Context: an optimization exercise on an open-source flow, tuned for small area and few clock cycles. The choices shown serve that exercise and are no tape-out recipe. Only simulation tests tie the RTL to the original design; equivalence was not proved. Not every run is shown, and edits may drop behaviour that the tests do not exercise. Power and IR drop assume default switching activity.

### Finished layout with every layer on, run 1

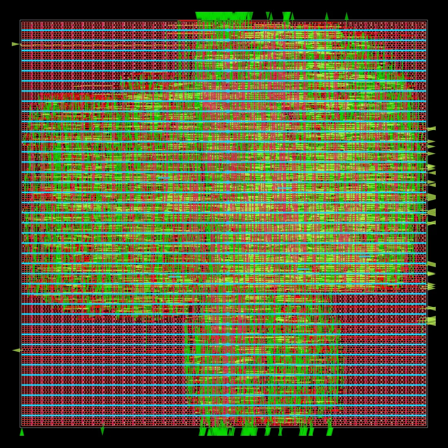
### Routing congestion, run 1

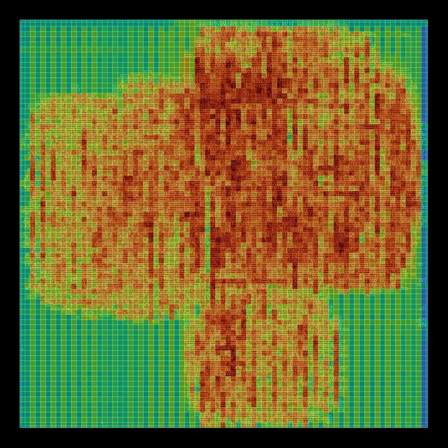
### Signal wires on met3, run 1

(1 px per um)
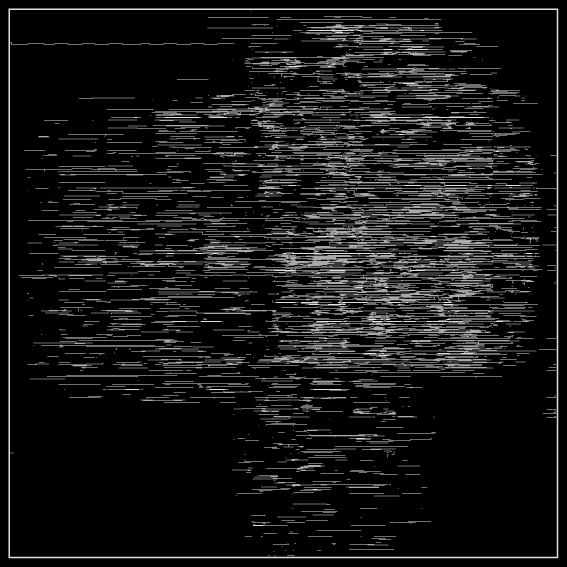
### Cell area per tile, run 1

27 x 27 tiles, from white (low) to dark blue (high), 0 to 100% covered.
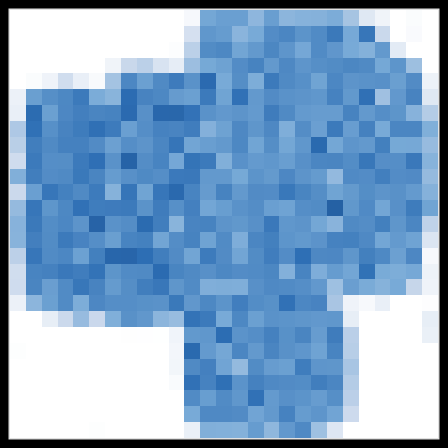
### design.v
`default_nettype none
module cache (
    input  wire        i_clk,
    input  wire        i_rst,
    input  wire        i_mem_ready,
    output wire [31:0] o_mem_addr,
    output wire        o_mem_ren,
    output wire        o_mem_wen,
    output wire [31:0] o_mem_wdata,
    input  wire [31:0] i_mem_rdata,
    input  wire        i_mem_valid,
    output wire        o_busy,
    input  wire [31:0] i_req_addr,
    input  wire        i_req_ren,
    input  wire        i_req_wen,
    input  wire [ 3:0] i_req_mask,
    input  wire [31:0] i_req_wdata,
    output wire [31:0] o_res_rdata
);
  localparam O = 4;   
  localparam S = 3;   
  localparam DEPTH = 2 ** S;   
  localparam W = 2;   
  localparam T = 32 - O - S;   
  localparam D = 2 ** O / 4;   
  reg busy1;
  assign o_busy = busy1;
  reg [   31:0] datas0[DEPTH - 1:0][D - 1:0];   
  reg [   31:0] datas1[DEPTH - 1:0][D - 1:0];   
  reg [T - 1:0] tags0 [DEPTH - 1:0];   
  reg [T - 1:0] tags1 [DEPTH - 1:0];   
  reg [    1:0] valid [DEPTH - 1:0];   
  reg           lru   [DEPTH - 1:0];   
  wire [T - 1:0] req_tag = i_req_addr[31:O+S];   
  wire [S - 1:0] req_index = i_req_addr[O+S-1:O];   
  wire [1:0] req_wrdOffset = i_req_addr[3:2];   
  wire hit;
  wire Line0_hit = valid[req_index][0] && (tags0[req_index] == req_tag);
  wire Line1_hit = valid[req_index][1] && (tags1[req_index] == req_tag);
  assign hit = Line0_hit || Line1_hit;
  reg cache_Rhit;
  reg ready2write;
  localparam IDLE     = 3'b000;
  localparam MEMREAD  = 3'b001;
  localparam MEMWRITE = 3'b010;
  localparam OUT_DATA = 3'b011;
  reg [2:0] state;
  reg [2:0] next_state;
  always @(posedge i_clk) begin
    if (i_rst) begin
      state <= IDLE;
    end else begin
      state <= next_state;
    end
  end
  reg i_req_wen_ff;
  reg i_req_ren_ff;
  always @(posedge i_clk) begin
    if (i_rst) begin
      i_req_wen_ff <= 1'b0;
      i_req_ren_ff <= 1'b0;
    end else begin
      if (state == IDLE) begin
        i_req_wen_ff <= i_req_wen;
        i_req_ren_ff <= i_req_ren;
      end
    end
  end
  reg [2:0] mem_add_read;
  reg [1:0] block_offset;
  wire [31:0] o_req_addr_offset = {i_req_addr[31:O], mem_add_read[1:0], 2'b00};
  wire [31:0] Data2Write;
  assign o_mem_addr = (state == MEMREAD) ? o_req_addr_offset : {i_req_addr[31:2], 2'b00};
  assign o_mem_ren  = (state == MEMREAD) && ~mem_add_read[2];
  integer i, x;
  always @(posedge i_clk) begin
    if (i_rst) begin
      for (i = 0; i < DEPTH; i = i + 1) begin
        valid[i] <= 2'd0;
        tags0[i] <= {T{1'b0}};
        tags1[i] <= {T{1'b0}};
        lru[i]   <= 1'd0;
        for (x = 0; x < D; x = x + 1) begin
          datas0[i][x] <= 32'b0;
          datas1[i][x] <= 32'b0;
        end
      end
      mem_add_read <= 3'b0;
      block_offset <= 2'b0;
    end else begin
      if (state != MEMREAD) begin
        mem_add_read <= 3'b0;
        block_offset <= 2'b0;
      end else begin
        if (o_mem_ren && i_mem_ready) begin
          mem_add_read <= mem_add_read + 3'd1;
        end
        if (i_mem_valid) begin
          block_offset <= block_offset + 2'd1;
          if (~valid[req_index][0]) begin
            datas0[req_index][block_offset] <= i_mem_rdata;
            tags0[req_index] <= req_tag;
            if (block_offset == 2'd3) begin
              valid[req_index][0] <= 1'b1;
              lru[req_index] <= 1'b1;   
            end
          end else if (~valid[req_index][1]) begin
            datas1[req_index][block_offset] <= i_mem_rdata;
            tags1[req_index] <= req_tag;
            if (block_offset == 2'd3) begin
              valid[req_index][1] <= 1'b1;
              lru[req_index] <= 1'b0;   
            end
          end else begin
            if (lru[req_index] == 1'b0) begin
              datas0[req_index][block_offset] <= i_mem_rdata;
              tags0[req_index] <= req_tag;
              if (block_offset == 2'd3) begin
                lru[req_index] <= 1'b1;   
              end
            end else begin
              datas1[req_index][block_offset] <= i_mem_rdata;
              tags1[req_index] <= req_tag;
              if (block_offset == 2'd3) begin
                lru[req_index] <= 1'b0;   
              end
            end
          end
        end
      end
      if (ready2write) begin
        if (Line0_hit) begin
          datas0[req_index][req_wrdOffset] <= Data2Write;
          lru[req_index] <= 1'b1;   
        end
        if (Line1_hit) begin
          datas1[req_index][req_wrdOffset] <= Data2Write;
          lru[req_index] <= 1'b0;   
        end
      end
    end
  end
  wire [31:0] cache_word =
    Line0_hit ? datas0[req_index][req_wrdOffset] :
    Line1_hit ? datas1[req_index][req_wrdOffset] :
    32'h0;
  wire [31:0] mask32 =
    (i_req_mask == 4'b1111) ? 32'hFFFFFFFF :
    (i_req_mask == 4'b0011) ? 32'h0000FFFF :
    (i_req_mask == 4'b1100) ? 32'hFFFF0000 :
    (i_req_mask == 4'b0001) ? 32'h000000FF :
    (i_req_mask == 4'b0010) ? 32'h0000FF00 :
    (i_req_mask == 4'b0100) ? 32'h00FF0000 :
    (i_req_mask == 4'b1000) ? 32'hFF000000 :
                              32'h00000000;
  wire [31:0] Cache_masked_output_val = cache_word & mask32;
  assign o_res_rdata = (cache_Rhit) ? Cache_masked_output_val : 32'b0;
  assign Data2Write = (cache_word & ~mask32) | (i_req_wdata & mask32);
  assign o_mem_wen   = ready2write;
  assign o_mem_wdata = Data2Write;
  always @(*) begin
    next_state = state;
    busy1 = 1'b0;
    cache_Rhit = 1'b0;
    ready2write = 1'b0;
    case (state)
      IDLE: begin
        cache_Rhit = 1'b1;
        if ((i_req_wen || i_req_ren) && ~hit) begin   
          next_state = MEMREAD;
          busy1 = 1'b1;
          cache_Rhit = 1'b0;
        end
        if (hit && i_req_wen) begin   
          cache_Rhit = 1'b0;
          if (i_mem_ready) begin
            ready2write = 1'b1;
          end else begin
            next_state = MEMWRITE;
            busy1 = 1'b1;
          end
        end
      end
      MEMREAD: begin
        busy1 = 1'b1;   
        if (block_offset == 2'd3 && i_mem_valid) begin   
          if (i_req_ren_ff) begin
            next_state = OUT_DATA;
          end else begin
            next_state = MEMWRITE;
          end
        end
      end
      OUT_DATA: begin
        cache_Rhit = 1'b1;
        next_state = IDLE;
      end
      MEMWRITE: begin
        busy1 = 1'b1;
        if (i_mem_ready) begin
          ready2write = 1'b1;
          busy1 = 1'b0;   
          next_state = IDLE;
        end
      end
      default: begin
        next_state = IDLE;
      end
    endcase
  end
endmodule
`default_nettype wire
### run.sh
#!/bin/bash
# synth_recipe.tcl (not shown) runs the flow's synth.tcl, then flattens the netlist and writes it again
# the make line also repeats each setting of config.mk as NAME=value (left out here)
make -C /OpenROAD-flow-scripts/flow DESIGN_CONFIG=/design/flow/config.mk WORK_HOME=/design/flow/orfs CLKGATE_MAP_FILE= SYNTH_SCRIPT=/design/flow/synth_recipe.tcl finish
### config.mk
export PLATFORM = sky130hd
export DESIGN_NAME = cache
export DESIGN_NICKNAME = cache
export VERILOG_FILES = /design/flow/design.v
export SDC_FILE = /design/flow/constraint.sdc
export NUM_CORES = 4
export LEC_CHECK = 0
export CAP_MARGIN = 20
export CORE_MARGIN = 2
export CORE_UTILIZATION = 40
export PLACE_DENSITY = 0.6
export SETUP_SLACK_MARGIN = 0.2
export SLEW_MARGIN = 20
### constraint.sdc
create_clock -name core_clock -period 10.0 [get_ports {i_clk}]
set_input_delay 2.0000 -clock core_clock [delete_from_list [all_inputs] [get_ports {i_clk}]]
set_output_delay 2.0000 -clock core_clock [all_outputs]
set_load 0.01 [all_outputs]
==> reports/results.ini, run 1 <==
[setup_path]
cp-start-kind = input pin
rr_startpoint = tags1[6][2]
end_kind = primary output
r2r_slack_ns = 4.79
startpoint = i_req_addr[5]
reg2reg_to = datas1[3][22]
cp-endpoint = o_res_rdata[28]
crit_required_ns = 8.00

[clock_network]
cts_hold_buf = 0
htreeDepth = 5
clock_latency_ns = 0.95
post_cts_buffers = 0
cts_buffers = 279
cts_resized = 0
cts_root_buf = clkbuf_16
clock_sinks = 2481

[cells_and_area]
nNetsFinal = 8699
layout.non_clock_buffers = 626
drive_gt1_share_pct = 19.08
final_area_um2 = 134000
reg_top3 = datas0 (1024), datas1 (1024)
clk_share_pct = 6.475
seq_cells = 2481
multi_input_area_share_pct = 30.09
n_antenna_cell = 16
num-nonclk-inverters = 30
fin_cells = 12736
nClkBuffers = 351
area_delta_synth_final_pct = 13.73

[yosys]
synthSimpleGateAreaFrac_pct = 9.234
synth_ff_type = edfxtp_1
yosys_warnings = 1
synth_compound_area_share_pct = 12.05
synth-edff-count = 2456
synth_xor_area_share_pct = 0.2155
ys_seq_area_share_pct = 63.01
synth_cell_type_count = 73
synth_top_family_by_area = compound AO/OA/AOI/OAI gates

[job]
max-cap-violations = 0

[timing]
fin_setup_tns_ns = 0
timing.hold.ws_ns = 0.4753
skew_ns = 0.1038
period_share_pct = 97.73
rsz0062_at_grt = no
fin_crit_ns = 9.773
max_clock_freq_ghz = 0.1023
worst_pin_slew_ns = 1.354
maxSlewViolCount = 0
relSlewSlack_pct = 9.757

[placed_design]
dp_hpwl_um = 268000
dp_cells = 12224
port_buffers = 200
post-place-ws_ns = 0.3382

[die]
core_um2 = 293600
rows = 199
die_w_um = 546.8
nWellTaps = 3919

[drt]
viasPerCell = 6.730
drt_iter0_drc = 14195
drtPass1Iterations = 7
drc = 0
wl_per_cell_um = 35.30

[pwr]
p_total_mw = 23.90
p_leak_nw = 44.09
p_per_area_nw_per_um2 = 178.4

[run_status]
status = complete, no violations

[worst_hold_path]
hold_start = valid[6][1]
min_to = valid[6][1]
hp-class = reg2reg

[grt]
grt.overflow.total = 0
antenna_found_initial = 23
grt_first_pass_wirelength_um = 626800
first_global_vias = 83722

Testbench counts for the RTL of run 1, summed over its fixed seeds: cycles 61,603.
-- 'Finished layout with every layer on' (at the start) --
die area: 299000 um2
Ports: 205

-- 'Routing congestion' (at the start) --
Final Core Density: 45.65%
met2 Usage GRT: 44.46%

-- 'Signal wires on met3' (at the start) --
share of all routed wire: 13%
wire length on this layer: 58.9 mm
nets with wire on the layer: 1116
longest straight run: 257 um
main direction: horizontal
drt total wl: 449600 um
total number of vias: 85708
grt met3 use: 7.697%

-- 'Cell area per tile' (at the start) --
fullest tile: 80%
mean over tiles: 43%
nearly empty tiles: 23%
emptiest ninth of the die: south-west
tiles over 75% full: 2.5%

[run 1: synth_stat cells (58+ instances only)]
cell,instances,area share [%]
clkbuf_1,960,3.1
mux2_2,255,2.4
o21ai_0,84,0.36
mux2i_1,331,2.8
nand3_1,137,0.58
nor3_1,139,0.59
o22ai_1,141,0.75
buf_1,77,0.25
a22oi_1,104,0.66
mux4_2,329,6.3
a21oi_1,148,0.63
and2_1,326,1.7
edfxtp_1,2456,63
o32ai_1,931,6.9
nand2_1,318,1.0
o31ai_1,96,0.61
nor2_1,1224,3.9
a211oi_1,63,0.40
buf_2,58,0.25
[run 1: power by group]
part	switching, mW	internal, mW
registers	0.0875	11.7
logic	1.47	0.597
clock network	4.39	5.62
[run 1: layer usage]
layer / global-route usage [%] / share of wire, %
met1: 37.05 / 35
met2: 44.46 / 45
met3: 7.697 / 13
met4: 18.16 / 7.1
met5: 0 / 0.016
[run 1: critical path: stages]
cell and delay [ns]:
buf_4 0.34, nor2b_2 0.71, a221oi_1 0.18, o21ai_0 0.44, xor2_1 0.16, or3_1 0.43
or4_1 0.61, nor3_4 0.60, buf_4 0.42, buf_4 0.20, a21oi_1 0.06, nor3_1 0.82
buf_4 0.24, clkdlybuf4s50_1 0.52
## Run 2: what changed since run 1
==> design.v (replaced) <==
`default_nettype none
module cache (
    input  wire        i_clk,
    input  wire        i_rst,
    input  wire        i_mem_ready,
    output wire [31:0] o_mem_addr,
    output wire        o_mem_ren,
    output wire        o_mem_wen,
    output wire [31:0] o_mem_wdata,
    input  wire [31:0] i_mem_rdata,
    input  wire        i_mem_valid,
    output wire        o_busy,
    input  wire [31:0] i_req_addr,
    input  wire        i_req_ren,
    input  wire        i_req_wen,
    input  wire [ 3:0] i_req_mask,
    input  wire [31:0] i_req_wdata,
    output wire [31:0] o_res_rdata
);
  localparam S = 3;
  localparam DEPTH = 8;
  localparam T = 25;
  reg [31:0] datas0[0:DEPTH*4-1];
  reg [31:0] datas1[0:DEPTH*4-1];
  reg [T-1:0] tags0[0:DEPTH-1];
  reg [T-1:0] tags1[0:DEPTH-1];
  reg [DEPTH-1:0] valid0;
  reg [DEPTH-1:0] valid1;
  reg [DEPTH-1:0] lru;   
  wire [T-1:0] req_tag = i_req_addr[31:7];
  wire [S-1:0] req_set = i_req_addr[6:4];
  wire [1:0] req_word = i_req_addr[3:2];
  wire hit0 = valid0[req_set] && (tags0[req_set] == req_tag);
  wire hit1 = valid1[req_set] && (tags1[req_set] == req_tag);
  wire hit = hit0 || hit1;
  reg st_fill;   
  reg st_wait;   
  reg wr_r;   
  reg wdone;   
  reg [2:0] ic;   
  reg [2:0] rc;   
  wire idle = ~st_fill & ~st_wait;
  wire req = i_req_ren | i_req_wen;
  wire miss_start = idle & req & ~hit;
  wire whit = idle & i_req_wen & hit;
  wire resp = st_fill & i_mem_valid;
  wire resp_first = resp & (rc[1:0] == 2'd0) & ~rc[2];
  wire resp_last = resp & (rc[1:0] == 2'd3);
  wire rc_done = rc[2] | resp_last;
  assign o_mem_ren = miss_start | (st_fill & ~ic[2]);
  wire rd_acc = o_mem_ren & i_mem_ready;
  wire [1:0] rd_word = req_word + (ic[1:0] & {2{st_fill}});
  assign o_mem_addr = {i_req_addr[31:4], rd_word, 2'b00};
  wire [4:0] widx = {req_set, req_word};
  wire [31:0] cache_word = hit1 ? datas1[widx] : datas0[widx];
  wire [31:0] mask32 = {{8{i_req_mask[3]}}, {8{i_req_mask[2]}}, {8{i_req_mask[1]}}, {8{i_req_mask[0]}}};
  wire merge = ~resp | (wr_r & resp_first);
  wire [31:0] base = resp ? i_mem_rdata : cache_word;
  wire [31:0] din = merge ? ((base & ~mask32) | (i_req_wdata & mask32)) : base;
  wire fill_w = st_fill & wr_r & ~wdone & ic[2] & merge & ((rc != 3'd0) ^ resp);
  assign o_mem_wen = whit | st_wait | fill_w;
  assign o_mem_wdata = din;
  wire w_acc = o_mem_wen & i_mem_ready;
  wire fill_done = st_fill & rc_done & (~wr_r | wdone | w_acc);
  assign o_busy = idle ? (miss_start | (whit & ~i_mem_ready)) :
                  st_wait ? ~i_mem_ready : ~fill_done;
  assign o_res_rdata = cache_word;
  wire fway = ~valid0[req_set] ? 1'b0 : ~valid1[req_set] ? 1'b1 : lru[req_set];
  wire uway = hit ? hit1 : fway;
  wire arr_we = whit | resp;
  wire arr_way = hit1;
  wire [1:0] arr_word = resp ? (req_word + rc[1:0]) : req_word;
  wire [4:0] aidx = {req_set, arr_word};
  always @(posedge i_clk) begin
    if (arr_we) begin
      if (arr_way) datas1[aidx] <= din;
      else datas0[aidx] <= din;
    end
    if (miss_start) begin
      if (fway) tags1[req_set] <= req_tag;
      else tags0[req_set] <= req_tag;
    end
    if (miss_start | whit) lru[req_set] <= ~uway;
  end
  always @(posedge i_clk) begin
    if (i_rst) begin
      valid0 <= {DEPTH{1'b0}};
      valid1 <= {DEPTH{1'b0}};
    end else if (miss_start) begin
      if (fway) valid1[req_set] <= 1'b1;
      else valid0[req_set] <= 1'b1;
    end
  end
  always @(posedge i_clk) begin
    if (i_rst) begin
      st_fill <= 1'b0;
      st_wait <= 1'b0;
    end else begin
      if (miss_start) st_fill <= 1'b1;
      else if (fill_done) st_fill <= 1'b0;
      if (whit & ~i_mem_ready) st_wait <= 1'b1;
      else if (st_wait & i_mem_ready) st_wait <= 1'b0;
    end
  end
  always @(posedge i_clk) begin
    if (miss_start) begin
      wr_r <= i_req_wen;
      wdone <= 1'b0;
      ic <= {2'b00, i_mem_ready};
      rc <= 3'd0;
    end else begin
      if (rd_acc) ic <= ic + 3'd1;
      if (resp) rc <= rc + 3'd1;
      if (w_acc) wdone <= 1'b1;
    end
  end
endmodule
`default_nettype wire
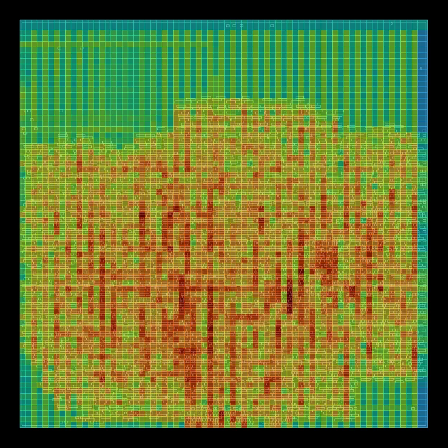
*Routing congestion, run 2*
GRT busiest layer: met2
GRT Total Usage: 21.70%
grt met3 use: 3.774%
Final Core Density: 46.47%

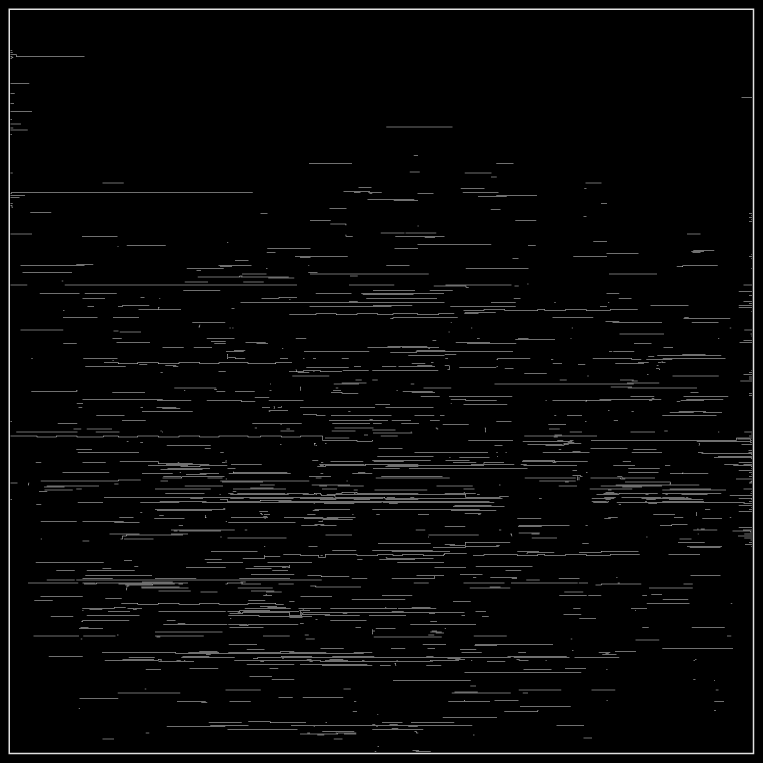
*Signal wires on met3, run 2*
(1.5 px per um)
longest straight run: 163 um
share of all routed wire: 6.9%
main direction: horizontal
total number of vias: 48138
drt total wl: 267000 um

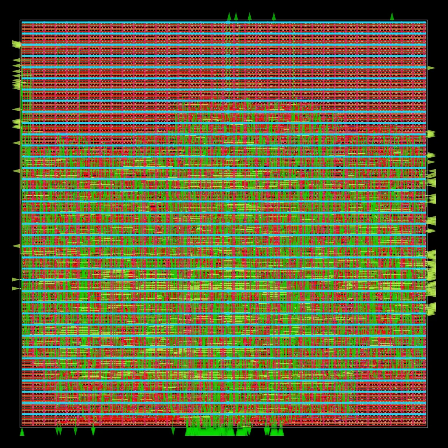
*Finished layout with every layer on, run 2*
Die Ht: 495.2 um
Rows: 180

==> run 2 against run 1 <==
  * Fmax increased by 5.0%
  * Global-route usage down 7.5 points
  * Non-clock buffer count is 168 lower
  * Sequential cell count is 1 higher
  * Power down 7.8%
  * Sequential power hardly changed
  * Die area fell by 18%
  * Critical path type unchanged
  * Final area is 17% lower
  * Setup slack improved by 0.47 ns
  * Critical path depth fell by 2
  * Critical endpoint is now o_mem_wdata[18]
  * Area after synthesis down 18%
==> reports/results.ini, run 2 <==
[setup_path]
cpMostUsedCell = clkdlybuf4s50_1  ; was buf_4
rr_startpoint = tags1[7][13]  ; was tags1[6][2]
crit_slowest_cell = nor2b_2  ; was nor3_1
cp.depth = 12  ; was 14
critPathMaxStageDelay_ns = 0.79  ; was 0.82 ns
worstPathBufferInverterCount = 4  ; was 5
crit_chain = clkdlybuf4s50_1, buf_4, nor2b_2, a22oi_1, a21oi_1, o22ai_1, or4_1, nor4_4, buf_12, mux2i_1, o21ai_4, clkdlybuf4s50_1  ; was buf_4, nor2b_2, a221oi_1, o21ai_0, xor2_1, or3_1, or4_1, nor3_4, buf_4, buf_4, a21oi_1, nor3_1, buf_4, clkdlybuf4s50_1
cp-start-kind = input pin  ; unchanged
reg2reg_to = datas0[20][0]  ; was datas1[3][22]
r2r_slack_ns = 4.72  ; was 4.79 ns

[drt]
route.met2.wl_um = 131400  ; was 201200 um
top_layer_used = met4  ; was met5
wl_per_cell_um = 32.44  ; was 35.30 um
viasPerCell = 5.850  ; was 6.730
met1_length_um = 107000  ; was 157500 um
drtPass1Iterations = 6  ; was 7
drc = 0  ; unchanged

[pwr]
p_comb_mw = 1.77  ; was 2.07 mW
p_total_mw = 22.03  ; was 23.90 mW
p_sw_mw = 5.042  ; was 5.943 mW
clk-power_mw = 8.50  ; was 10.0 mW
p_per_area_nw_per_um2 = 197.3  ; was 178.4 nW/um2
p_sw_share_pct = 22.89  ; was 24.86%

[cells_and_area]
fin_cells = 8229  ; was 12736
reg_top3 = datas0 (1024), datas1 (1024)  ; unchanged
seq_cells = 2482  ; was 2481
multi_input_area_share_pct = 19.50  ; was 30.09%
final_area_um2 = 111700  ; was 134000 um2
drive_gt1_share_pct = 26.25  ; was 19.08%
num-nonclk-inverters = 42  ; was 30
nClkBuffers = 289  ; was 351
layout.non_clock_buffers = 458  ; was 626

[worst_hold_path]
min_to = valid0[7]  ; was valid[6][1]
hp-class = reg2reg  ; unchanged

[placed_design]
post-place-ws_ns = 0.7884  ; was 0.3382 ns
port_buffers = 200  ; unchanged
dp_cells = 7785  ; was 12224
dp_hpwl_um = 159700  ; was 268000 um

[die]
nWellTaps = 3185  ; was 3919
core_um2 = 240300  ; was 293600 um2
ios = 205  ; unchanged
die_area_um2 = 245200  ; was 299000 um2

[clock_network]
cts_buffers = 231  ; was 279
clock_sinks = 2482  ; was 2481
clock_latency_ns = 0.86  ; was 0.95 ns
cts_resized = 0  ; unchanged

[yosys]
synth_xor_area_share_pct = 0.3721  ; was 0.2155%
synthSimpleGateAreaFrac_pct = 2.142  ; was 9.234%
synth_ff_type = edfxtp_1  ; unchanged
synthTopCellsByCount = edfxtp_1, mux4_2, mux2i_1  ; was edfxtp_1, nor2_1, clkbuf_1
yosysTopAreaCellShare_pct = 76.49  ; was 62.58%
synth-edff-count = 2458  ; was 2456
synth_area_leaders = edfxtp_1, mux4_2, mux2i_1  ; was edfxtp_1, o32ai_1, mux4_2
ys_seq_area_share_pct = 76.98  ; was 63.01%
synth_top_family_by_area = multiplexers  ; was compound AO/OA/AOI/OAI gates
yosys_warnings = 1  ; unchanged

[timing]
timing.hold.ws_ns = 0.4675  ; was 0.4753 ns
maxSlewViolCount = 0  ; unchanged
rsz0062_at_grt = no  ; unchanged
fin_setup_tns_ns = 0  ; unchanged
period_share_pct = 93.06  ; was 97.73%

[run_status]
status = complete, no violations  ; unchanged

[job]
max-cap-violations = 0  ; unchanged

[grt]
use_met2_pct = 35.66  ; was 44.46%
grt_first_pass_wirelength_um = 372200  ; was 626800 um

Testbench counts for the RTL of run 2, summed over its fixed seeds: cycles 55,009.
## run 2: cell count changes after synthesis, moves of 115 or more
cell,previous run,this run
o32ai_1,931,0
nor3_1,139,24
mux2_2,255,25
and2_1,326,8
clkbuf_1,960,133
mux2i_1,331,210
nand2_1,318,91
mux4_2,329,580
o22ai_1,141,14
nor2_1,1224,55
## run 2: worst max-delay path by stage
| stage | start | end | slack, ns |
|---|---|---|---|
| floorplan | i_req_addr[4] | o_mem_wdata[21] | 0.71 |
| global placement | i_req_addr[4] | o_mem_wdata[30] | 0.81 |
| detailed placement | i_req_addr[4] | o_mem_wdata[30] | 0.79 |
| CTS | i_req_addr[4] | o_mem_wdata[30] | 0.76 |
| global route | i_req_addr[4] | o_mem_wdata[30] | 0.56 |
| finish | i_req_addr[6] | o_mem_wdata[18] | 0.69 |
## run 2: cell families after synthesis
kind of cell,Yosys count
XOR/XNOR,41
adder cells (fa/ha/maj),9
AND/OR/NAND/NOR,377
multiplexers,815
other,1
buffers and inverters,313
flip-flops,2482
AO/OA/AOI/OAI,375
## run 2: tightest hold or removal path, cell delays in order, from the launching register on
cell      delay (ns)
dfxtp_1         0.33
nand2b_1        0.06
o41ai_1         0.05
## Run 3: files that changed since run 2, shown whole
==> design.v <==
`default_nettype none
module cache (
    input  wire        i_clk,
    input  wire        i_rst,
    input  wire        i_mem_ready,
    output wire [31:0] o_mem_addr,
    output wire        o_mem_ren,
    output wire        o_mem_wen,
    output wire [31:0] o_mem_wdata,
    input  wire [31:0] i_mem_rdata,
    input  wire        i_mem_valid,
    output wire        o_busy,
    input  wire [31:0] i_req_addr,
    input  wire        i_req_ren,
    input  wire        i_req_wen,
    input  wire [ 3:0] i_req_mask,
    input  wire [31:0] i_req_wdata,
    output wire [31:0] o_res_rdata
);
  localparam S = 3;
  localparam DEPTH = 8;
  localparam T = 25;
  reg [31:0] dx0[0:15];
  reg [31:0] dy0[0:15];
  reg [31:0] dx1[0:15];
  reg [31:0] dy1[0:15];
  reg [T-1:0] tx[0:DEPTH-1];
  reg [T-1:0] ty[0:DEPTH-1];
  reg [DEPTH-1:0] valid0;
  reg [DEPTH-1:0] valid1;
  reg [DEPTH-1:0] lru;   
  reg ph;
  wire [T-1:0] req_tag = i_req_addr[31:7];
  wire [S-1:0] req_set = i_req_addr[6:4];
  wire [1:0] req_word = i_req_addr[3:2];
  wire [DEPTH-1:0] set_dec = 8'd1 << req_set;
  wire [15:0] pair_dec = 16'd1 << {req_set, req_word[1]};
  wire rd_y = req_word[0] ^ ph;   
  reg [T-1:0] tagx_r, tagy_r;
  reg [31:0] word0_r, word1_r;
  integer k;
  always @(*) begin
    tagx_r = {T{1'b0}};
    tagy_r = {T{1'b0}};
    for (k = 0; k < DEPTH; k = k + 1) begin
      tagx_r = tagx_r | (tx[k] & {T{set_dec[k]}});
      tagy_r = tagy_r | (ty[k] & {T{set_dec[k]}});
    end
    word0_r = 32'd0;
    word1_r = 32'd0;
    for (k = 0; k < 16; k = k + 1) begin
      word0_r = word0_r | (dx0[k] & {32{pair_dec[k] & ~rd_y}}) | (dy0[k] & {32{pair_dec[k] & rd_y}});
      word1_r = word1_r | (dx1[k] & {32{pair_dec[k] & ~rd_y}}) | (dy1[k] & {32{pair_dec[k] & rd_y}});
    end
  end
  wire eqx = (tagx_r == req_tag);
  wire eqy = (tagy_r == req_tag);
  wire hit0 = valid0[req_set] && (ph ? eqy : eqx);
  wire hit1 = valid1[req_set] && (ph ? eqx : eqy);
  wire hit = hit0 || hit1;
  reg st_fill;   
  reg st_wait;   
  reg awp;   
  reg wr_r;   
  reg wdone;   
  reg fw_r;   
  reg tag_pend;   
  reg [2:0] ic;   
  reg [2:0] rc;   
  wire idle = ~st_fill & ~st_wait;
  wire req = i_req_ren | i_req_wen;
  wire miss_start = idle & req & ~hit;
  wire whit = idle & i_req_wen & hit;
  wire resp = st_fill & i_mem_valid;
  wire resp_first = resp & (rc == 3'd0);
  wire resp_last = resp & (rc[1:0] == 2'd3);
  wire rc_done = rc[2] | resp_last;
  assign o_mem_ren = miss_start | (st_fill & ~ic[2]);
  wire rd_acc = o_mem_ren & i_mem_ready;
  wire [1:0] rd_word = req_word + (ic[1:0] & {2{st_fill}});
  assign o_mem_addr = {i_req_addr[31:4], rd_word, 2'b00};
  reg wb_valid;
  reg wb_way;
  reg [S-1:0] wb_set;
  reg [1:0] wb_word;
  reg [31:0] wb_data;
  wire acc_way = st_fill ? fw_r : hit1;
  wire fwd = wb_valid & (wb_way == acc_way) & (wb_set == req_set) & (wb_word == req_word);
  wire [31:0] cache_word = fwd ? wb_data : acc_way ? word1_r : word0_r;
  wire [31:0] mask32 = {{8{i_req_mask[3]}}, {8{i_req_mask[2]}}, {8{i_req_mask[1]}}, {8{i_req_mask[0]}}};
  wire merge = ~resp | (wr_r & resp_first);
  wire [31:0] base = resp ? i_mem_rdata : cache_word;
  wire [31:0] din = merge ? ((base & ~mask32) | (i_req_wdata & mask32)) : base;
  wire [1:0] in_word = st_fill ? (req_word + rc[1:0]) : req_word;
  wire in_now = in_word[0] ^ ph;   
  wire aw_ok = ~(in_now & wb_valid);
  wire aw_req = whit | (st_wait & awp);
  wire in_we = resp | (aw_req & aw_ok);
  wire in_direct = in_we & in_now & ~wb_valid;
  wire in_buf = in_we & ~in_now;
  wire fill_w = st_fill & wr_r & ~wdone & ic[2] & merge & ((rc != 3'd0) ^ resp);
  assign o_mem_wen = whit | st_wait | fill_w;
  assign o_mem_wdata = din;
  wire w_acc = o_mem_wen & i_mem_ready;
  wire fill_done = st_fill & rc_done & (~wr_r | wdone | w_acc);
  wire wait_done = i_mem_ready & (~awp | aw_ok);
  assign o_busy = idle ? (miss_start | (whit & ~(i_mem_ready & aw_ok))) :
                  st_wait ? ~wait_done : ~fill_done;
  assign o_res_rdata = cache_word;
  wire fway = ~valid0[req_set] ? 1'b0 : ~valid1[req_set] ? 1'b1 : lru[req_set];
  wire [31:0] bus = wb_valid ? wb_data : din;
  wire b_we = wb_valid | in_direct;
  wire b_way = wb_valid ? wb_way : acc_way;
  wire [3:0] b_pair = wb_valid ? {wb_set, wb_word[1]} : {req_set, in_word[1]};
  wire t_we = (miss_start & (fway != ph)) | tag_pend;
  wire t_way = st_fill ? fw_r : fway;
  always @(posedge i_clk) begin
    for (k = 0; k < 16; k = k + 1) begin
      dy0[k] <= dx0[k];
      dy1[k] <= dx1[k];
      dx0[k] <= (b_we & ~b_way & (b_pair == k)) ? bus : dy0[k];
      dx1[k] <= (b_we & b_way & (b_pair == k)) ? bus : dy1[k];
    end
    for (k = 0; k < DEPTH; k = k + 1) begin
      ty[k] <= tx[k];
      tx[k] <= (t_we & (req_set == k)) ? req_tag : ty[k];
    end
    if (miss_start | whit) lru[req_set] <= ~(hit ? hit1 : fway);
    wb_data <= din;
    wb_way <= acc_way;
    wb_set <= req_set;
    wb_word <= in_word;
  end
  always @(posedge i_clk) begin
    if (i_rst) begin
      valid0 <= {DEPTH{1'b0}};
      valid1 <= {DEPTH{1'b0}};
    end else if (miss_start) begin
      if (fway) valid1[req_set] <= 1'b1;
      else valid0[req_set] <= 1'b1;
    end
  end
  always @(posedge i_clk) begin
    if (i_rst) begin
      ph <= 1'b0;
      wb_valid <= 1'b0;
      tag_pend <= 1'b0;
      st_fill <= 1'b0;
      st_wait <= 1'b0;
    end else begin
      ph <= ~ph;
      wb_valid <= in_buf;
      tag_pend <= miss_start & (fway == ph);
      if (miss_start) st_fill <= 1'b1;
      else if (fill_done) st_fill <= 1'b0;
      if (whit & ~(i_mem_ready & aw_ok)) st_wait <= 1'b1;
      else if (st_wait & wait_done) st_wait <= 1'b0;
    end
  end
  always @(posedge i_clk) begin
    if (whit) awp <= ~aw_ok;
    else if (aw_ok) awp <= 1'b0;
    if (miss_start) begin
      wr_r <= i_req_wen;
      wdone <= 1'b0;
      fw_r <= fway;
      ic <= {2'b00, i_mem_ready};
      rc <= 3'd0;
    end else begin
      if (rd_acc) ic <= ic + 3'd1;
      if (resp) rc <= rc + 3'd1;
      if (w_acc) wdone <= 1'b1;
    end
  end
endmodule
`default_nettype wire
==> config.mk <==
export PLATFORM = sky130hd
export DESIGN_NAME = cache
export DESIGN_NICKNAME = cache
export VERILOG_FILES = /design/flow/design.v
export SDC_FILE = /design/flow/constraint.sdc
export NUM_CORES = 4
export LEC_CHECK = 0
export ABC_AREA = 1
export CAP_MARGIN = 20
export CORE_MARGIN = 2
export CORE_UTILIZATION = 60
export CTS_BUF_LIST = sky130_fd_sc_hd__clkbuf_8
export CTS_CLUSTER_SIZE = 30
export PLACE_DENSITY = 0.7
export SETUP_SLACK_MARGIN = 0.2
export SLEW_MARGIN = 20
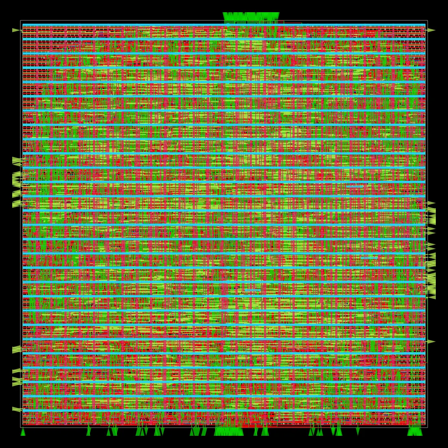
*Finished layout with every layer on, run 3*
fin area: 99490 um2
Rows: 140
Final Core Density: 68.19%
Die Ht: 387.8 um

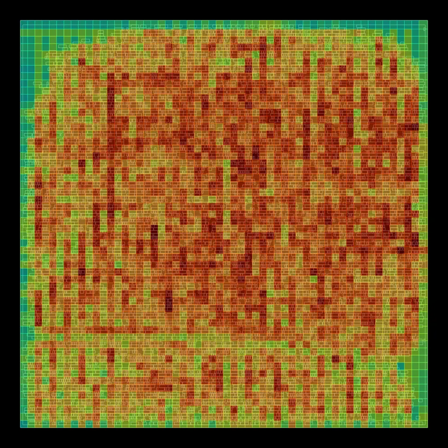
*Routing congestion, run 3*
met2 Usage GRT: 59.48%
met1 usage: 53.82%

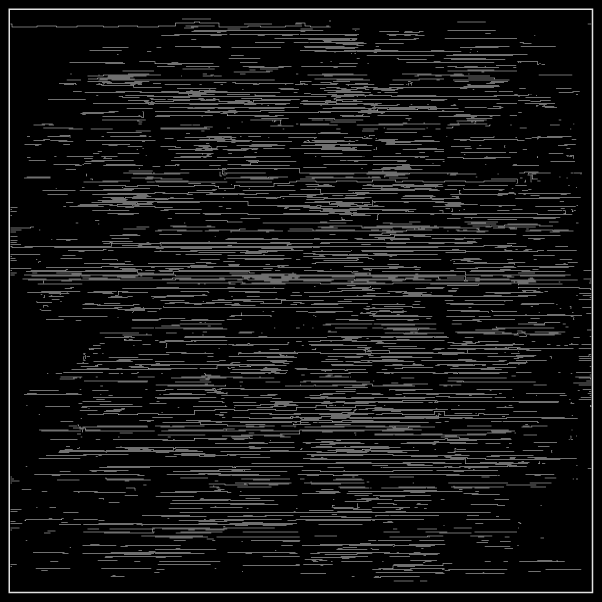
*Signal wires on met3, run 3*
(1.5 px per um)
grt met3 use: 10.33%
drt total wl: 314100 um
total number of vias: 76884

==> run 3 against run 2 <==
  * Final area shrank 11%
  * Hold slack lost 0.17 ns
  * Sequential share of layout area shrank 16 points
  * Critical endpoint is now o_mem_wdata[6]
  * Synthesized cell count grew 140%
  * Sequential power grew 13%
  * Still clean
  * Via count grew 60%
==> reports/results.ini, run 3 <==
[timing]
fin_crit_ns = 9.498  ; was 9.306 ns
maxSlewViolCount = 0  ; unchanged
period_share_pct = 94.98  ; was 93.06%
relSlewSlack_pct = 25.30  ; was 15.14%
final_hold_viol_count = 0  ; unchanged
skew_ns = 0.08568  ; was 0.02919 ns
worst_pin_slew_ns = 1.119  ; was 1.261 ns
fin_setup_tns_ns = 0  ; unchanged
max_clock_freq_ghz = 0.1053  ; was 0.1075 GHz
timing.hold.ws_ns = 0.3003  ; was 0.4675 ns
rsz0062_at_grt = no  ; unchanged

[yosys]
synth_area_leaders = dfxtp_1, nand2_1, a22o_1  ; was edfxtp_1, mux4_2, mux2i_1
synthTopCellsByCount = nand2_1, dfxtp_1, a22o_1  ; was edfxtp_1, mux4_2, mux2i_1
synth_compound_area_share_pct = 8.966  ; was 2.891%
yosys_warnings = 7  ; was 1
ys_ff_latch = 2525  ; was 2482
synth_top_family_by_area = simple AND/OR/NAND/NOR gates  ; was multiplexers
async_flop_share_pct = 0  ; unchanged
yosysMostFrequentCell = nand2_1  ; was edfxtp_1
synth_cell_type_count = 60  ; was 75
synthSimpleGateAreaFrac_pct = 27.60  ; was 2.142%
synth-adder-area-share_pct = 0.1841  ; was 0.1167%
synth_ff_type = dfxtp_1  ; was edfxtp_1
synth-edff-count = 12  ; was 2458
post_synth.cell_area_avg_um2 = 8.198  ; was 21.87 um2
synth_xor_area_share_pct = 0.07788  ; was 0.3721%
yosysTopAreaCellShare_pct = 56.93  ; was 76.49%
synth_cells = 10778  ; was 4413
synth_area_leader_cell = dfxtp_1  ; was edfxtp_1
ys_seq_area_share_pct = 57.34  ; was 76.98%

[drt]
wl_per_cell_um = 23.83  ; was 32.44 um
drc = 0  ; unchanged
drtPass1Iterations = 8  ; was 6
drt_iter0_drc = 8705  ; was 5370
viasPerCell = 5.833  ; was 5.850

[die]
ios = 205  ; unchanged
die_area_um2 = 150400  ; was 245200 um2
core_um2 = 145900  ; was 240300 um2
die_w_um = 387.8  ; was 495.2 um

[cells_and_area]
fin_cells = 13181  ; was 8229
nNetsFinal = 11094  ; was 4949
area_delta_synth_final_pct = 12.60  ; was 15.72%
drive_gt1_share_pct = 8.511  ; was 26.25%

[pwr]
power.group.top = sequential cells  ; unchanged
p_comb_mw = 3.43  ; was 1.77 mW
power.internal_mw = 17.85  ; was 16.99 mW
clk-power_mw = 8.56  ; was 8.50 mW
p_total_mw = 25.30  ; was 22.03 mW
p_comb_share_pct = 13.6  ; was 8.0%
p_seq_mw = 13.3  ; was 11.8 mW
seq_power_share_pct = 52.6  ; was 53.4%
p_leak_nw = 46.41  ; was 35.12 nW
p_sw_share_pct = 29.44  ; was 22.89%
p_sw_mw = 7.446  ; was 5.042 mW
p_per_area_nw_per_um2 = 254.2  ; was 197.3 nW/um2
clock_power_share_pct = 33.8  ; was 38.6%

[worst_hold_path]
hp-class = reg2reg  ; unchanged
worst_hold_path.num_cells = 0  ; was 2
hold_start = dx0[15][11]  ; was valid0[7]

[job]
max-cap-violations = 0  ; unchanged

[clock_network]
clock_sinks = 2525  ; was 2482
cts_root_buf = clkbuf_8  ; was clkbuf_16
post_cts_buffers = 0  ; unchanged
clock_latency_ns = 1.06  ; was 0.86 ns
cts_buffers = 396  ; was 231
cts_resized = 0  ; unchanged
htreeDepth = 5  ; was 4
tritoncts = done  ; unchanged
cts_hold_buf = 0  ; unchanged

[grt]
grt_util_all_layers_pct = 40.56  ; was 21.70%
grt.overflow.total = 0  ; unchanged
grt_first_pass_wirelength_um = 459400  ; was 372200 um
antenna_found_initial = 9  ; was 18
grt_max_degree = 64  ; was 90
first_global_vias = 73139  ; was 48085

[setup_path]
crit_required_ns = 8.00  ; about the same
cp-start-kind = input pin  ; unchanged
crit_slowest_cell = clkdlybuf4s50_1  ; was nor2b_2
end_kind = primary output  ; unchanged
critPathMaxStageDelay_ns = 0.60  ; was 0.79 ns
rr_startpoint = ph  ; was tags1[7][13]
rr_worst_depth = 18  ; was 11
startpoint = i_req_addr[5]  ; was i_req_addr[6]
cpMostUsedCell = nand2_1  ; was clkdlybuf4s50_1

[run_status]
status = complete, no violations  ; unchanged

[placed_design]
dp_hpwl_um = 188000  ; was 159700 um
port_buffers = 200  ; unchanged
post-place-ws_ns = 0.3360  ; was 0.7884 ns
dp_cells = 12493  ; was 7785

Testbench counts for the RTL of run 3, summed over its fixed seeds: cycles 55,580.
run 3: per-layer routing:
metal  share of wire [%]  global-route usage, %
met1                  39                  53.82
met2                  42                  59.48
met3                  13                  10.33
met4                 6.5                  24.64
met5               0.013                      0
run 3: worst paths after layout:
path,end,slack (ns)
max,o_mem_wdata[6],0.50
min,dy0[15][11],0.30
max reg2reg,dx0[15][13],4.21
min reg2reg,dy0[15][11],0.30
run 3: logic make-up after synthesis:
| kind of cell | after synthesis |
|---|---|
| fa+ha+maj | 13 |
| other cells | 1 |
| compound gates | 1077 |
| simple gates | 6063 |
| flops | 2525 |
| buf+inv | 1092 |
| xor+xnor | 7 |
run 3: cell type report:
type	count	area, um2	share of cell area, %
timing repair buffer	458	4304	4.326
clock inverter	177	815.8	0.8199
inverter	432	1639	1.647
sequential	2525	50670	50.93
antenna	8	20.02	0.02012
multi-input combinational	7162	32740	32.90
tap	1917	2399	2.411
clock buffer	502	6909	6.944
run 3: critical path: cells and delay by family:
| family | cells | cell delay (ns) |
|---|---|---|
| compound gates | 1 | 0.15 |
| simple gates | 17 | 2.42 |
| buf+inv | 8 | 2.50 |
| fa+ha+maj | 1 | 0.37 |
## Run 4: what changed since run 3
--- a/config.mk
+++ b/config.mk
@@ -8,9 +8,7 @@
 export ABC_AREA = 1
 export CAP_MARGIN = 20
 export CORE_MARGIN = 2
-export CORE_UTILIZATION = 60
-export CTS_BUF_LIST = sky130_fd_sc_hd__clkbuf_8
-export CTS_CLUSTER_SIZE = 30
-export PLACE_DENSITY = 0.7
+export CORE_UTILIZATION = 40
+export PLACE_DENSITY = 0.6
 export SETUP_SLACK_MARGIN = 0.2
 export SLEW_MARGIN = 20
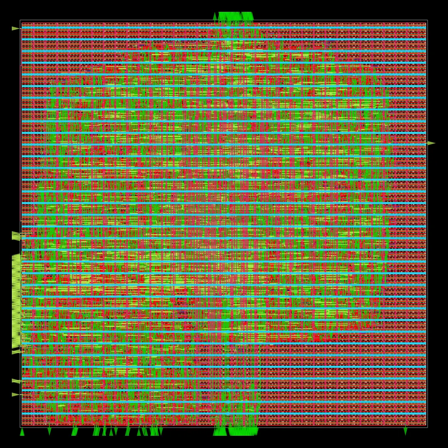
*Finished layout with every layer on, run 4*
Final Instance Count excl. Fillers: 13997
Final Core Density: 46.27%

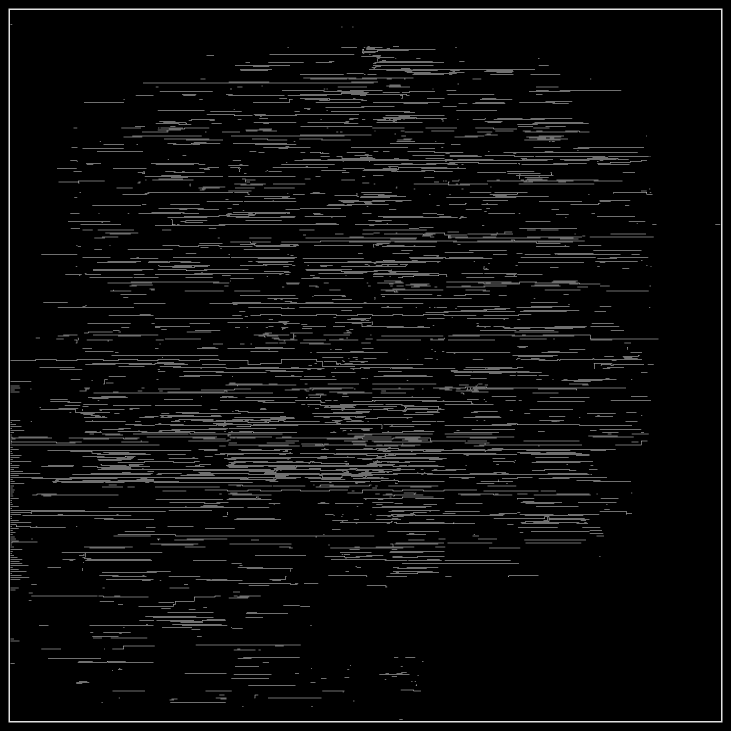
*Signal wires on met3, run 4*
(1.5 px per um)
total number of vias: 75452
grt met3 use: 5.403%
drt total wl: 330300 um

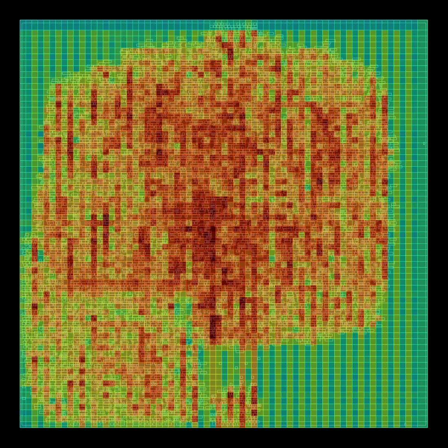
*Routing congestion, run 4*
GRT Total Usage: 28.60%
met1 usage: 37.14%
drt wl/cell: 23.60 um
met2 Usage GRT: 43.84%

==> run 4 against run 3 <==
  * Still clean on timing, DRC and antenna
  * Non-clock buffer count is 12 lower
  * Sequential cell count stayed put
  * Register-to-register slack hardly changed
  * Fmax is 0.48% lower
  * Setup slack worse by 0.046 ns
  * Global-route usage is 12 points lower
  * Critical endpoint is now o_mem_wdata[22]
  * Largest power group unchanged
  * Highest routed layer is now met4
==> reports/results.ini, run 4 <==
[cells_and_area]
clk_share_pct = 8.607  ; was 7.764%
num-multi-input-gates = 7162  ; unchanged
n_antenna_cell = 8  ; unchanged
final_area_um2 = 101700  ; was 99490 um2
nClkBuffers = 399  ; was 502
dominant_cells = flip-flops and latches  ; unchanged
drive_gt1_share_pct = 7.261  ; was 8.511%
multi_input_area_share_pct = 32.20  ; was 32.90%
layout.non_clock_buffers = 446  ; was 458
buf_share_pct = 4.076  ; was 4.326%
nNetsFinal = 10963  ; was 11094
seq_cells = 2525  ; unchanged
fill_cells = 21078  ; was 11948
seq_area_um2 = 50670  ; unchanged
area_delta_synth_final_pct = 15.06  ; was 12.60%
seq_area_share_pct = 49.84  ; was 50.93%
num-nonclk-inverters = 432  ; unchanged
multi_input_area_um2 = 32740  ; unchanged

[setup_path]
rr_worst_depth = 26  ; was 18
rr_startpoint = tx[0][6]  ; was ph
r2r_slack_ns = 4.22  ; was 4.21 ns
cp-start-kind = input pin  ; unchanged
reg2reg_to = dx0[10][18]  ; was dx0[15][13]
startpoint = i_req_addr[2]  ; was i_req_addr[5]
crit_chain = clkdlybuf4s50_1, xnor2_4, inv_2, nand2_1, inv_2, buf_4, a22o_1, nor2_1, nand4_1, nor4_1, nand3_1, nand2_1, nand2_1, nand3_1, a21boi_0, clkdlybuf4s50_1
crit_required_ns = 8.00  ; about the same
end_kind = primary output  ; unchanged
crit_slowest_cell = nor4_1  ; was clkdlybuf4s50_1
cp-endpoint = o_mem_wdata[22]  ; was o_mem_wdata[6]
path_max_fanout = 18  ; was 31
cpMostUsedCell = nand2_1  ; unchanged
critPathMaxStageDelay_ns = 0.96  ; was 0.60 ns

[yosys]
synth_cells = 10778  ; unchanged
post_synth.cell_area_avg_um2 = 8.198  ; unchanged
synth_area_leaders = dfxtp_1, nand2_1, a22o_1  ; unchanged
synthTopCellsByCount = nand2_1, dfxtp_1, a22o_1  ; unchanged
ys_seq_area_share_pct = 57.34  ; unchanged
synth_ff_type = dfxtp_1  ; unchanged
yosysMostFrequentCell = nand2_1  ; unchanged
synth-edff-count = 12  ; unchanged
async_flop_share_pct = 0  ; unchanged
yosysTopAreaCellShare_pct = 56.93  ; unchanged
ys_ff_latch = 2525  ; unchanged
synth_area_leader_cell = dfxtp_1  ; unchanged
synth_cell_type_count = 60  ; unchanged
yosys_warnings = 7  ; unchanged

[grt]
first_global_vias = 72849  ; was 73139
antenna_found_initial = 2  ; was 9
grt_max_degree = 51  ; was 64
grt_first_pass_wirelength_um = 479700  ; was 459400 um
grt.overflow.total = 0  ; unchanged

[worst_hold_path]
worst_hold_path.num_cells = 0  ; unchanged
min_to = dy1[2][14]  ; was dy0[15][11]
hp-class = reg2reg  ; unchanged
hold_start = dx1[2][14]  ; was dx0[15][11]

[die]
core_um2 = 219700  ; was 145900 um2
ios = 205  ; unchanged
die_area_um2 = 224700  ; was 150400 um2
rows = 172  ; was 140
initial_core_util_pct = 40.21  ; was 60.56%
die_w_um = 474.0  ; was 387.8 um
die_y_um = 474.0  ; was 387.8 um
nWellTaps = 2958  ; was 1917

[pwr]
p_leak_nw = 46.18  ; was 46.41 nW
p_per_area_nw_per_um2 = 262.8  ; was 254.2 nW/um2
p_total_mw = 26.72  ; was 25.30 mW

[run_status]
status = complete, no violations  ; unchanged

[timing]
rsz0062_at_grt = no  ; unchanged
relSlewSlack_pct = 19.41  ; was 25.30%
final_hold_viol_count = 0  ; unchanged
max_clock_freq_ghz = 0.1048  ; was 0.1053 GHz
fin_crit_ns = 9.545  ; was 9.498 ns
setup_viol = 0  ; unchanged
skew_ns = 0.09473  ; was 0.08568 ns
maxSlewViolCount = 0  ; unchanged
timing.hold.ws_ns = 0.3034  ; was 0.3003 ns
worst_pin_slew_ns = 1.205  ; was 1.119 ns
period_share_pct = 95.45  ; was 94.98%
fin_setup_tns_ns = 0  ; unchanged

[clock_network]
tritoncts = done  ; unchanged
cts_resized = 0  ; unchanged
htreeDepth = 5  ; unchanged
clk_pin_slew_worst_paths_ns = 0.06  ; about the same
cts_buffers = 277  ; was 396
post_cts_buffers = 0  ; unchanged
clock_latency_ns = 0.97  ; was 1.06 ns
clock_sinks = 2525  ; unchanged
cts_root_buf = clkbuf_16  ; was clkbuf_8
cts_hold_buf = 0  ; unchanged

[job]
max-cap-violations = 0  ; unchanged

[placed_design]
post-place-ws_ns = 0.5720  ; was 0.3360 ns
dp_cells = 13523  ; was 12493
placed_area_um2 = 92880  ; was 91690 um2
port_buffers = 200  ; unchanged
dp_hpwl_um = 199100  ; was 188000 um

[drt]
viasPerCell = 5.391  ; was 5.833
drc = 0  ; unchanged
drtPass1Iterations = 6  ; was 8
drt_iter0_drc = 8023  ; was 8705

[run 4: cell types whose count changed in the layout (fill, tap and decap cells not counted), sizes merged]
| cell | change |
|---|---|
| bufinv | +8 |
| buf | -12 |
| clkbuf | -103 |
| clkinv | +12 |
| inv | -130 |
[run 4: cells by family after synthesis]
group,synth area share (%)
buf+inv,5.830
simple gates,27.60
xor+xnor,0.07788
fa+ha+maj,0.1841
other cells,0.004244
flops,57.34
compound gates,8.966
[run 4: report_power, final]
part | total (mW) | internal [mW] | switching [mW] | leakage, nW
logic | 3.44 | 1.06 | 2.37 | 21.2
registers | 13.3 | 12.2 | 1.09 | 20.7
clock network | 9.99 | 5.88 | 4.10 | 4.33
total | 26.7 | 19.2 | 7.57 | 46.2
[run 4: layer usage]
metal  GRT usage [%]  vias up  wire (um)
li1                -    34597          -
met1           37.14    36049     132300
met2           43.84     3945     141600
met3           5.403      861      32910
met4           17.79        0      23480
met5               0        -          0
[run 4: critical path: cells and delay by family]
| kind | cells | cell delay, ns |
|---|---|---|
| xor gates and xnor gates | 1 | 0.48 |
| AOI/OAI and AO/OA | 2 | 0.34 |
| buffers and inverters | 5 | 2.25 |
| and+or+nand+nor | 8 | 2.39 |
--- run 5 (changed files replaced; the others as in run 4) ---
==> design.v <==
`default_nettype none
module cache (
    input  wire        i_clk,
    input  wire        i_rst,
    input  wire        i_mem_ready,
    output wire [31:0] o_mem_addr,
    output wire        o_mem_ren,
    output wire        o_mem_wen,
    output wire [31:0] o_mem_wdata,
    input  wire [31:0] i_mem_rdata,
    input  wire        i_mem_valid,
    output wire        o_busy,
    input  wire [31:0] i_req_addr,
    input  wire        i_req_ren,
    input  wire        i_req_wen,
    input  wire [ 3:0] i_req_mask,
    input  wire [31:0] i_req_wdata,
    output wire [31:0] o_res_rdata
);
  localparam S = 3;
  localparam DEPTH = 8;
  localparam T = 25;
  reg [31:0] dx0[0:15];
  reg [31:0] dy0[0:15];
  reg [31:0] dx1[0:15];
  reg [31:0] dy1[0:15];
  reg [T-1:0] tx[0:DEPTH-1];
  reg [T-1:0] ty[0:DEPTH-1];
  reg [DEPTH-1:0] valid0;
  reg [DEPTH-1:0] valid1;
  reg [DEPTH-1:0] lru;   
  reg ph;
  wire [T-1:0] req_tag = i_req_addr[31:7];
  wire [S-1:0] req_set = i_req_addr[6:4];
  wire [1:0] req_word = i_req_addr[3:2];
  wire [DEPTH-1:0] set_dec = 8'd1 << req_set;
  wire [15:0] pair_dec = 16'd1 << {req_set, req_word[1]};
  wire rd_y = req_word[0] ^ ph;   
  reg [T-1:0] tagx_r, tagy_r;
  reg [31:0] word0_r, word1_r;
  integer k;
  always @(*) begin
    tagx_r = {T{1'b0}};
    tagy_r = {T{1'b0}};
    for (k = 0; k < DEPTH; k = k + 1) begin
      tagx_r = tagx_r | (tx[k] & {T{set_dec[k]}});
      tagy_r = tagy_r | (ty[k] & {T{set_dec[k]}});
    end
    word0_r = 32'd0;
    word1_r = 32'd0;
    for (k = 0; k < 16; k = k + 1) begin
      word0_r = word0_r | (dx0[k] & {32{pair_dec[k] & ~rd_y}}) | (dy0[k] & {32{pair_dec[k] & rd_y}});
      word1_r = word1_r | (dx1[k] & {32{pair_dec[k] & ~rd_y}}) | (dy1[k] & {32{pair_dec[k] & rd_y}});
    end
  end
  wire eqx = (tagx_r == req_tag);
  wire eqy = (tagy_r == ~req_tag);
  wire hit0 = valid0[req_set] && (ph ? eqy : eqx);
  wire hit1 = valid1[req_set] && (ph ? eqx : eqy);
  wire hit = hit0 || hit1;
  reg st_fill;   
  reg st_wait;   
  reg awp;   
  reg wr_r;   
  reg wdone;   
  reg fw_r;   
  reg [1:0] tag_st;   
  reg [2:0] ic;   
  reg [2:0] rc;   
  wire idle = ~st_fill & ~st_wait;
  wire req = i_req_ren | i_req_wen;
  wire miss_start = idle & req & ~hit;
  wire whit = idle & i_req_wen & hit;
  wire resp = st_fill & i_mem_valid;
  wire resp_first = resp & (rc == 3'd0);
  wire resp_last = resp & (rc[1:0] == 2'd3);
  wire rc_done = rc[2] | resp_last;
  assign o_mem_ren = miss_start | (st_fill & ~ic[2]);
  wire rd_acc = o_mem_ren & i_mem_ready;
  wire [1:0] rd_word = req_word + (ic[1:0] & {2{st_fill}});
  assign o_mem_addr = {i_req_addr[31:4], rd_word, 2'b00};
  reg s1_valid, s1_clr, s1_way, s2_valid, s2_way;
  reg [S-1:0] s1_set, s2_set;
  reg [1:0] s1_word, s2_word;
  reg [31:0] s1_data, s2_data;
  wire acc_way = st_fill ? fw_r : hit1;
  wire fwd1 = s1_valid & (s1_way == acc_way) & (s1_set == req_set) & (s1_word == req_word);
  wire fwd2 = s2_valid & (s2_way == acc_way) & (s2_set == req_set) & (s2_word == req_word);
  wire [31:0] arr_word = (acc_way ? word1_r : word0_r) ^ {32{rd_y}};
  wire [31:0] cache_word = fwd1 ? s1_data : fwd2 ? s2_data : arr_word;
  wire [31:0] mask32 = {{8{i_req_mask[3]}}, {8{i_req_mask[2]}}, {8{i_req_mask[1]}}, {8{i_req_mask[0]}}};
  wire merge = ~resp | (wr_r & resp_first);
  wire [31:0] base = resp ? i_mem_rdata : cache_word;
  wire [31:0] din = merge ? ((base & ~mask32) | (i_req_wdata & mask32)) : base;
  wire [1:0] in_word = st_fill ? (req_word + rc[1:0]) : req_word;
  wire in_x = ~(in_word[0] ^ ph);   
  wire aw_ok = ~(in_x & s1_valid & ~s1_clr);
  wire aw_req = whit | (st_wait & awp);
  wire in_we = resp | (aw_req & aw_ok);
  wire fill_w = st_fill & wr_r & ~wdone & ic[2] & merge & ((rc != 3'd0) ^ resp);
  assign o_mem_wen = whit | st_wait | fill_w;
  assign o_mem_wdata = din;
  wire w_acc = o_mem_wen & i_mem_ready;
  wire fill_done = st_fill & rc_done & (~wr_r | wdone | w_acc);
  wire wait_done = i_mem_ready & (~awp | aw_ok);
  assign o_busy = idle ? (miss_start | (whit & ~(i_mem_ready & aw_ok))) :
                  st_wait ? ~wait_done : ~fill_done;
  assign o_res_rdata = cache_word;
  wire fway = ~valid0[req_set] ? 1'b0 : ~valid1[req_set] ? 1'b1 : lru[req_set];
  wire c1_we = in_we & in_x;
  wire [4:0] c1_row = {acc_way, req_set, in_word[1]};
  wire c2_we = s1_valid & ~s1_clr;
  wire [4:0] c2_row = {s1_way, s1_set, s1_word[1]};
  wire set1 = s1_valid & s1_clr;
  wire b_we = set1 | s2_valid;
  wire [4:0] b_row = set1 ? {s1_way, s1_set, s1_word[1]} : {s2_way, s2_set, s2_word[1]};
  wire [31:0] bus = set1 ? s1_data : s2_data;
  wire t_way = st_fill ? fw_r : fway;
  wire t_clr = (miss_start & (fway == ph)) | tag_st[1];
  wire t_set = tag_st[0];
  always @(posedge i_clk) begin
    for (k = 0; k < 32; k = k + 1) begin
      if (k < 16) begin
        dy0[k] <= ~(dx0[k] | {32{(c1_we & (c1_row == k)) | (c2_we & (c2_row == k))}});
        dx0[k] <= ~(dy0[k] | ({32{b_we & (b_row == k)}} & ~bus));
      end else begin
        dy1[k-16] <= ~(dx1[k-16] | {32{(c1_we & (c1_row == k)) | (c2_we & (c2_row == k))}});
        dx1[k-16] <= ~(dy1[k-16] | ({32{b_we & (b_row == k)}} & ~bus));
      end
    end
    for (k = 0; k < DEPTH; k = k + 1) begin
      ty[k] <= ~(tx[k] | {T{t_clr & (req_set == k)}});
      tx[k] <= ~(ty[k] | ({T{t_set & (req_set == k)}} & ~req_tag));
    end
    if (miss_start | whit) lru[req_set] <= ~(hit ? hit1 : fway);
    s1_clr <= in_x;
    s1_way <= acc_way;
    s1_set <= req_set;
    s1_word <= in_word;
    s1_data <= din;
    s2_way <= s1_way;
    s2_set <= s1_set;
    s2_word <= s1_word;
    s2_data <= s1_data;
  end
  always @(posedge i_clk) begin
    if (i_rst) begin
      valid0 <= {DEPTH{1'b0}};
      valid1 <= {DEPTH{1'b0}};
    end else if (miss_start) begin
      if (fway) valid1[req_set] <= 1'b1;
      else valid0[req_set] <= 1'b1;
    end
  end
  always @(posedge i_clk) begin
    if (i_rst) begin
      ph <= 1'b0;
      s1_valid <= 1'b0;
      s2_valid <= 1'b0;
      tag_st <= 2'd0;
      st_fill <= 1'b0;
      st_wait <= 1'b0;
    end else begin
      ph <= ~ph;
      s1_valid <= in_we;
      s2_valid <= s1_valid & ~s1_clr;
      tag_st <= {miss_start & (fway != ph), t_clr};
      if (miss_start) st_fill <= 1'b1;
      else if (fill_done) st_fill <= 1'b0;
      if (whit & ~(i_mem_ready & aw_ok)) st_wait <= 1'b1;
      else if (st_wait & wait_done) st_wait <= 1'b0;
    end
  end
  always @(posedge i_clk) begin
    if (whit) awp <= ~aw_ok;
    else if (aw_ok) awp <= 1'b0;
    if (miss_start) begin
      wr_r <= i_req_wen;
      wdone <= 1'b0;
      fw_r <= fway;
      ic <= {2'b00, i_mem_ready};
      rc <= 3'd0;
    end else begin
      if (rd_acc) ic <= ic + 3'd1;
      if (resp) rc <= rc + 3'd1;
      if (w_acc) wdone <= 1'b1;
    end
  end
endmodule
`default_nettype wire
==> config.mk <==
export PLATFORM = sky130hd
export DESIGN_NAME = cache
export DESIGN_NICKNAME = cache
export VERILOG_FILES = /design/flow/design.v
export SDC_FILE = /design/flow/constraint.sdc
export NUM_CORES = 4
export LEC_CHECK = 0
export CAP_MARGIN = 20
export CORE_MARGIN = 2
export CORE_UTILIZATION = 40
export CTS_CLUSTER_DIAMETER = 90
export CTS_CLUSTER_SIZE = 30
export PLACE_DENSITY = 0.6
export SETUP_SLACK_MARGIN = 0.2
export SLEW_MARGIN = 20
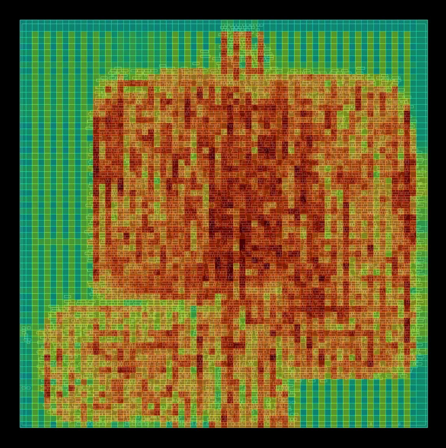
*Routing congestion, run 5*
met2 Usage GRT: 48.75%
Final Core Density: 44.84%
met1 usage: 40.12%
GRT Total Usage: 31.43%
drt wl/cell: 30.85 um

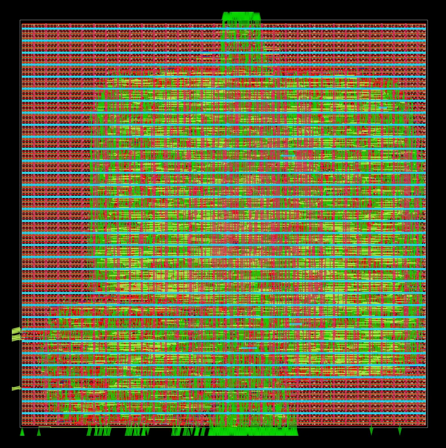
*Finished layout with every layer on, run 5*
Final Instance Count excl. Fillers: 11216
Rows: 167
drt total wl: 346100 um
fin area: 93040 um2
die width: 461.3 um

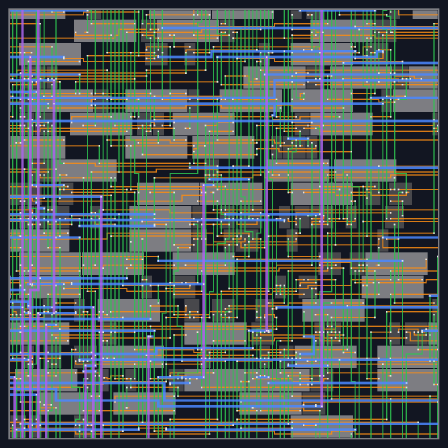
*Close-up of the layout, run 5*
Window x 321 to 371, y 321 to 371 um. Cells in gray, sequential cells in the stronger gray; small squares are vias.
| color | layer |
|---|---|
| purple | M4 |
| blue | M3 |
| green | M2 |
| orange | M1 |
most frequent: dfxtp_1 (48), nor2_1 (24), a21oi_1 (22)
sequential cells in the window: 48
cells with their middle in the window: 125
netlist names of flops here include: dy1 (25), dx1 (23)

==> run 5 against run 4 <==
  * Power fell by 18%
  * Via count fell by 6.7%
  * Cell count fell by 20%
  * Count of clock-buffer cells in the layout fell by 283
  * Non-clock buffer count rose by 28
  * Largest power group unchanged
==> reports/results.ini, run 5 <==
[pwr]
p_sw_share_pct = 29.67  ; was 28.31%
p_leak_nw = 37.84  ; was 46.18 nW
power.group.top = sequential cells  ; unchanged
seq_power_share_pct = 59.2  ; was 49.8%
clock_power_share_pct = 24.8  ; was 37.4%
p_comb_mw = 3.49  ; was 3.44 mW
p_comb_share_pct = 16.0  ; was 12.9%
p_sw_mw = 6.482  ; was 7.566 mW
ir_drop_v = 0.0001564  ; was 0.0002094 V
p_per_area_nw_per_um2 = 234.8  ; was 262.8 nW/um2
p_total_mw = 21.84  ; was 26.72 mW
clk-power_mw = 5.43  ; was 9.99 mW
p_seq_mw = 12.9  ; was 13.3 mW
power.internal_mw = 15.36  ; was 19.16 mW

[cells_and_area]
layout_commonest_cell = dfxtp_1  ; was nand2_1
drive_gt1_share_pct = 7.667  ; was 7.261%
area_delta_synth_final_pct = 11.22  ; was 15.06%
layout_common_cells = dfxtp_1, nor2_1, a21oi_1, a22oi_1, nand2_1  ; was nand2_1, dfxtp_1, a22o_1, nor2_1, inv_1
nNetsFinal = 8503  ; was 10963

[yosys]
synth_area_leader_cell = dfxtp_1  ; unchanged
yosysTopAreaCellShare_pct = 61.11  ; was 56.93%
ys_seq_area_share_pct = 61.54  ; was 57.34%
ys_ff_latch = 2566  ; was 2525
syn_area_um2 = 83660  ; was 88360 um2
synth_area_leaders = dfxtp_1, a22oi_1, nor2_1  ; was dfxtp_1, nand2_1, a22o_1
synth_ff_type = dfxtp_1  ; unchanged
async_flop_share_pct = 0  ; unchanged
yosys_warnings = 7  ; unchanged
post_synth.cell_area_avg_um2 = 9.848  ; was 8.198 um2
yosysMostFrequentCell = dfxtp_1  ; was nand2_1
synth-edff-count = 12  ; unchanged
synthTopCellsByCount = dfxtp_1, nor2_1, a21oi_1  ; was nand2_1, dfxtp_1, a22o_1
synth_cells = 8495  ; was 10778
synth_cell_type_count = 68  ; was 60

[die]
die_area_um2 = 212800  ; was 224700 um2
ios = 205  ; unchanged
initial_core_util_pct = 40.32  ; was 40.21%
core_um2 = 207500  ; was 219700 um2

[setup_path]
startpoint = i_req_addr[4]  ; was i_req_addr[2]
cp-endpoint = o_mem_wdata[1]  ; was o_mem_wdata[22]
arrival_ns = 7.76  ; was 7.54 ns
rr_startpoint = tx[4][3]  ; was tx[0][6]
path_max_fanout = 15  ; was 18
worstSetupPathType = in2out  ; unchanged
r2r_slack_ns = 4.41  ; was 4.22 ns
worstPathBufferInverterCount = 5  ; unchanged
cp-start-kind = input pin  ; unchanged
critPathMaxStageDelay_ns = 0.62  ; was 0.96 ns
crit_family = compound AO/OA/AOI/OAI gates  ; was simple AND/OR/NAND/NOR gates
crit_slowest_cell = clkdlybuf4s50_1  ; was nor4_1
crit_chain = clkdlybuf4s50_1, inv_1, ha_1, ha_4, a22o_1, a221o_1, o21ai_0, nand4_1, or4_1, nor4b_1, o2bb2a_2, o21a_1, inv_4, mux2i_1, buf_4, xnor2_1, a221o_1, a31o_2, clkdlybuf4s50_1  ; was clkdlybuf4s50_1, xnor2_4, inv_2, nand2_1, inv_2, buf_4, a22o_1, nor2_1, nand4_1, nor4_1, nand3_1, nand2_1, nand2_1, nand3_1, a21boi_0, clkdlybuf4s50_1
cp.depth = 19  ; was 16
crit_required_ns = 8.00  ; about the same
rr_worst_depth = 13  ; was 26
reg2reg_to = dy0[14][17]  ; was dx0[10][18]
end_kind = primary output  ; unchanged

[timing]
fin_crit_ns = 9.763  ; was 9.545 ns
setup_viol = 0  ; unchanged
timing.hold.ws_ns = 0.3724  ; was 0.3034 ns
max_clock_freq_ghz = 0.1024  ; was 0.1048 GHz
worst_pin_slew_ns = 1.197  ; was 1.205 ns
setup_slack_ns = 0.2366  ; was 0.4553 ns
period_share_pct = 97.63  ; was 95.45%
final_hold_viol_count = 0  ; unchanged
maxSlewViolCount = 0  ; unchanged
fin_setup_tns_ns = 0  ; unchanged
skew_ns = 0.05218  ; was 0.09473 ns
rsz0062_at_grt = no  ; unchanged
relSlewSlack_pct = 19.92  ; was 19.41%

[drt]
route.met2.wl_um = 150100  ; was 141600 um
drtPass1Iterations = 9  ; was 6
met1_length_um = 129500  ; was 132300 um
drc = 0  ; unchanged
antenna_left = 0  ; unchanged
viasPerCell = 6.279  ; was 5.391
wl_met3_um = 42110  ; was 32910 um
drt_iter0_drc = 10174  ; was 8023
top_layer_used = met5  ; was met4
num_vias = 70422  ; was 75452

[clock_network]
cts_root_buf = clkbuf_16  ; unchanged
clock_latency_ns = 0.82  ; was 0.97 ns
clk_path_buf_depth = 3  ; was 4
htreeDepth = 3  ; was 5
clock_sinks = 2566  ; was 2525
tritoncts = done  ; unchanged
cts_buffers = 104  ; was 277
clk_pin_slew_worst_paths_ns = 0.11  ; was 0.06 ns

[grt]
antenna_found_initial = 9  ; was 2
grt.overflow.total = 0  ; unchanged
grt_max_degree = 60  ; was 51
use_met3_pct = 7.336  ; was 5.403%
grt-busiest-layer = met2  ; unchanged
first_global_vias = 68260  ; was 72849
grt_first_pass_wirelength_um = 487800  ; was 479700 um

[placed_design]
dp_hpwl_um = 190700  ; was 199100 um
post-place-ws_ns = 0.09022  ; was 0.5720 ns
place_congestion = 0.9220  ; was 0.9057
placed_area_um2 = 89770  ; was 92880 um2
dp_cells = 11065  ; was 13523
port_buffers = 200  ; unchanged

[worst_hold_path]
hold_start = s1_word[0]  ; was dx1[2][14]
hp-class = reg2reg  ; unchanged
min_to = s2_word[0]  ; was dy1[2][14]
worst_hold_path.num_cells = 0  ; unchanged

[run_status]
status = complete, no violations  ; unchanged

[job]
max-cap-violations = 0  ; unchanged

Testbench counts for the RTL of run 5, summed over its fixed seeds: cycles 55,595.
run 5: cell count changes after synthesis, moves of 301 or more:
cell,delta
a21oi_1,+949
nor2_1,+1339
nand2_1,-4699
a22oi_1,+866
inv_1,-349
a22o_1,-301
run 5: repair_timing:
action / 4_1_cts / 5_1_grt
endpoints found under the setup margin: 22 / 31
hold buffers: 0 / 0
gates resized for setup: 8 / 8
setup buffers: 0 / 1
cloned: 0 / 0
run 5: logic make-up (layout without fill, tap and decap cells):
logic type	count (synthesis)	count (layout)	share of synthesized area (%)
and+or+nand+nor	2583	2583	13.07
muxes	94	94	1.226
buffers and inverters	718	648	3.661
other	1	4	0.004482
adders and majority gates	13	13	0.1944
AOI/OAI and AO/OA	2437	2437	19.43
DFF	2566	2566	61.54
xor gates and xnor gates	83	83	0.8689
run 5: final cells by class:
type / count / area [um2]
Antenna cell: 2 / 5.005
Tap cell: 2788 / 3488
Clock inverter: 32 / 416.7
Clock buffer: 116 / 2773
Inverter: 26 / 100.1
Fill cell: 19545 / 114400
Multi-Input combinational cell: 5212 / 30320
Timing Repair Buffer: 474 / 4456
Sequential cell: 2566 / 51490
## Run 6: what changed since run 5
--- a/config.mk
+++ b/config.mk
@@ -7,9 +7,9 @@
 export LEC_CHECK = 0
 export CAP_MARGIN = 20
 export CORE_MARGIN = 2
-export CORE_UTILIZATION = 40
+export CORE_UTILIZATION = 55
 export CTS_CLUSTER_DIAMETER = 90
 export CTS_CLUSTER_SIZE = 30
-export PLACE_DENSITY = 0.6
+export PLACE_DENSITY = 0.7
 export SETUP_SLACK_MARGIN = 0.2
 export SLEW_MARGIN = 20
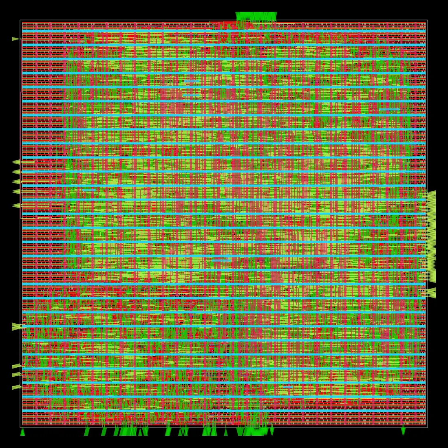
*Finished layout with every layer on, run 6*
Final Instance Count excl. Fillers: 10429
fin area: 91910 um2
Die Ht: 394.0 um

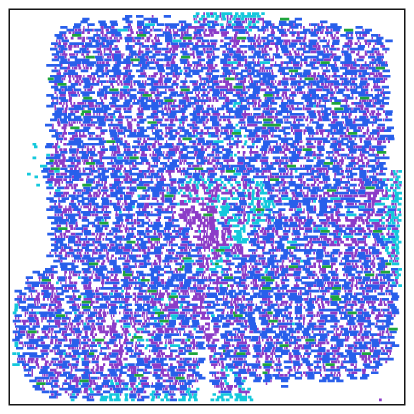
*Cell classes on the final placement, run 6*
(1 px per um)
| color | class | cells |
|---|---|---|
| green | clock drivers and dummy loads | 119 |
| cyan | remaining buffers and delay cells | 471 |
| purple | remaining logic cells | 5238 |
| blue | sequential cells | 2566 |
Std-Cell Core Area: 151500 um2
Rows: 143
Final Core Density: 60.65%

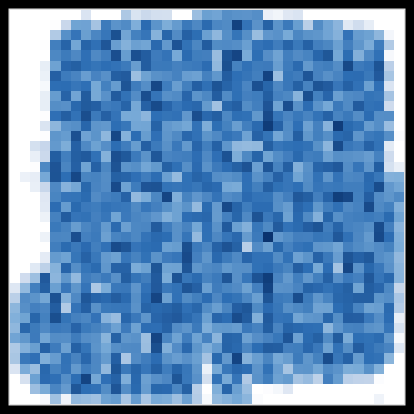
*Cell area per tile, run 6*
(1 px per um) 39 x 39 tiles, from white (low) to dark blue (high), 0 to 100% covered.
tiles over 75% full: 24%
fullest tile: 99%
mean over tiles: 58%
emptiest ninth of the die: north-west
nearly empty tiles: 10%

==> run 6 against run 5 <==
  * Still clean
  * Combinational power is 2% lower
  * Largest cell class unchanged
  * Global-route usage rose by 9.7 points
  * Sequential cell count is the same
  * Count of clock-buffer cells in the layout shrank 7
  * Critical path depth stayed put
  * Fmax rose by 1.1%
  * Highest routed layer unchanged
  * Die area decreased by 27%
  * Power is 2.1% lower
  * First-iteration DRC count rose by 14%
  * Register-to-register slack got worse by 0.06 ns
  * Critical path type unchanged
  * Sequential power about the same
  * Cell count decreased by 7.0%
==> reports/results.ini, run 6 <==
[timing]
setup_viol = 0  ; unchanged
worst_pin_slew_ns = 1.259  ; was 1.197 ns
timing.hold.ws_ns = 0.3789  ; was 0.3724 ns
fin_crit_ns = 9.657  ; was 9.763 ns
relSlewSlack_pct = 15.77  ; was 19.92%
period_share_pct = 96.57  ; was 97.63%
fin_setup_tns_ns = 0  ; unchanged
skew_ns = 0.04110  ; was 0.05218 ns
rsz0062_at_grt = no  ; unchanged
setup_slack_ns = 0.3432  ; was 0.2366 ns
maxSlewViolCount = 0  ; unchanged
max_clock_freq_ghz = 0.1036  ; was 0.1024 GHz
final_hold_viol_count = 0  ; unchanged

[setup_path]
critPathMaxStageDelay_ns = 0.59  ; was 0.62 ns
worstSetupPathType = in2out  ; unchanged
crit_required_ns = 8.00  ; about the same
cp-endpoint = o_res_rdata[7]  ; was o_mem_wdata[1]
arrival_ns = 7.66  ; was 7.76 ns
crit_family = buffers and inverters  ; was compound AO/OA/AOI/OAI gates
path_max_fanout = 19  ; was 15
r2r_slack_ns = 4.35  ; was 4.41 ns
end_kind = primary output  ; unchanged
rr_worst_depth = 13  ; unchanged
crit_chain = clkdlybuf4s50_1, inv_1, ha_1, ha_2, buf_4, a22oi_1, nand2_1, o21ai_0, nand4_1, or4_1, nor4b_1, o2bb2a_2, mux2i_1, nand2b_2, nor2_4, buf_4, a221o_1, buf_4, clkdlybuf4s50_1  ; was clkdlybuf4s50_1, inv_1, ha_1, ha_4, a22o_1, a221o_1, o21ai_0, nand4_1, or4_1, nor4b_1, o2bb2a_2, o21a_1, inv_4, mux2i_1, buf_4, xnor2_1, a221o_1, a31o_2, clkdlybuf4s50_1
worstPathBufferInverterCount = 6  ; was 5
cp.depth = 19  ; unchanged
cp-start-kind = input pin  ; unchanged
rr_startpoint = tx[6][6]  ; was tx[4][3]
reg2reg_to = dy0[6][31]  ; was dy0[14][17]
cpMostUsedCell = buf_4
startpoint = i_req_addr[5]  ; was i_req_addr[4]
crit_slowest_cell = clkdlybuf4s50_1  ; unchanged

[grt]
use_met1_pct = 53.64  ; was 40.12%
antenna_found_initial = 11  ; was 9
grt_max_degree = 65  ; was 60
use_met3_pct = 12.97  ; was 7.336%
grt_first_pass_wirelength_um = 472600  ; was 487800 um
grt_util_all_layers_pct = 41.11  ; was 31.43%
grt.overflow.total = 0  ; unchanged
first_global_vias = 68505  ; was 68260
use_met2_pct = 59.83  ; was 48.75%
grt-busiest-layer = met2  ; unchanged

[worst_hold_path]
min_to = s2_word[0]  ; unchanged
hp-class = reg2reg  ; unchanged
worst_hold_path.num_cells = 0  ; unchanged
hold_start = s1_word[0]  ; unchanged

[pwr]
seq_power_share_pct = 60.6  ; was 59.2%
ir_drop_v = 0.0001953  ; was 0.0001564 V
p_total_mw = 21.38  ; was 21.84 mW
clock_power_share_pct = 23.4  ; was 24.8%
p_per_area_nw_per_um2 = 232.6  ; was 234.8 nW/um2
p_leak_nw = 37.70  ; was 37.84 nW
p_sw_share_pct = 28.97  ; was 29.67%
p_sw_mw = 6.195  ; was 6.482 mW
p_comb_share_pct = 16.0  ; about the same
power.internal_mw = 15.19  ; was 15.36 mW

[cells_and_area]
num-nonclk-inverters = 26  ; unchanged
multi_input_area_um2 = 30250  ; was 30320 um2
nClkBuffers = 109  ; was 116
layout_common_cells = dfxtp_1, nor2_1, a21oi_1, a22oi_1, nand2_1  ; unchanged
seq_cells = 2566  ; unchanged
seq_area_share_pct = 56.02  ; was 55.34%
clk_share_pct = 2.935  ; was 3.428%
layout_commonest_cell = dfxtp_1  ; unchanged
n_antenna_cell = 5  ; was 2
dominant_cells = flip-flops and latches  ; unchanged
num-multi-input-gates = 5212  ; unchanged
multi_input_area_share_pct = 32.92  ; was 32.58%
buf_share_pct = 5.244  ; was 4.789%
layout.non_clock_buffers = 471  ; was 474
seq_area_um2 = 51490  ; unchanged
nNetsFinal = 8493  ; was 8503
fill_cells = 12612  ; was 19545
drive_gt1_share_pct = 7.243  ; was 7.667%

[drt]
wl_met3_um = 51830  ; was 42110 um
viasPerCell = 6.883  ; was 6.279
drt_iter0_drc = 11600  ; was 10174
wl_per_cell_um = 31.87  ; was 30.85 um
met1_length_um = 119600  ; was 129500 um
drc = 0  ; unchanged
routed_wl_um = 332400  ; was 346100 um
antenna_left = 0  ; unchanged
drtPass1Iterations = 9  ; unchanged
route.met2.wl_um = 135200  ; was 150100 um
top_layer_used = met5  ; unchanged
num_vias = 71785  ; was 70422

[run_status]
status = complete, no violations  ; unchanged

[yosys]
ys_seq_area_share_pct = 61.54  ; unchanged
yosysTopAreaCellShare_pct = 61.11  ; unchanged
synth_cell_type_count = 68  ; unchanged
synth_area_leader_cell = dfxtp_1  ; unchanged
yosys_warnings = 7  ; unchanged
synthTopCellsByCount = dfxtp_1, nor2_1, a21oi_1  ; unchanged
syn_area_um2 = 83660  ; unchanged
synth_cells = 8495  ; unchanged
post_synth.cell_area_avg_um2 = 9.848  ; unchanged
async_flop_share_pct = 0  ; unchanged
synth_ff_type = dfxtp_1  ; unchanged
yosysMostFrequentCell = dfxtp_1  ; unchanged
synth_area_leaders = dfxtp_1, a22oi_1, nor2_1  ; unchanged
synth-edff-count = 12  ; unchanged
ys_ff_latch = 2566  ; unchanged

[placed_design]
dp_cells = 10291  ; was 11065
placed_area_um2 = 88900  ; was 89770 um2
dp_hpwl_um = 185800  ; was 190700 um
place_congestion = 0.9663  ; was 0.9220
port_buffers = 200  ; unchanged
post-place-ws_ns = 0.1062  ; was 0.09022 ns

[die]
nWellTaps = 2030  ; was 2788
die_area_um2 = 155200  ; was 212800 um2
die_w_um = 394.0  ; was 461.3 um
ios = 205  ; unchanged
initial_core_util_pct = 55.21  ; was 40.32%

[clock_network]
clock_latency_ns = 0.78  ; was 0.82 ns
tritoncts = done  ; unchanged
clock_sinks = 2566  ; unchanged
cts_buffers = 97  ; was 104
clk_pin_slew_worst_paths_ns = 0.11  ; about the same
clk_path_buf_depth = 3  ; unchanged
cts_hold_buf = 0  ; unchanged

[job]
max-cap-violations = 0  ; unchanged

[run 6: changes by cell type in the layout (fill, tap and decap cells not counted), moves of 4 or more]
cell / before / now
buf_8: 1 / 6
clkbuf_16: 108 / 102
mux2i_1: 43 / 47
buf_12: 26 / 35
inv_8: 6 / 2
buf_4: 244 / 215
clkinv_4: 4 / 0
clkinv_2: 6 / 2
buf_16: 3 / 14
[run 6: kinds of logic after synthesis]
group,synth area share [%]
flops,61.54
simple gates,13.07
buf+inv,3.661
xor+xnor,0.8689
mux,1.226
fa+ha+maj,0.1944
other cells,0.004482
compound gates,19.43
[run 6: what timing repair did]
item	in CTS	in global routing
pin swaps	0	0
buffers inserted	0	1
endpoints found under the setup margin	6	38
gates resized for setup	2	5
[run 6: power groups by stage]
stage	Clock, mW	Combinational (mW)	Sequential, mW
2_1_floorplan	0	1.96	12.8
3_3_place_gp	0	3.08	13.1
3_5_place_dp	0	3.22	13.1
4_1_cts	4.98	3.24	12.9
5_1_grt	5.32	3.62	13.1
6_report	5.01	3.43	12.9
## Run 7: what changed since run 6
--- a/config.mk
+++ b/config.mk
@@ -7,9 +7,9 @@
 export LEC_CHECK = 0
 export CAP_MARGIN = 20
 export CORE_MARGIN = 2
-export CORE_UTILIZATION = 55
-export CTS_CLUSTER_DIAMETER = 90
-export CTS_CLUSTER_SIZE = 30
-export PLACE_DENSITY = 0.7
+export CORE_UTILIZATION = 40
+export CTS_CLUSTER_DIAMETER = 120
+export CTS_CLUSTER_SIZE = 25
+export PLACE_DENSITY = 0.6
 export SETUP_SLACK_MARGIN = 0.2
 export SLEW_MARGIN = 20
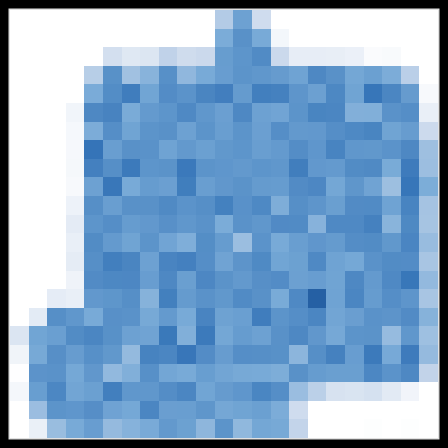
*Cell area per tile, run 7*
23 x 23 tiles, from white (low) to dark blue (high), 0 to 100% covered.
Std-Cell Core Area: 207500 um2
Starting Density: 40.32%

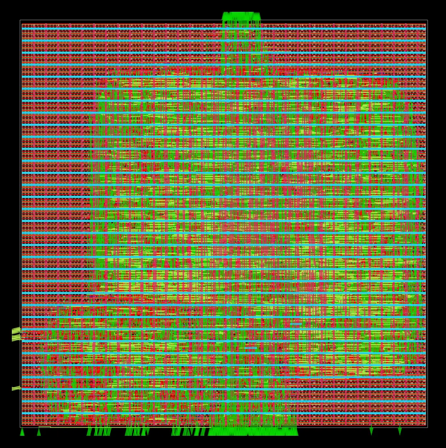
*Finished layout with every layer on, run 7*
drt total wl: 347600 um
Rows: 167
Final Core Density: 44.77%
die area: 212800 um2

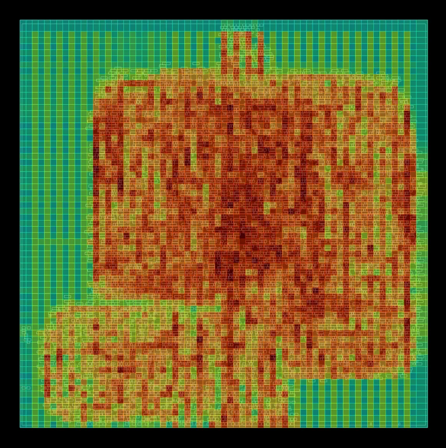
*Routing congestion, run 7*
met2 Usage GRT: 48.75%
grt met3 use: 7.099%
drt wl/cell: 31.04 um

==> run 7 against run 6 <==
  * Clock skew grew 0.015 ns
  * Area after synthesis unchanged
  * Global-route usage decreased by 9.6 points
  * Hold slack worse by 0.0085 ns
  * Count of clock-buffer cells in the layout increased by 12
  * Via count fell by 1.8%
  * First-iteration DRC count down 9.9%
==> reports/results.ini, run 7 <==
[timing]
relSlewSlack_pct = 17.94  ; was 15.77%
period_share_pct = 97.37  ; was 96.57%
worst_pin_slew_ns = 1.231  ; was 1.259 ns
fin_setup_tns_ns = 0  ; unchanged
setup_viol = 0  ; unchanged
final_hold_viol_count = 0  ; unchanged

[yosys]
synth_area_leader_cell = dfxtp_1  ; unchanged
yosys_warnings = 7  ; unchanged
synth-edff-count = 12  ; unchanged
yosysTopAreaCellShare_pct = 61.11  ; unchanged
ys_ff_latch = 2566  ; unchanged
ys_seq_area_share_pct = 61.54  ; unchanged
synth_ff_type = dfxtp_1  ; unchanged

[setup_path]
cpMostUsedCell = clkdlybuf4s50_1  ; was buf_4
critPathMaxStageDelay_ns = 0.63  ; was 0.59 ns
end_kind = primary output  ; unchanged
crit_required_ns = 8.00  ; about the same
cp-start-kind = input pin  ; unchanged
arrival_ns = 7.74  ; was 7.66 ns
startpoint = i_req_addr[4]  ; was i_req_addr[5]
worstSetupPathType = in2out  ; unchanged
cp.depth = 19  ; unchanged
cp-endpoint = o_mem_wdata[4]  ; was o_res_rdata[7]
rr_startpoint = tx[4][3]  ; was tx[6][6]

[run_status]
status = complete, no violations  ; unchanged

[cells_and_area]
layout_common_cells = dfxtp_1, nor2_1, a21oi_1, a22oi_1, nand2_1  ; unchanged
seq_area_um2 = 51490  ; unchanged
final_area_um2 = 92890  ; was 91910 um2
nClkBuffers = 121  ; was 109
seq_area_share_pct = 55.43  ; was 56.02%
nNetsFinal = 8512  ; was 8493
num-nonclk-inverters = 26  ; unchanged
dominant_cells = flip-flops and latches  ; unchanged
seq_cells = 2566  ; unchanged
drive_gt1_share_pct = 7.433  ; was 7.243%

[grt]
grt-busiest-layer = met2  ; unchanged
grt_util_all_layers_pct = 31.51  ; was 41.11%
use_met1_pct = 40.33  ; was 53.64%
grt_first_pass_wirelength_um = 488700  ; was 472600 um

[drt]
antenna_left = 0  ; unchanged
viasPerCell = 6.294  ; was 6.883
num_vias = 70488  ; was 71785
route.met2.wl_um = 150900  ; was 135200 um
met1_length_um = 130000  ; was 119600 um
drc = 0  ; unchanged
drtPass1Iterations = 10  ; was 9

[die]
die_y_um = 461.3  ; was 394.0 um
nWellTaps = 2788  ; was 2030
ios = 205  ; unchanged
die_w_um = 461.3  ; was 394.0 um

[placed_design]
dp_hpwl_um = 190700  ; was 185800 um
place_congestion = 0.9220  ; was 0.9663
placed_area_um2 = 89770  ; was 88900 um2
port_buffers = 200  ; unchanged

[pwr]
seq_power_share_pct = 59.4  ; was 60.6%
p_sw_share_pct = 29.52  ; was 28.97%
ir_drop_v = 0.0001439  ; was 0.0001953 V
p_total_mw = 21.76  ; was 21.38 mW
p_comb_share_pct = 16.1  ; was 16.0%
p_sw_mw = 6.424  ; was 6.195 mW

[clock_network]
clock_latency_ns = 0.84  ; was 0.78 ns
clk_pin_slew_worst_paths_ns = 0.10  ; was 0.11 ns
cts_root_buf = clkbuf_16  ; unchanged
tritoncts = done  ; unchanged
post_cts_buffers = 0  ; unchanged
cts_buffers = 113  ; was 97

[worst_hold_path]
min_to = s2_word[0]  ; unchanged
worst_hold_path.num_cells = 0  ; unchanged
hold_start = s1_word[0]  ; unchanged

[job]
max-cap-violations = 0  ; unchanged

==> run 7: changes by cell type in the layout (fill, tap and decap cells not counted), sizes merged <==
cell,before,now
buf,270,275
dlymetal6s2s,0,1
diode,5,3
clkbuf,111,121
dlygate4sd2,1,0
inv,29,28
==> run 7: logic make-up after synthesis <==
logic type	count (synthesis)	synth area share, %
other	1	0.004482
xor gates and xnor gates	83	0.8689
muxes	94	1.226
AOI/OAI and AO/OA	2437	19.43
adders and majority gates	13	0.1944
DFF	2566	61.54
and+or+nand+nor	2583	13.07
buffers and inverters	718	3.661
==> run 7: stage by stage <==
step	hold slack, ns	std cells	setup slack (ns)
after detailed placement	0.3563	11065	0.09022
after global routing	0.3884	11198	0.2241
final	0.3704	11199	0.2625
after global placement	0.3598	11061	0.1642
after CTS	0.3713	11195	0.2021
after floorplan	0.3431	8496	1.434
==> run 7: power groups by stage <==
stage,Clock [mW],Combinational [mW],Sequential [mW]
after global placement,0,3.28,13.1
after global routing,5.70,3.68,13.1
after detailed placement,0,3.38,13.1
after CTS,5.34,3.40,12.9
after floorplan,0,1.96,12.8
final,5.33,3.50,12.9
## Run 8: what changed since run 7
==> flow/run.sh (new file) <==
#!/bin/bash
# The standard layout (standard.sh: ORFS synth .. finish), except that the
# input and output ports are buffered with the smallest buffer cell instead of
# the one buffer_ports picks by default. Every port still gets its buffer.
set -euo pipefail
export BUFFER_PORTS_ARGS="-buffer_cell sky130_fd_sc_hd__buf_1"
bash standard.sh > standard.log 2>&1
==> standard.sh (new file) <==
#!/bin/bash
# synth_recipe.tcl (not shown) runs the flow's synth.tcl, then flattens the netlist and writes it again
# the make line also repeats each setting of config.mk as NAME=value (left out here)
make -C /OpenROAD-flow-scripts/flow DESIGN_CONFIG=/design/flow/config.mk WORK_HOME=/design/flow/orfs CLKGATE_MAP_FILE= SYNTH_SCRIPT=/design/flow/synth_recipe.tcl "${@:-finish}"
--- a/config.mk
+++ b/config.mk
@@ -8,8 +8,8 @@
 export CAP_MARGIN = 20
 export CORE_MARGIN = 2
 export CORE_UTILIZATION = 40
-export CTS_CLUSTER_DIAMETER = 120
-export CTS_CLUSTER_SIZE = 25
+export CTS_CLUSTER_DIAMETER = 90
+export CTS_CLUSTER_SIZE = 30
 export PLACE_DENSITY = 0.6
 export SETUP_SLACK_MARGIN = 0.2
 export SLEW_MARGIN = 20
removed: run.sh
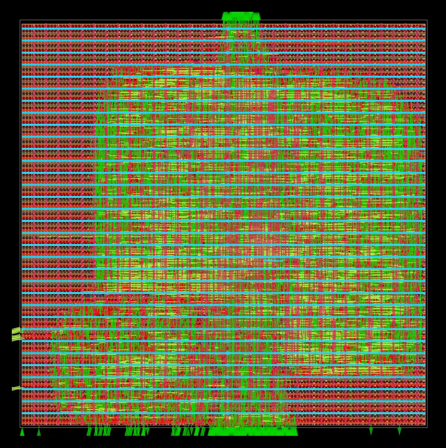
*Finished layout with every layer on, run 8*
Final Instance Count excl. Fillers: 11202
Final Core Density: 44.18%
drt total wl: 345600 um
Die Ht: 461.3 um
fin area: 91680 um2

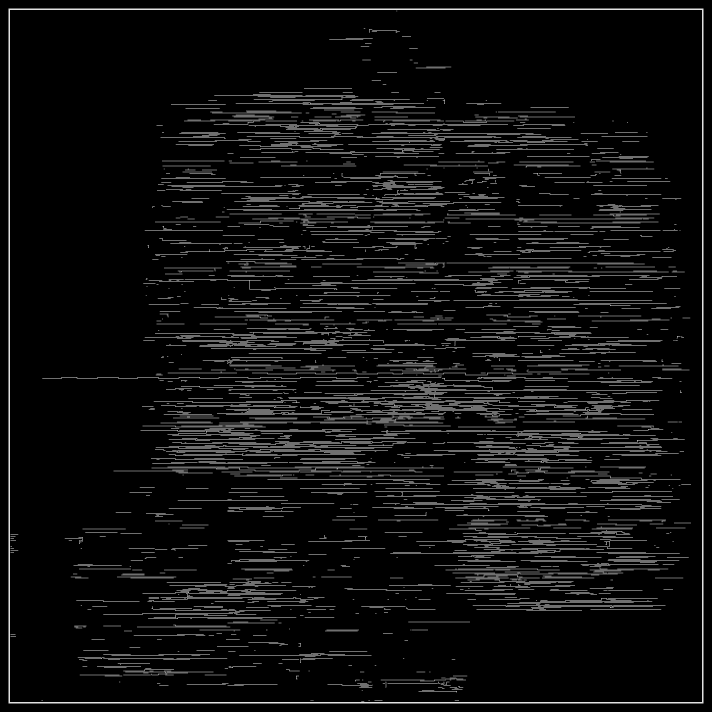
*Signal wires on met3, run 8*
(1.5 px per um)
grt met3 use: 6.695%
total number of vias: 70541

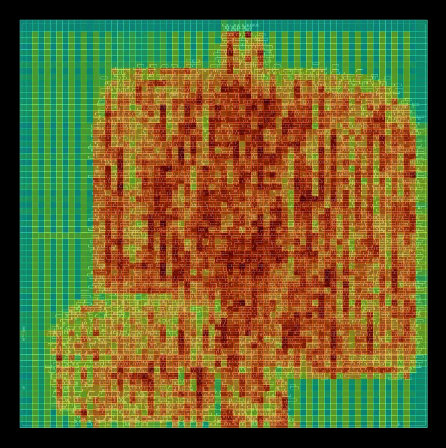
*Routing congestion, run 8*
met2 Usage GRT: 48.60%
met1 usage: 40.08%
drt wl/cell: 30.85 um

==> run 8 against run 7 <==
  * Synthesized cell count is the same
  * Core utilization decreased by 0.58 points
  * Critical path depth increased by 1
  * Non-clock buffer count down 19
  * Sequential cell count did not move
  * Cell count about the same
  * Area after synthesis is the same
  * Largest cell class unchanged
  * Highest routed layer unchanged
==> reports/results.ini, run 8 <==
[run_status]
status = complete, no violations  ; unchanged

[timing]
fin_crit_ns = 9.754  ; was 9.737 ns
final_hold_viol_count = 0  ; unchanged
setup_slack_ns = 0.2464  ; was 0.2625 ns
skew_ns = 0.06357  ; was 0.05654 ns
timing.hold.ws_ns = 0.3914  ; was 0.3704 ns
rsz0062_at_grt = no  ; unchanged
max_clock_freq_ghz = 0.1025  ; was 0.1027 GHz
period_share_pct = 97.54  ; was 97.37%
worst_pin_slew_ns = 1.257  ; was 1.231 ns
relSlewSlack_pct = 15.87  ; was 17.94%
maxSlewViolCount = 0  ; unchanged
fin_setup_tns_ns = 0  ; unchanged
setup_viol = 0  ; unchanged

[clock_network]
htreeDepth = 3  ; unchanged
tritoncts = done  ; unchanged
cts_buffers = 104  ; was 113
clk_path_buf_depth = 3  ; unchanged
cts_hold_buf = 0  ; unchanged
clock_sinks = 2566  ; unchanged
clock_latency_ns = 0.84  ; about the same
cts_root_buf = clkbuf_16  ; unchanged
clk_pin_slew_worst_paths_ns = 0.11  ; was 0.10 ns
cts_resized = 0  ; was 8
post_cts_buffers = 0  ; unchanged

[drt]
met1_length_um = 130800  ; was 130000 um
top_layer_used = met5  ; unchanged
drtPass1Iterations = 7  ; was 10
drc = 0  ; unchanged
route.met2.wl_um = 149800  ; was 150900 um
antenna_left = 0  ; unchanged
wl_met3_um = 40280  ; was 42340 um
drt_iter0_drc = 10470  ; was 10448
viasPerCell = 6.297  ; was 6.294

[placed_design]
place_congestion = 0.9314  ; was 0.9220
placed_area_um2 = 88420  ; was 89770 um2
dp_hpwl_um = 189800  ; was 190700 um
dp_cells = 11045  ; was 11065
port_buffers = 200  ; unchanged
post-place-ws_ns = 0.4799  ; was 0.09022 ns

[yosys]
post_synth.cell_area_avg_um2 = 9.848  ; unchanged
ys_ff_latch = 2566  ; unchanged
yosysTopAreaCellShare_pct = 61.11  ; unchanged
yosysMostFrequentCell = dfxtp_1  ; unchanged
synth-edff-count = 12  ; unchanged
async_flop_share_pct = 0  ; unchanged
synth_cell_type_count = 68  ; unchanged
synth_area_leader_cell = dfxtp_1  ; unchanged
synth_cells = 8495  ; unchanged
yosys_warnings = 7  ; unchanged
syn_area_um2 = 83660  ; unchanged
synthTopCellsByCount = dfxtp_1, nor2_1, a21oi_1  ; unchanged
synth_area_leaders = dfxtp_1, a22oi_1, nor2_1  ; unchanged
synth_ff_type = dfxtp_1  ; unchanged
ys_seq_area_share_pct = 61.54  ; unchanged

[grt]
first_global_vias = 67956  ; was 68301
grt_first_pass_wirelength_um = 486900  ; was 488700 um
grt.overflow.total = 0  ; unchanged
grt_util_all_layers_pct = 31.37  ; was 31.51%
grt_max_degree = 65  ; was 60
antenna_found_initial = 8  ; was 10
grt-busiest-layer = met2  ; unchanged

[pwr]
p_per_area_nw_per_um2 = 236.3  ; was 234.3 nW/um2
p_total_mw = 21.67  ; was 21.76 mW
p_leak_nw = 37.19  ; was 37.75 nW
ir_drop_v = 0.0001471  ; was 0.0001439 V

[job]
max-cap-violations = 0  ; unchanged

[die]
core_um2 = 207500  ; unchanged
die_area_um2 = 212800  ; unchanged
ios = 205  ; unchanged
rows = 167  ; unchanged
initial_core_util_pct = 40.32  ; unchanged
die_w_um = 461.3  ; unchanged

[worst_hold_path]
worst_hold_path.num_cells = 1  ; was 0
hold_start = dx1[11][25]  ; was s1_word[0]
hp-class = reg2reg  ; unchanged
min_to = dy1[11][25]  ; was s2_word[0]

[cells_and_area]
drive_gt1_share_pct = 7.339  ; was 7.433%
fill_cells = 19573  ; was 19555
layout_commonest_cell = dfxtp_1  ; unchanged
area_delta_synth_final_pct = 9.582  ; was 11.03%
layout_common_cells = dfxtp_1, nor2_1, a21oi_1, a22oi_1, nand2_1  ; unchanged
nNetsFinal = 8484  ; was 8512

[setup_path]
cp-start-kind = input pin  ; unchanged
r2r_slack_ns = 4.57  ; was 4.32 ns
crit_chain = buf_1, inv_1, ha_4, buf_4, a22oi_1, a32oi_1, or3_1, nand4_1, or4_1, nor4b_1, o2bb2a_1, o21a_1, buf_4, clkinv_2, buf_12, mux2i_1, xnor2_1, a221o_1, a31o_2, buf_1  ; was clkdlybuf4s50_1, inv_1, ha_1, ha_4, a22o_1, a221o_1, o21ai_0, nand4_1, or4_1, nor4b_1, o2bb2a_2, mux2i_1, nand2_1, buf_4, nor2_4, buf_12, a211o_1, a31o_2, clkdlybuf4s50_1
path_max_fanout = 30  ; was 19
worstSetupPathType = in2out  ; unchanged
crit_slowest_cell = or4_1  ; was clkdlybuf4s50_1
rr_startpoint = tx[6][15]  ; was tx[4][3]
reg2reg_to = dy1[6][9]  ; was dy0[14][17]
startpoint = i_req_addr[4]  ; unchanged
cp.depth = 20  ; was 19
crit_required_ns = 8.00  ; about the same
rr_worst_depth = 13  ; unchanged
end_kind = primary output  ; unchanged
arrival_ns = 7.75  ; was 7.74 ns
cp-endpoint = o_mem_wdata[2]  ; was o_mem_wdata[4]
worstPathBufferInverterCount = 7  ; was 5
critPathMaxStageDelay_ns = 0.57  ; was 0.63 ns
crit_family = compound AO/OA/AOI/OAI gates  ; was buffers and inverters

## run 8: layout make-up
type / instances / area [um2] / area share, %
Sequential cell: 2566 / 51490 / 56.16
Multi-Input combinational cell: 5212 / 30280 / 33.03
Tap cell: 2788 / 3488 / 3.805
Timing Repair Buffer: 455 / 3128 / 3.412
Clock buffer: 117 / 2713 / 2.959
Clock inverter: 31 / 460.4 / 0.5022
Inverter: 26 / 98.84 / 0.1078
Antenna cell: 7 / 17.52 / 0.01911
## run 8: logic make-up after synthesis
kind of cell,synth area share [%]
compound gates,19.43
xor+xnor,0.8689
fa+ha+maj,0.1944
buf+inv,3.661
flops,61.54
mux,1.226
other cells,0.004482
simple gates,13.07
## run 8: where the power goes
| group | internal, mW | total, mW | switching [mW] | leakage, nW |
|---|---|---|---|---|
| Combinational | 1.15 | 3.30 | 2.15 | 14.1 |
| Clock | 2.08 | 5.43 | 3.35 | 1.54 |
| Sequential | 11.9 | 12.9 | 1.00 | 21.6 |
| Total | 15.2 | 21.7 | 6.51 | 37.2 |
## Run 9: what changed since run 8
--- a/config.mk
+++ b/config.mk
@@ -5,11 +5,11 @@
 export SDC_FILE = /design/flow/constraint.sdc
 export NUM_CORES = 4
 export LEC_CHECK = 0
-export CAP_MARGIN = 20
+export CAP_MARGIN = 0
 export CORE_MARGIN = 2
 export CORE_UTILIZATION = 40
 export CTS_CLUSTER_DIAMETER = 90
 export CTS_CLUSTER_SIZE = 30
 export PLACE_DENSITY = 0.6
 export SETUP_SLACK_MARGIN = 0.2
-export SLEW_MARGIN = 20
+export SLEW_MARGIN = 0
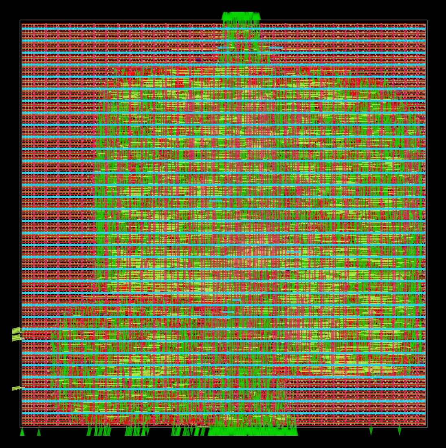
*Finished layout with every layer on, run 9*
fin area: 91460 um2
Final Core Density: 44.08%
Final Instance Count excl. Fillers: 11189
drt total wl: 346300 um

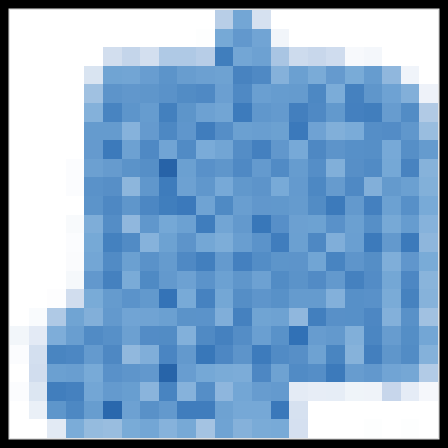
*Cell area per tile, run 9*
23 x 23 tiles, from white (low) to dark blue (high), 0 to 100% covered.

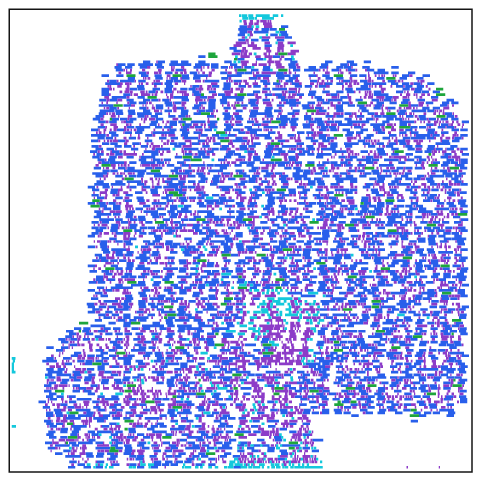
*Cell classes on the final placement, run 9*
(1 px per um)
| color | class | cells |
|---|---|---|
| blue | sequential cells | 2566 |
| purple | remaining logic cells | 5238 |
| green | clock drivers and dummy loads | 146 |
| cyan | remaining buffers and delay cells | 448 |

==> run 9 against run 8 <==
  * The layout now fails its checks (capacitance limit, slew limit)
  * Clock skew fell by 0.011 ns
  * Synthesized cell count did not move
  * Non-clock buffer count shrank 7
  * Via count up 0.30%
  * Final area down 0.23%
  * Die area stayed put
  * Count of clock-buffer cells in the layout shrank 4
  * Sequential power about the same
  * Register-to-register slack got worse by 0.30 ns
  * Sequential cell count unchanged
  * Global-route usage rose by 0.058 points
  * Power down 0.11%
  * Critical path type unchanged
==> reports/results.ini, run 9 <==
[yosys]
synthTopCellsByCount = dfxtp_1, nor2_1, a21oi_1  ; unchanged
ys_seq_area_share_pct = 61.54  ; unchanged
synth_ff_type = dfxtp_1  ; unchanged
synthSimpleGateAreaFrac_pct = 13.07  ; unchanged
async_flop_share_pct = 0  ; unchanged
synth_area_leader_cell = dfxtp_1  ; unchanged
synth-adder-area-share_pct = 0.1944  ; unchanged
synth_cells = 8495  ; unchanged
synth-edff-count = 12  ; unchanged
synth_area_leaders = dfxtp_1, a22oi_1, nor2_1  ; unchanged
synth_cell_type_count = 68  ; unchanged
ys_ff_latch = 2566  ; unchanged
yosysMostFrequentCell = dfxtp_1  ; unchanged
synth_xor_area_share_pct = 0.8689  ; unchanged
yosysTopAreaCellShare_pct = 61.11  ; unchanged

[cells_and_area]
drive_gt1_share_pct = 7.252  ; was 7.339%
fill_cells = 19696  ; was 19573
multi_input_area_um2 = 30270  ; was 30280 um2
nNetsFinal = 8477  ; was 8484
layout_common_cells = dfxtp_1, nor2_1, a21oi_1, a22oi_1, nand2_1  ; unchanged

[clock_network]
clk_pin_slew_worst_paths_ns = 0.11  ; about the same
clk_path_buf_depth = 3  ; unchanged
cts_root_buf = clkbuf_16  ; unchanged
cts_buffers = 104  ; unchanged

[timing]
fin_setup_tns_ns = 0  ; unchanged
relSlewSlack_pct = -4.266  ; was 15.87%
period_share_pct = 96.36  ; was 97.54%
setup_slack_ns = 0.3641  ; was 0.2464 ns
fin_crit_ns = 9.636  ; was 9.754 ns
timing.hold.ws_ns = 0.3788  ; was 0.3914 ns
final_hold_viol_count = 0  ; unchanged
worst_pin_slew_ns = 1.558  ; was 1.257 ns
max_clock_freq_ghz = 0.1038  ; was 0.1025 GHz
maxSlewViolCount = 19  ; was 0

[pwr]
p_comb_mw = 3.26  ; was 3.30 mW
power.internal_mw = 15.14  ; was 15.16 mW
p_per_area_nw_per_um2 = 236.6  ; was 236.3 nW/um2
p_total_mw = 21.64  ; was 21.67 mW
clk-power_mw = 5.44  ; was 5.43 mW
clock_power_share_pct = 25.1  ; about the same
power.group.top = sequential cells  ; unchanged
p_sw_share_pct = 30.06  ; was 30.02%
p_seq_mw = 12.9  ; about the same

[die]
die_w_um = 461.3  ; unchanged
die_area_um2 = 212800  ; unchanged
rows = 167  ; unchanged
core_um2 = 207500  ; unchanged
die_y_um = 461.3  ; unchanged

[grt]
use_met3_pct = 7.048  ; was 6.695%
use_met1_pct = 40.18  ; was 40.08%
antenna_found_initial = 13  ; was 8
grt-busiest-layer = met2  ; unchanged
grt.overflow.total = 0  ; unchanged
first_global_vias = 68306  ; was 67956
use_met2_pct = 48.51  ; was 48.60%

[drt]
top_layer_used = met5  ; unchanged
num_vias = 70752  ; was 70541
antenna_left = 0  ; unchanged
route.met2.wl_um = 149400  ; was 149800 um
drc = 0  ; unchanged
wl_met3_um = 41530  ; was 40280 um
met1_length_um = 130300  ; was 130800 um

[placed_design]
port_buffers = 200  ; unchanged
dp_cells = 11039  ; was 11045
placed_area_um2 = 88250  ; was 88420 um2
post-place-ws_ns = 0.4968  ; was 0.4799 ns

[job]
max-cap-violations = 1  ; was 0

[setup_path]
critPathMaxStageDelay_ns = 0.66  ; was 0.57 ns
rr_worst_depth = 13  ; unchanged
startpoint = i_req_addr[4]  ; unchanged
crit_chain = buf_1, inv_1, ha_1, ha_2, buf_4, a22o_1, a21o_1, o21ai_0, nand4_1, or4_1, nor4b_1, o2bb2a_1, o21a_1, buf_4, clkinv_2, buf_12, mux2i_1, xnor2_1, a211o_1, a31o_2, buf_1  ; was buf_1, inv_1, ha_4, buf_4, a22oi_1, a32oi_1, or3_1, nand4_1, or4_1, nor4b_1, o2bb2a_1, o21a_1, buf_4, clkinv_2, buf_12, mux2i_1, xnor2_1, a221o_1, a31o_2, buf_1
end_kind = primary output  ; unchanged
arrival_ns = 7.64  ; was 7.75 ns
crit_slowest_cell = mux2i_1  ; was or4_1

[run_status]
so.violations = capacitance limit, slew limit
status = failed layout checks  ; was complete, no violations

[worst_hold_path]
hp-class = reg2reg  ; unchanged
min_to = s2_word[0]  ; was dy1[11][25]

==> run 9: area by class of cell <==
cell class                 count  share of cell area, %
antenna                        3               0.008208
clock inverter                33                 0.5321
sequential                  2566                  56.29
tap                         2788                  3.814
timing repair buffer         448                  3.211
inverter                      26                 0.1081
multi-input combinational   5212                  33.09
clock buffer                 113                  2.938
==> run 9: worst max path at each step <==
stage                 endpoint  cells past startpoint  slack, ns
6_report       o_mem_wdata[21]                     21       0.36
3_3_place_gp   o_mem_wdata[21]                     20       0.50
2_1_floorplan  o_mem_wdata[20]                     20       1.43
5_1_grt        o_mem_wdata[16]                     20       0.34
3_5_place_dp    o_mem_wdata[2]                     20       0.50
4_1_cts         o_mem_wdata[2]                     20       0.48
==> run 9: logic make-up after synthesis <==
| family | Yosys count |
|---|---|
| simple gates | 2583 |
| flops | 2566 |
| compound gates | 2437 |
| buf+inv | 718 |
| mux | 94 |
| xor+xnor | 83 |
| fa+ha+maj | 13 |
| other cells | 1 |
==> run 9: timing repair <==
action,CTS,global route
setup endpoints to repair,0,2
gates resized for setup,0,2
endpoints found under the hold margin,0,0
setup buffers,0,1
hold buffers,0,0
## Run 10: what changed since run 9
--- a/design.v
+++ b/design.v
@@ -72,12 +72,12 @@
   wire miss_start = idle & req & ~hit;
   wire whit = idle & i_req_wen & hit;
   wire resp = st_fill & i_mem_valid;
-  wire resp_first = resp & (rc == 3'd0);
+  wire resp_req = resp & (rc == 3'd1);   
   wire resp_last = resp & (rc[1:0] == 2'd3);
   wire rc_done = rc[2] | resp_last;
   assign o_mem_ren = miss_start | (st_fill & ~ic[2]);
   wire rd_acc = o_mem_ren & i_mem_ready;
-  wire [1:0] rd_word = req_word + (ic[1:0] & {2{st_fill}});
+  wire [1:0] rd_word = req_word + (st_fill ? {ic[1], ~ic[0] & ~ic[2]} : {1'b0, ~hit});
   assign o_mem_addr = {i_req_addr[31:4], rd_word, 2'b00};
   reg s1_valid, s1_clr, s1_way, s2_valid, s2_way;
   reg [S-1:0] s1_set, s2_set;
@@ -89,15 +89,16 @@
   wire [31:0] arr_word = (acc_way ? word1_r : word0_r) ^ {32{rd_y}};
   wire [31:0] cache_word = fwd1 ? s1_data : fwd2 ? s2_data : arr_word;
   wire [31:0] mask32 = {{8{i_req_mask[3]}}, {8{i_req_mask[2]}}, {8{i_req_mask[1]}}, {8{i_req_mask[0]}}};
-  wire merge = ~resp | (wr_r & resp_first);
+  wire merge = ~resp | (wr_r & resp_req);
   wire [31:0] base = resp ? i_mem_rdata : cache_word;
   wire [31:0] din = merge ? ((base & ~mask32) | (i_req_wdata & mask32)) : base;
-  wire [1:0] in_word = st_fill ? (req_word + rc[1:0]) : req_word;
+  wire [1:0] in_word = st_fill ? (req_word + {rc[1], ~rc[0]}) : req_word;
   wire in_x = ~(in_word[0] ^ ph);   
   wire aw_ok = ~(in_x & s1_valid & ~s1_clr);
   wire aw_req = whit | (st_wait & awp);
   wire in_we = resp | (aw_req & aw_ok);
-  wire fill_w = st_fill & wr_r & ~wdone & ic[2] & merge & ((rc != 3'd0) ^ resp);
+  wire fill_w = st_fill & wr_r & ~wdone & ic[2] & merge &
+                ((rc[2:1] != 2'd0) | resp_req | (&i_req_mask));
   assign o_mem_wen = whit | st_wait | fill_w;
   assign o_mem_wdata = din;
   wire w_acc = o_mem_wen & i_mem_ready;
==> config.mk (replaced) <==
export PLATFORM = sky130hd
export DESIGN_NAME = cache
export DESIGN_NICKNAME = cache
export VERILOG_FILES = /design/flow/design.v
export SDC_FILE = /design/flow/constraint.sdc
export NUM_CORES = 4
export LEC_CHECK = 0
export CAP_MARGIN = 20
export CORE_MARGIN = 2
export CORE_UTILIZATION = 40
export CTS_CLUSTER_DIAMETER = 90
export CTS_CLUSTER_SIZE = 30
export PLACE_DENSITY = 0.8
export SETUP_SLACK_MARGIN = 0.2
export SLEW_MARGIN = 20
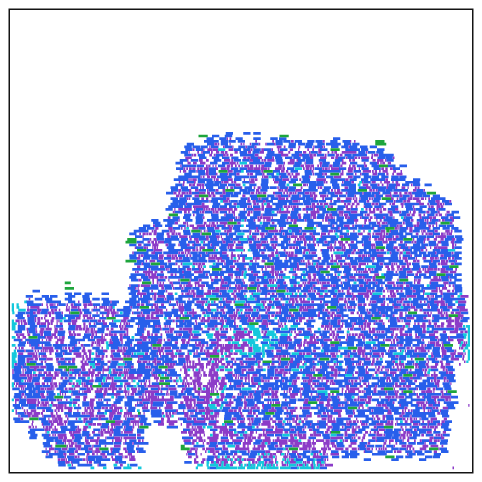
*Cell classes on the final placement, run 10*
(1 px per um)
| color | class | cells |
|---|---|---|
| purple | remaining logic cells | 5146 |
| cyan | remaining buffers and delay cells | 515 |
| blue | sequential cells | 2566 |
| green | clock drivers and dummy loads | 112 |
sequential cell area share: 55.94%
fin area: 92050 um2
Final Core Density: 44.06%
Rows: 168
Std-Cell Core Area: 208900 um2

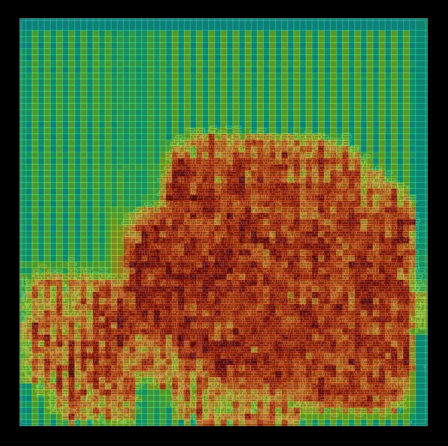
*Routing congestion, run 10*
grt met3 use: 13.26%
GRT Total Usage: 30.34%
met2 Usage GRT: 42.87%
met1 usage: 36.17%

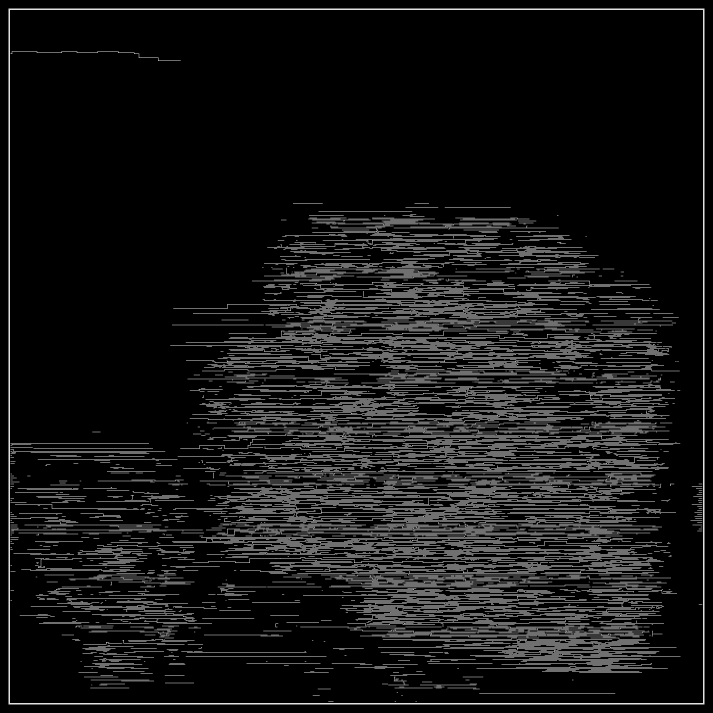
*Signal wires on met3, run 10*
(1.5 px per um)
main direction: horizontal
wire length on this layer: 61.4 mm
longest straight run: 179 um
share of all routed wire: 18%
nets with wire on the layer: 1131
drt total wl: 336700 um
total number of vias: 74250

==> run 10 against run 9 <==
  * Register-to-register slack got worse by 0.20 ns
  * Count of clock-buffer cells in the layout decreased by 11
  * First-iteration DRC count increased by 31%
  * Final area increased by 0.64%
  * Largest power group unchanged
  * Die area increased by 0.26%
  * Combinational power increased by 4%
  * Global-route usage decreased by 1.1 points
  * Now clean on timing, DRC and antenna
  * Cell count decreased by 0.24%
  * Via count increased by 4.9%
  * Fmax decreased by 1.1%
  * Synthesized cell count decreased by 1.1%
  * Clock power decreased by 8.1%
  * Critical endpoint is now o_mem_wdata[6]
==> reports/results.ini, run 10 <==
[run_status]
status = complete, no violations  ; was failed layout checks

[timing]
final_hold_viol_count = 0  ; unchanged
fin_crit_ns = 9.743  ; was 9.636 ns
rsz0062_at_grt = no  ; unchanged
setup_viol = 0  ; unchanged
max_clock_freq_ghz = 0.1026  ; was 0.1038 GHz
relSlewSlack_pct = 13.53  ; was -4.266%
maxSlewViolCount = 0  ; was 19
setup_slack_ns = 0.2569  ; was 0.3641 ns
timing.hold.ws_ns = 0.3716  ; was 0.3788 ns
worst_pin_slew_ns = 1.294  ; was 1.558 ns
fin_setup_tns_ns = 0  ; unchanged
skew_ns = 0.1122  ; was 0.05216 ns
period_share_pct = 97.43  ; was 96.36%

[yosys]
synth_top_family_by_area = compound AO/OA/AOI/OAI gates  ; unchanged
synth_cell_type_count = 72  ; was 68
yosys_warnings = 7  ; unchanged
synth-adder-area-share_pct = 0.1790  ; was 0.1944%
synth_ff_type = dfxtp_1  ; unchanged
synthSimpleGateAreaFrac_pct = 12.18  ; was 13.07%
ys_ff_latch = 2566  ; unchanged
synth_xor_area_share_pct = 0.6056  ; was 0.8689%
synth_area_leaders = dfxtp_1, nor2_1, a21oi_1  ; was dfxtp_1, a22oi_1, nor2_1
syn_area_um2 = 83880  ; was 83660 um2
async_flop_share_pct = 0  ; unchanged
yosysMostFrequentCell = dfxtp_1  ; unchanged
yosysTopAreaCellShare_pct = 60.96  ; was 61.11%
ys_seq_area_share_pct = 61.39  ; was 61.54%
synth_compound_area_share_pct = 19.78  ; was 19.43%
post_synth.cell_area_avg_um2 = 9.980  ; was 9.848 um2
synth.area.mux_share_pct = 1.766  ; was 1.226%
synth_cells = 8405  ; was 8495
synth-edff-count = 12  ; unchanged
synth_area_leader_cell = dfxtp_1  ; unchanged
synthTopCellsByCount = dfxtp_1, nor2_1, a21oi_1  ; unchanged

[die]
die_w_um = 461.9  ; was 461.3 um
die_y_um = 461.9  ; was 461.3 um
die_area_um2 = 213400  ; was 212800 um2
initial_core_util_pct = 40.15  ; was 40.32%
ios = 205  ; unchanged

[clock_network]
clock_latency_ns = 0.84  ; was 0.83 ns
cts_hold_buf = 0  ; unchanged
clock_sinks = 2566  ; unchanged
clk_pin_slew_worst_paths_ns = 0.12  ; was 0.11 ns
htreeDepth = 3  ; unchanged
cts_buffers = 97  ; was 104
clk_path_buf_depth = 3  ; unchanged
post_cts_buffers = 0  ; unchanged
cts_root_buf = clkbuf_16  ; unchanged
cts_resized = 0  ; unchanged
tritoncts = done  ; unchanged

[drt]
viasPerCell = 6.652  ; was 6.323
drtPass1Iterations = 10  ; was 7
drt_iter0_drc = 13608  ; was 10408
drc = 0  ; unchanged
wl_per_cell_um = 30.16  ; was 30.95 um
antenna_left = 0  ; unchanged

[grt]
antenna_found_initial = 22  ; was 13
grt_first_pass_wirelength_um = 480300  ; was 488000 um
grt.overflow.total = 0  ; unchanged
first_global_vias = 72176  ; was 68306
grt_max_degree = 77  ; was 65

[pwr]
p_sw_share_pct = 29.97  ; was 30.06%
power.internal_mw = 15.09  ; was 15.14 mW
p_comb_share_pct = 15.8  ; was 15.1%
p_comb_mw = 3.40  ; was 3.26 mW
p_sw_mw = 6.457  ; was 6.507 mW
p_seq_mw = 13.1  ; was 12.9 mW
p_total_mw = 21.54  ; was 21.64 mW
p_leak_nw = 37.24  ; was 37.10 nW
p_per_area_nw_per_um2 = 234.0  ; was 236.6 nW/um2
ir_drop_v = 0.0001807  ; was 0.0001734 V
power.group.top = sequential cells  ; unchanged
seq_power_share_pct = 61.0  ; was 59.8%
clk-power_mw = 5.00  ; was 5.44 mW
clock_power_share_pct = 23.2  ; was 25.1%

[placed_design]
port_buffers = 200  ; unchanged
dp_cells = 11016  ; was 11039
dp_hpwl_um = 200300  ; was 189600 um
post-place-ws_ns = 0.2163  ; was 0.4968 ns
placed_area_um2 = 88920  ; was 88250 um2
place_congestion = 0.9656  ; was 0.9314

[cells_and_area]
nNetsFinal = 8444  ; was 8477
fin_cells = 11162  ; was 11189
multi_input_area_um2 = 30100  ; was 30270 um2
fill_cells = 19111  ; was 19696
layout_common_cells = dfxtp_1, nor2_1, a21oi_1, a22oi_1, a22o_1  ; was dfxtp_1, nor2_1, a21oi_1, a22oi_1, nand2_1
area_delta_synth_final_pct = 9.742  ; was 9.326%
seq_area_um2 = 51490  ; unchanged
drive_gt1_share_pct = 7.507  ; was 7.252%
layout_commonest_cell = dfxtp_1  ; unchanged

[job]
max-cap-violations = 0  ; was 1

[worst_hold_path]
hold_start = s1_word[0]  ; unchanged
worst_hold_path.num_cells = 0  ; unchanged
min_to = s2_word[0]  ; unchanged
hp-class = reg2reg  ; unchanged

[setup_path]
crit_required_ns = 8.00  ; about the same
worstPathBufferInverterCount = 6  ; was 7
critPathMaxStageDelay_ns = 0.72  ; was 0.66 ns
reg2reg_to = dy1[10][21]  ; was dy0[0][6]
cp.depth = 18  ; was 21
crit_chain = buf_1, buf_4, ha_2, inv_1, o21ai_1, nor3_1, nand4b_1, or4_1, nor4_1, buf_4, o21a_1, buf_4, nor2_4, mux2i_1, xnor2_1, o21ai_1, a31o_1, buf_1  ; was buf_1, inv_1, ha_1, ha_2, buf_4, a22o_1, a21o_1, o21ai_0, nand4_1, or4_1, nor4b_1, o2bb2a_1, o21a_1, buf_4, clkinv_2, buf_12, mux2i_1, xnor2_1, a211o_1, a31o_2, buf_1
cp-start-kind = input pin  ; unchanged
arrival_ns = 7.74  ; was 7.64 ns
cp-endpoint = o_mem_wdata[6]  ; was o_mem_wdata[21]
path_max_fanout = 19  ; was 25
r2r_slack_ns = 4.07  ; was 4.27 ns
rr_worst_depth = 14  ; was 13
worstSetupPathType = in2out  ; unchanged
cpMostUsedCell = buf_4
crit_family = simple AND/OR/NAND/NOR gates  ; was compound AO/OA/AOI/OAI gates
end_kind = primary output  ; unchanged
crit_slowest_cell = mux2i_1  ; unchanged
rr_startpoint = tx[0][14]  ; was tx[6][15]
startpoint = i_req_addr[5]  ; was i_req_addr[4]

Testbench counts for the RTL of run 10, summed over its fixed seeds: cycles 55,262.
## run 10: changes by cell type after synthesis, sizes merged, moves of 28 or more
| cell | previous run | this run |
|---|---|---|
| buf | 207 | 300 |
| inv | 24 | 52 |
| nand3 | 128 | 43 |
| mux2 | 8 | 36 |
| a22oi | 872 | 563 |
| nand2 | 296 | 212 |
| nand4 | 155 | 248 |
| a221oi | 116 | 283 |
| a22o | 119 | 289 |
| or4 | 34 | 6 |
| clkbuf | 485 | 395 |
| o211ai | 1 | 31 |
## run 10: metal layers
| layer | track usage (%) | share of wire, % | vias up |
|---|---|---|---|
| li1 | - | - | 29666 |
| met1 | 36.17 | 33 | 35030 |
| met2 | 42.87 | 39 | 7205 |
| met3 | 13.26 | 18 | 2329 |
| met4 | 22.72 | 10 | 20 |
| met5 | 0.4525 | 0.078 | - |
## run 10: cell type report
| class | instances | share of cell area [%] |
|---|---|---|
| diodes | 18 | 0.04893 |
| clock buffers | 102 | 2.704 |
| inverters | 52 | 0.2120 |
| well taps | 2805 | 3.813 |
| flip-flops and latches | 2566 | 55.94 |
| clock inverters | 10 | 0.2175 |
| repair buffers | 515 | 4.369 |
| multi-input cells | 5094 | 32.70 |

==> screenshots <==
Cell classes on the final placement.
(1 px per um)
image #1
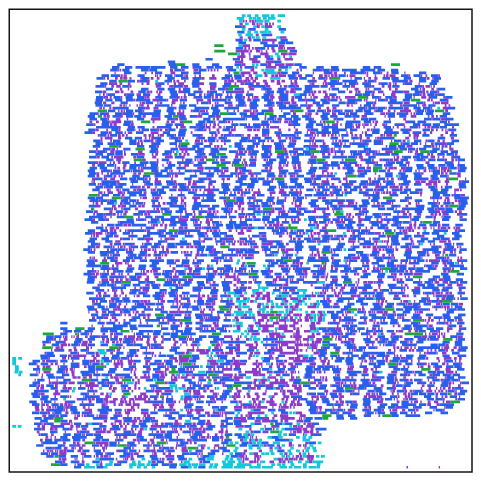
image #2
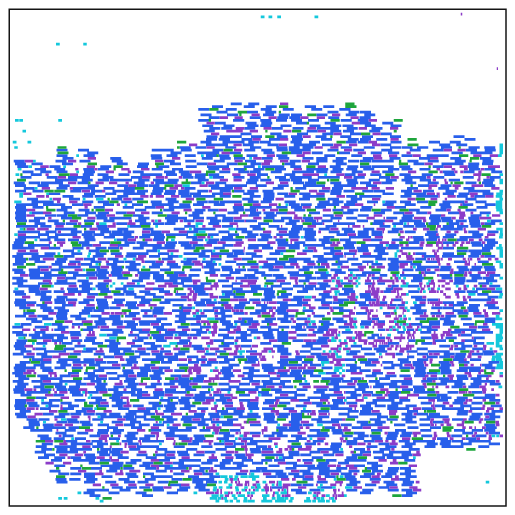
image #3
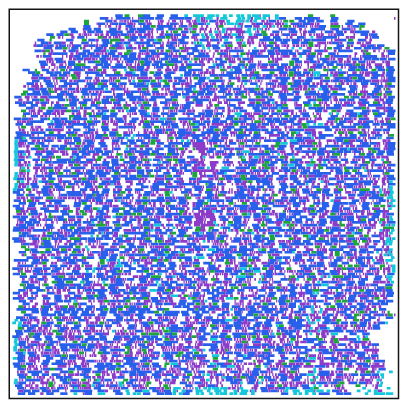
image #4
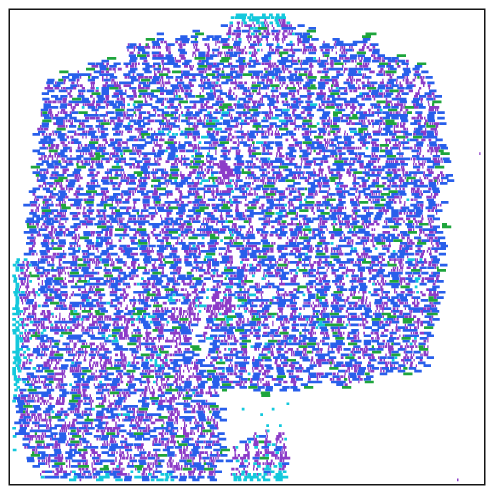
image #5
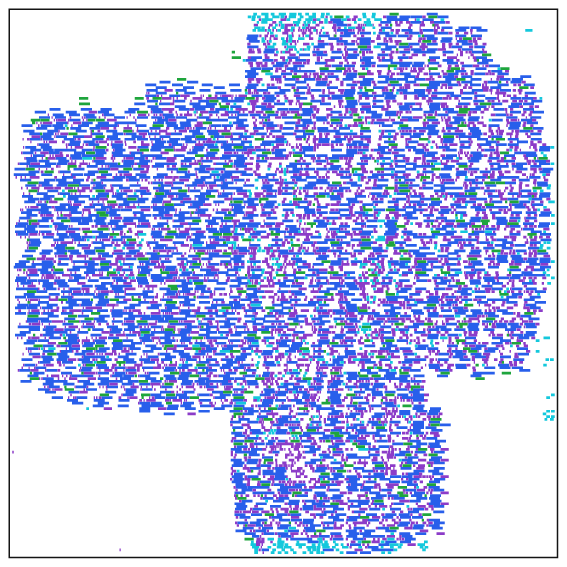
image #1: run 5
image #2: run 2
image #4: run 4
image #5: run 1
image #3: run 3
Of these, fewest cells: image #2

Key to image #3:
| color | class | cells |
|---|---|---|
| purple | remaining logic cells | 7594 |
| cyan | remaining buffers and delay cells | 458 |
| green | clock drivers and dummy loads | 679 |
| blue | sequential cells | 2525 |

[separate check: timing with driven ports]
The flow's constraints put no driver on any port. The routed layouts listed below were extracted and timed again, unchanged, in two steps. Step 1 assumes that a clkbuf_16 drives the clock port and a buf_2 every other input. Step 2 times the ports against the registers' clock, not the clock port: input delays grow and output delays shrink by t, the midpoint of the rising clock arrivals with the driver on. Three values: no drivers, after step 1, after step 2; two values: the first two.
run | t, ns | setup WS [ns] | hold slack, ns
run 1 | 1.001 | 0.227 / 0.191 / 0.191 | 0.475 / 0.475 / 0.475
run 2 | 0.952 | 0.694 / 0.668 / 0.668 | 0.468 / 0.468 / 0.468
run 3 | 1.114 | 0.502 / 0.478 / 0.478 | 0.300 / 0.300 / 0.300
run 4 | 1.015 | 0.455 / 0.393 / 0.393 | 0.303 / 0.303 / 0.303
run 5 | 0.882 | 0.237 / 0.213 / 0.213 | 0.372 / 0.372 / 0.372
run 6 | 0.844 | 0.343 / 0.316 / 0.316 | 0.379 / 0.379 / 0.379
run 7 | 0.891 | 0.263 / 0.239 / 0.239 | 0.370 / 0.370 / 0.370
run 8 | 0.893 | 0.246 / 0.225 / 0.225 | 0.391 / 0.391 / 0.391
run 9 | 0.897 | 0.364 / 0.342 / 0.342 | 0.379 / 0.379 / 0.379
run 10 | 0.886 | 0.257 / 0.170 / 0.170 | 0.372 / 0.372 / 0.372
The setup slack of run 10, which loses most, moves by -0.087 ns with the drivers and by -0.087 ns with both steps.
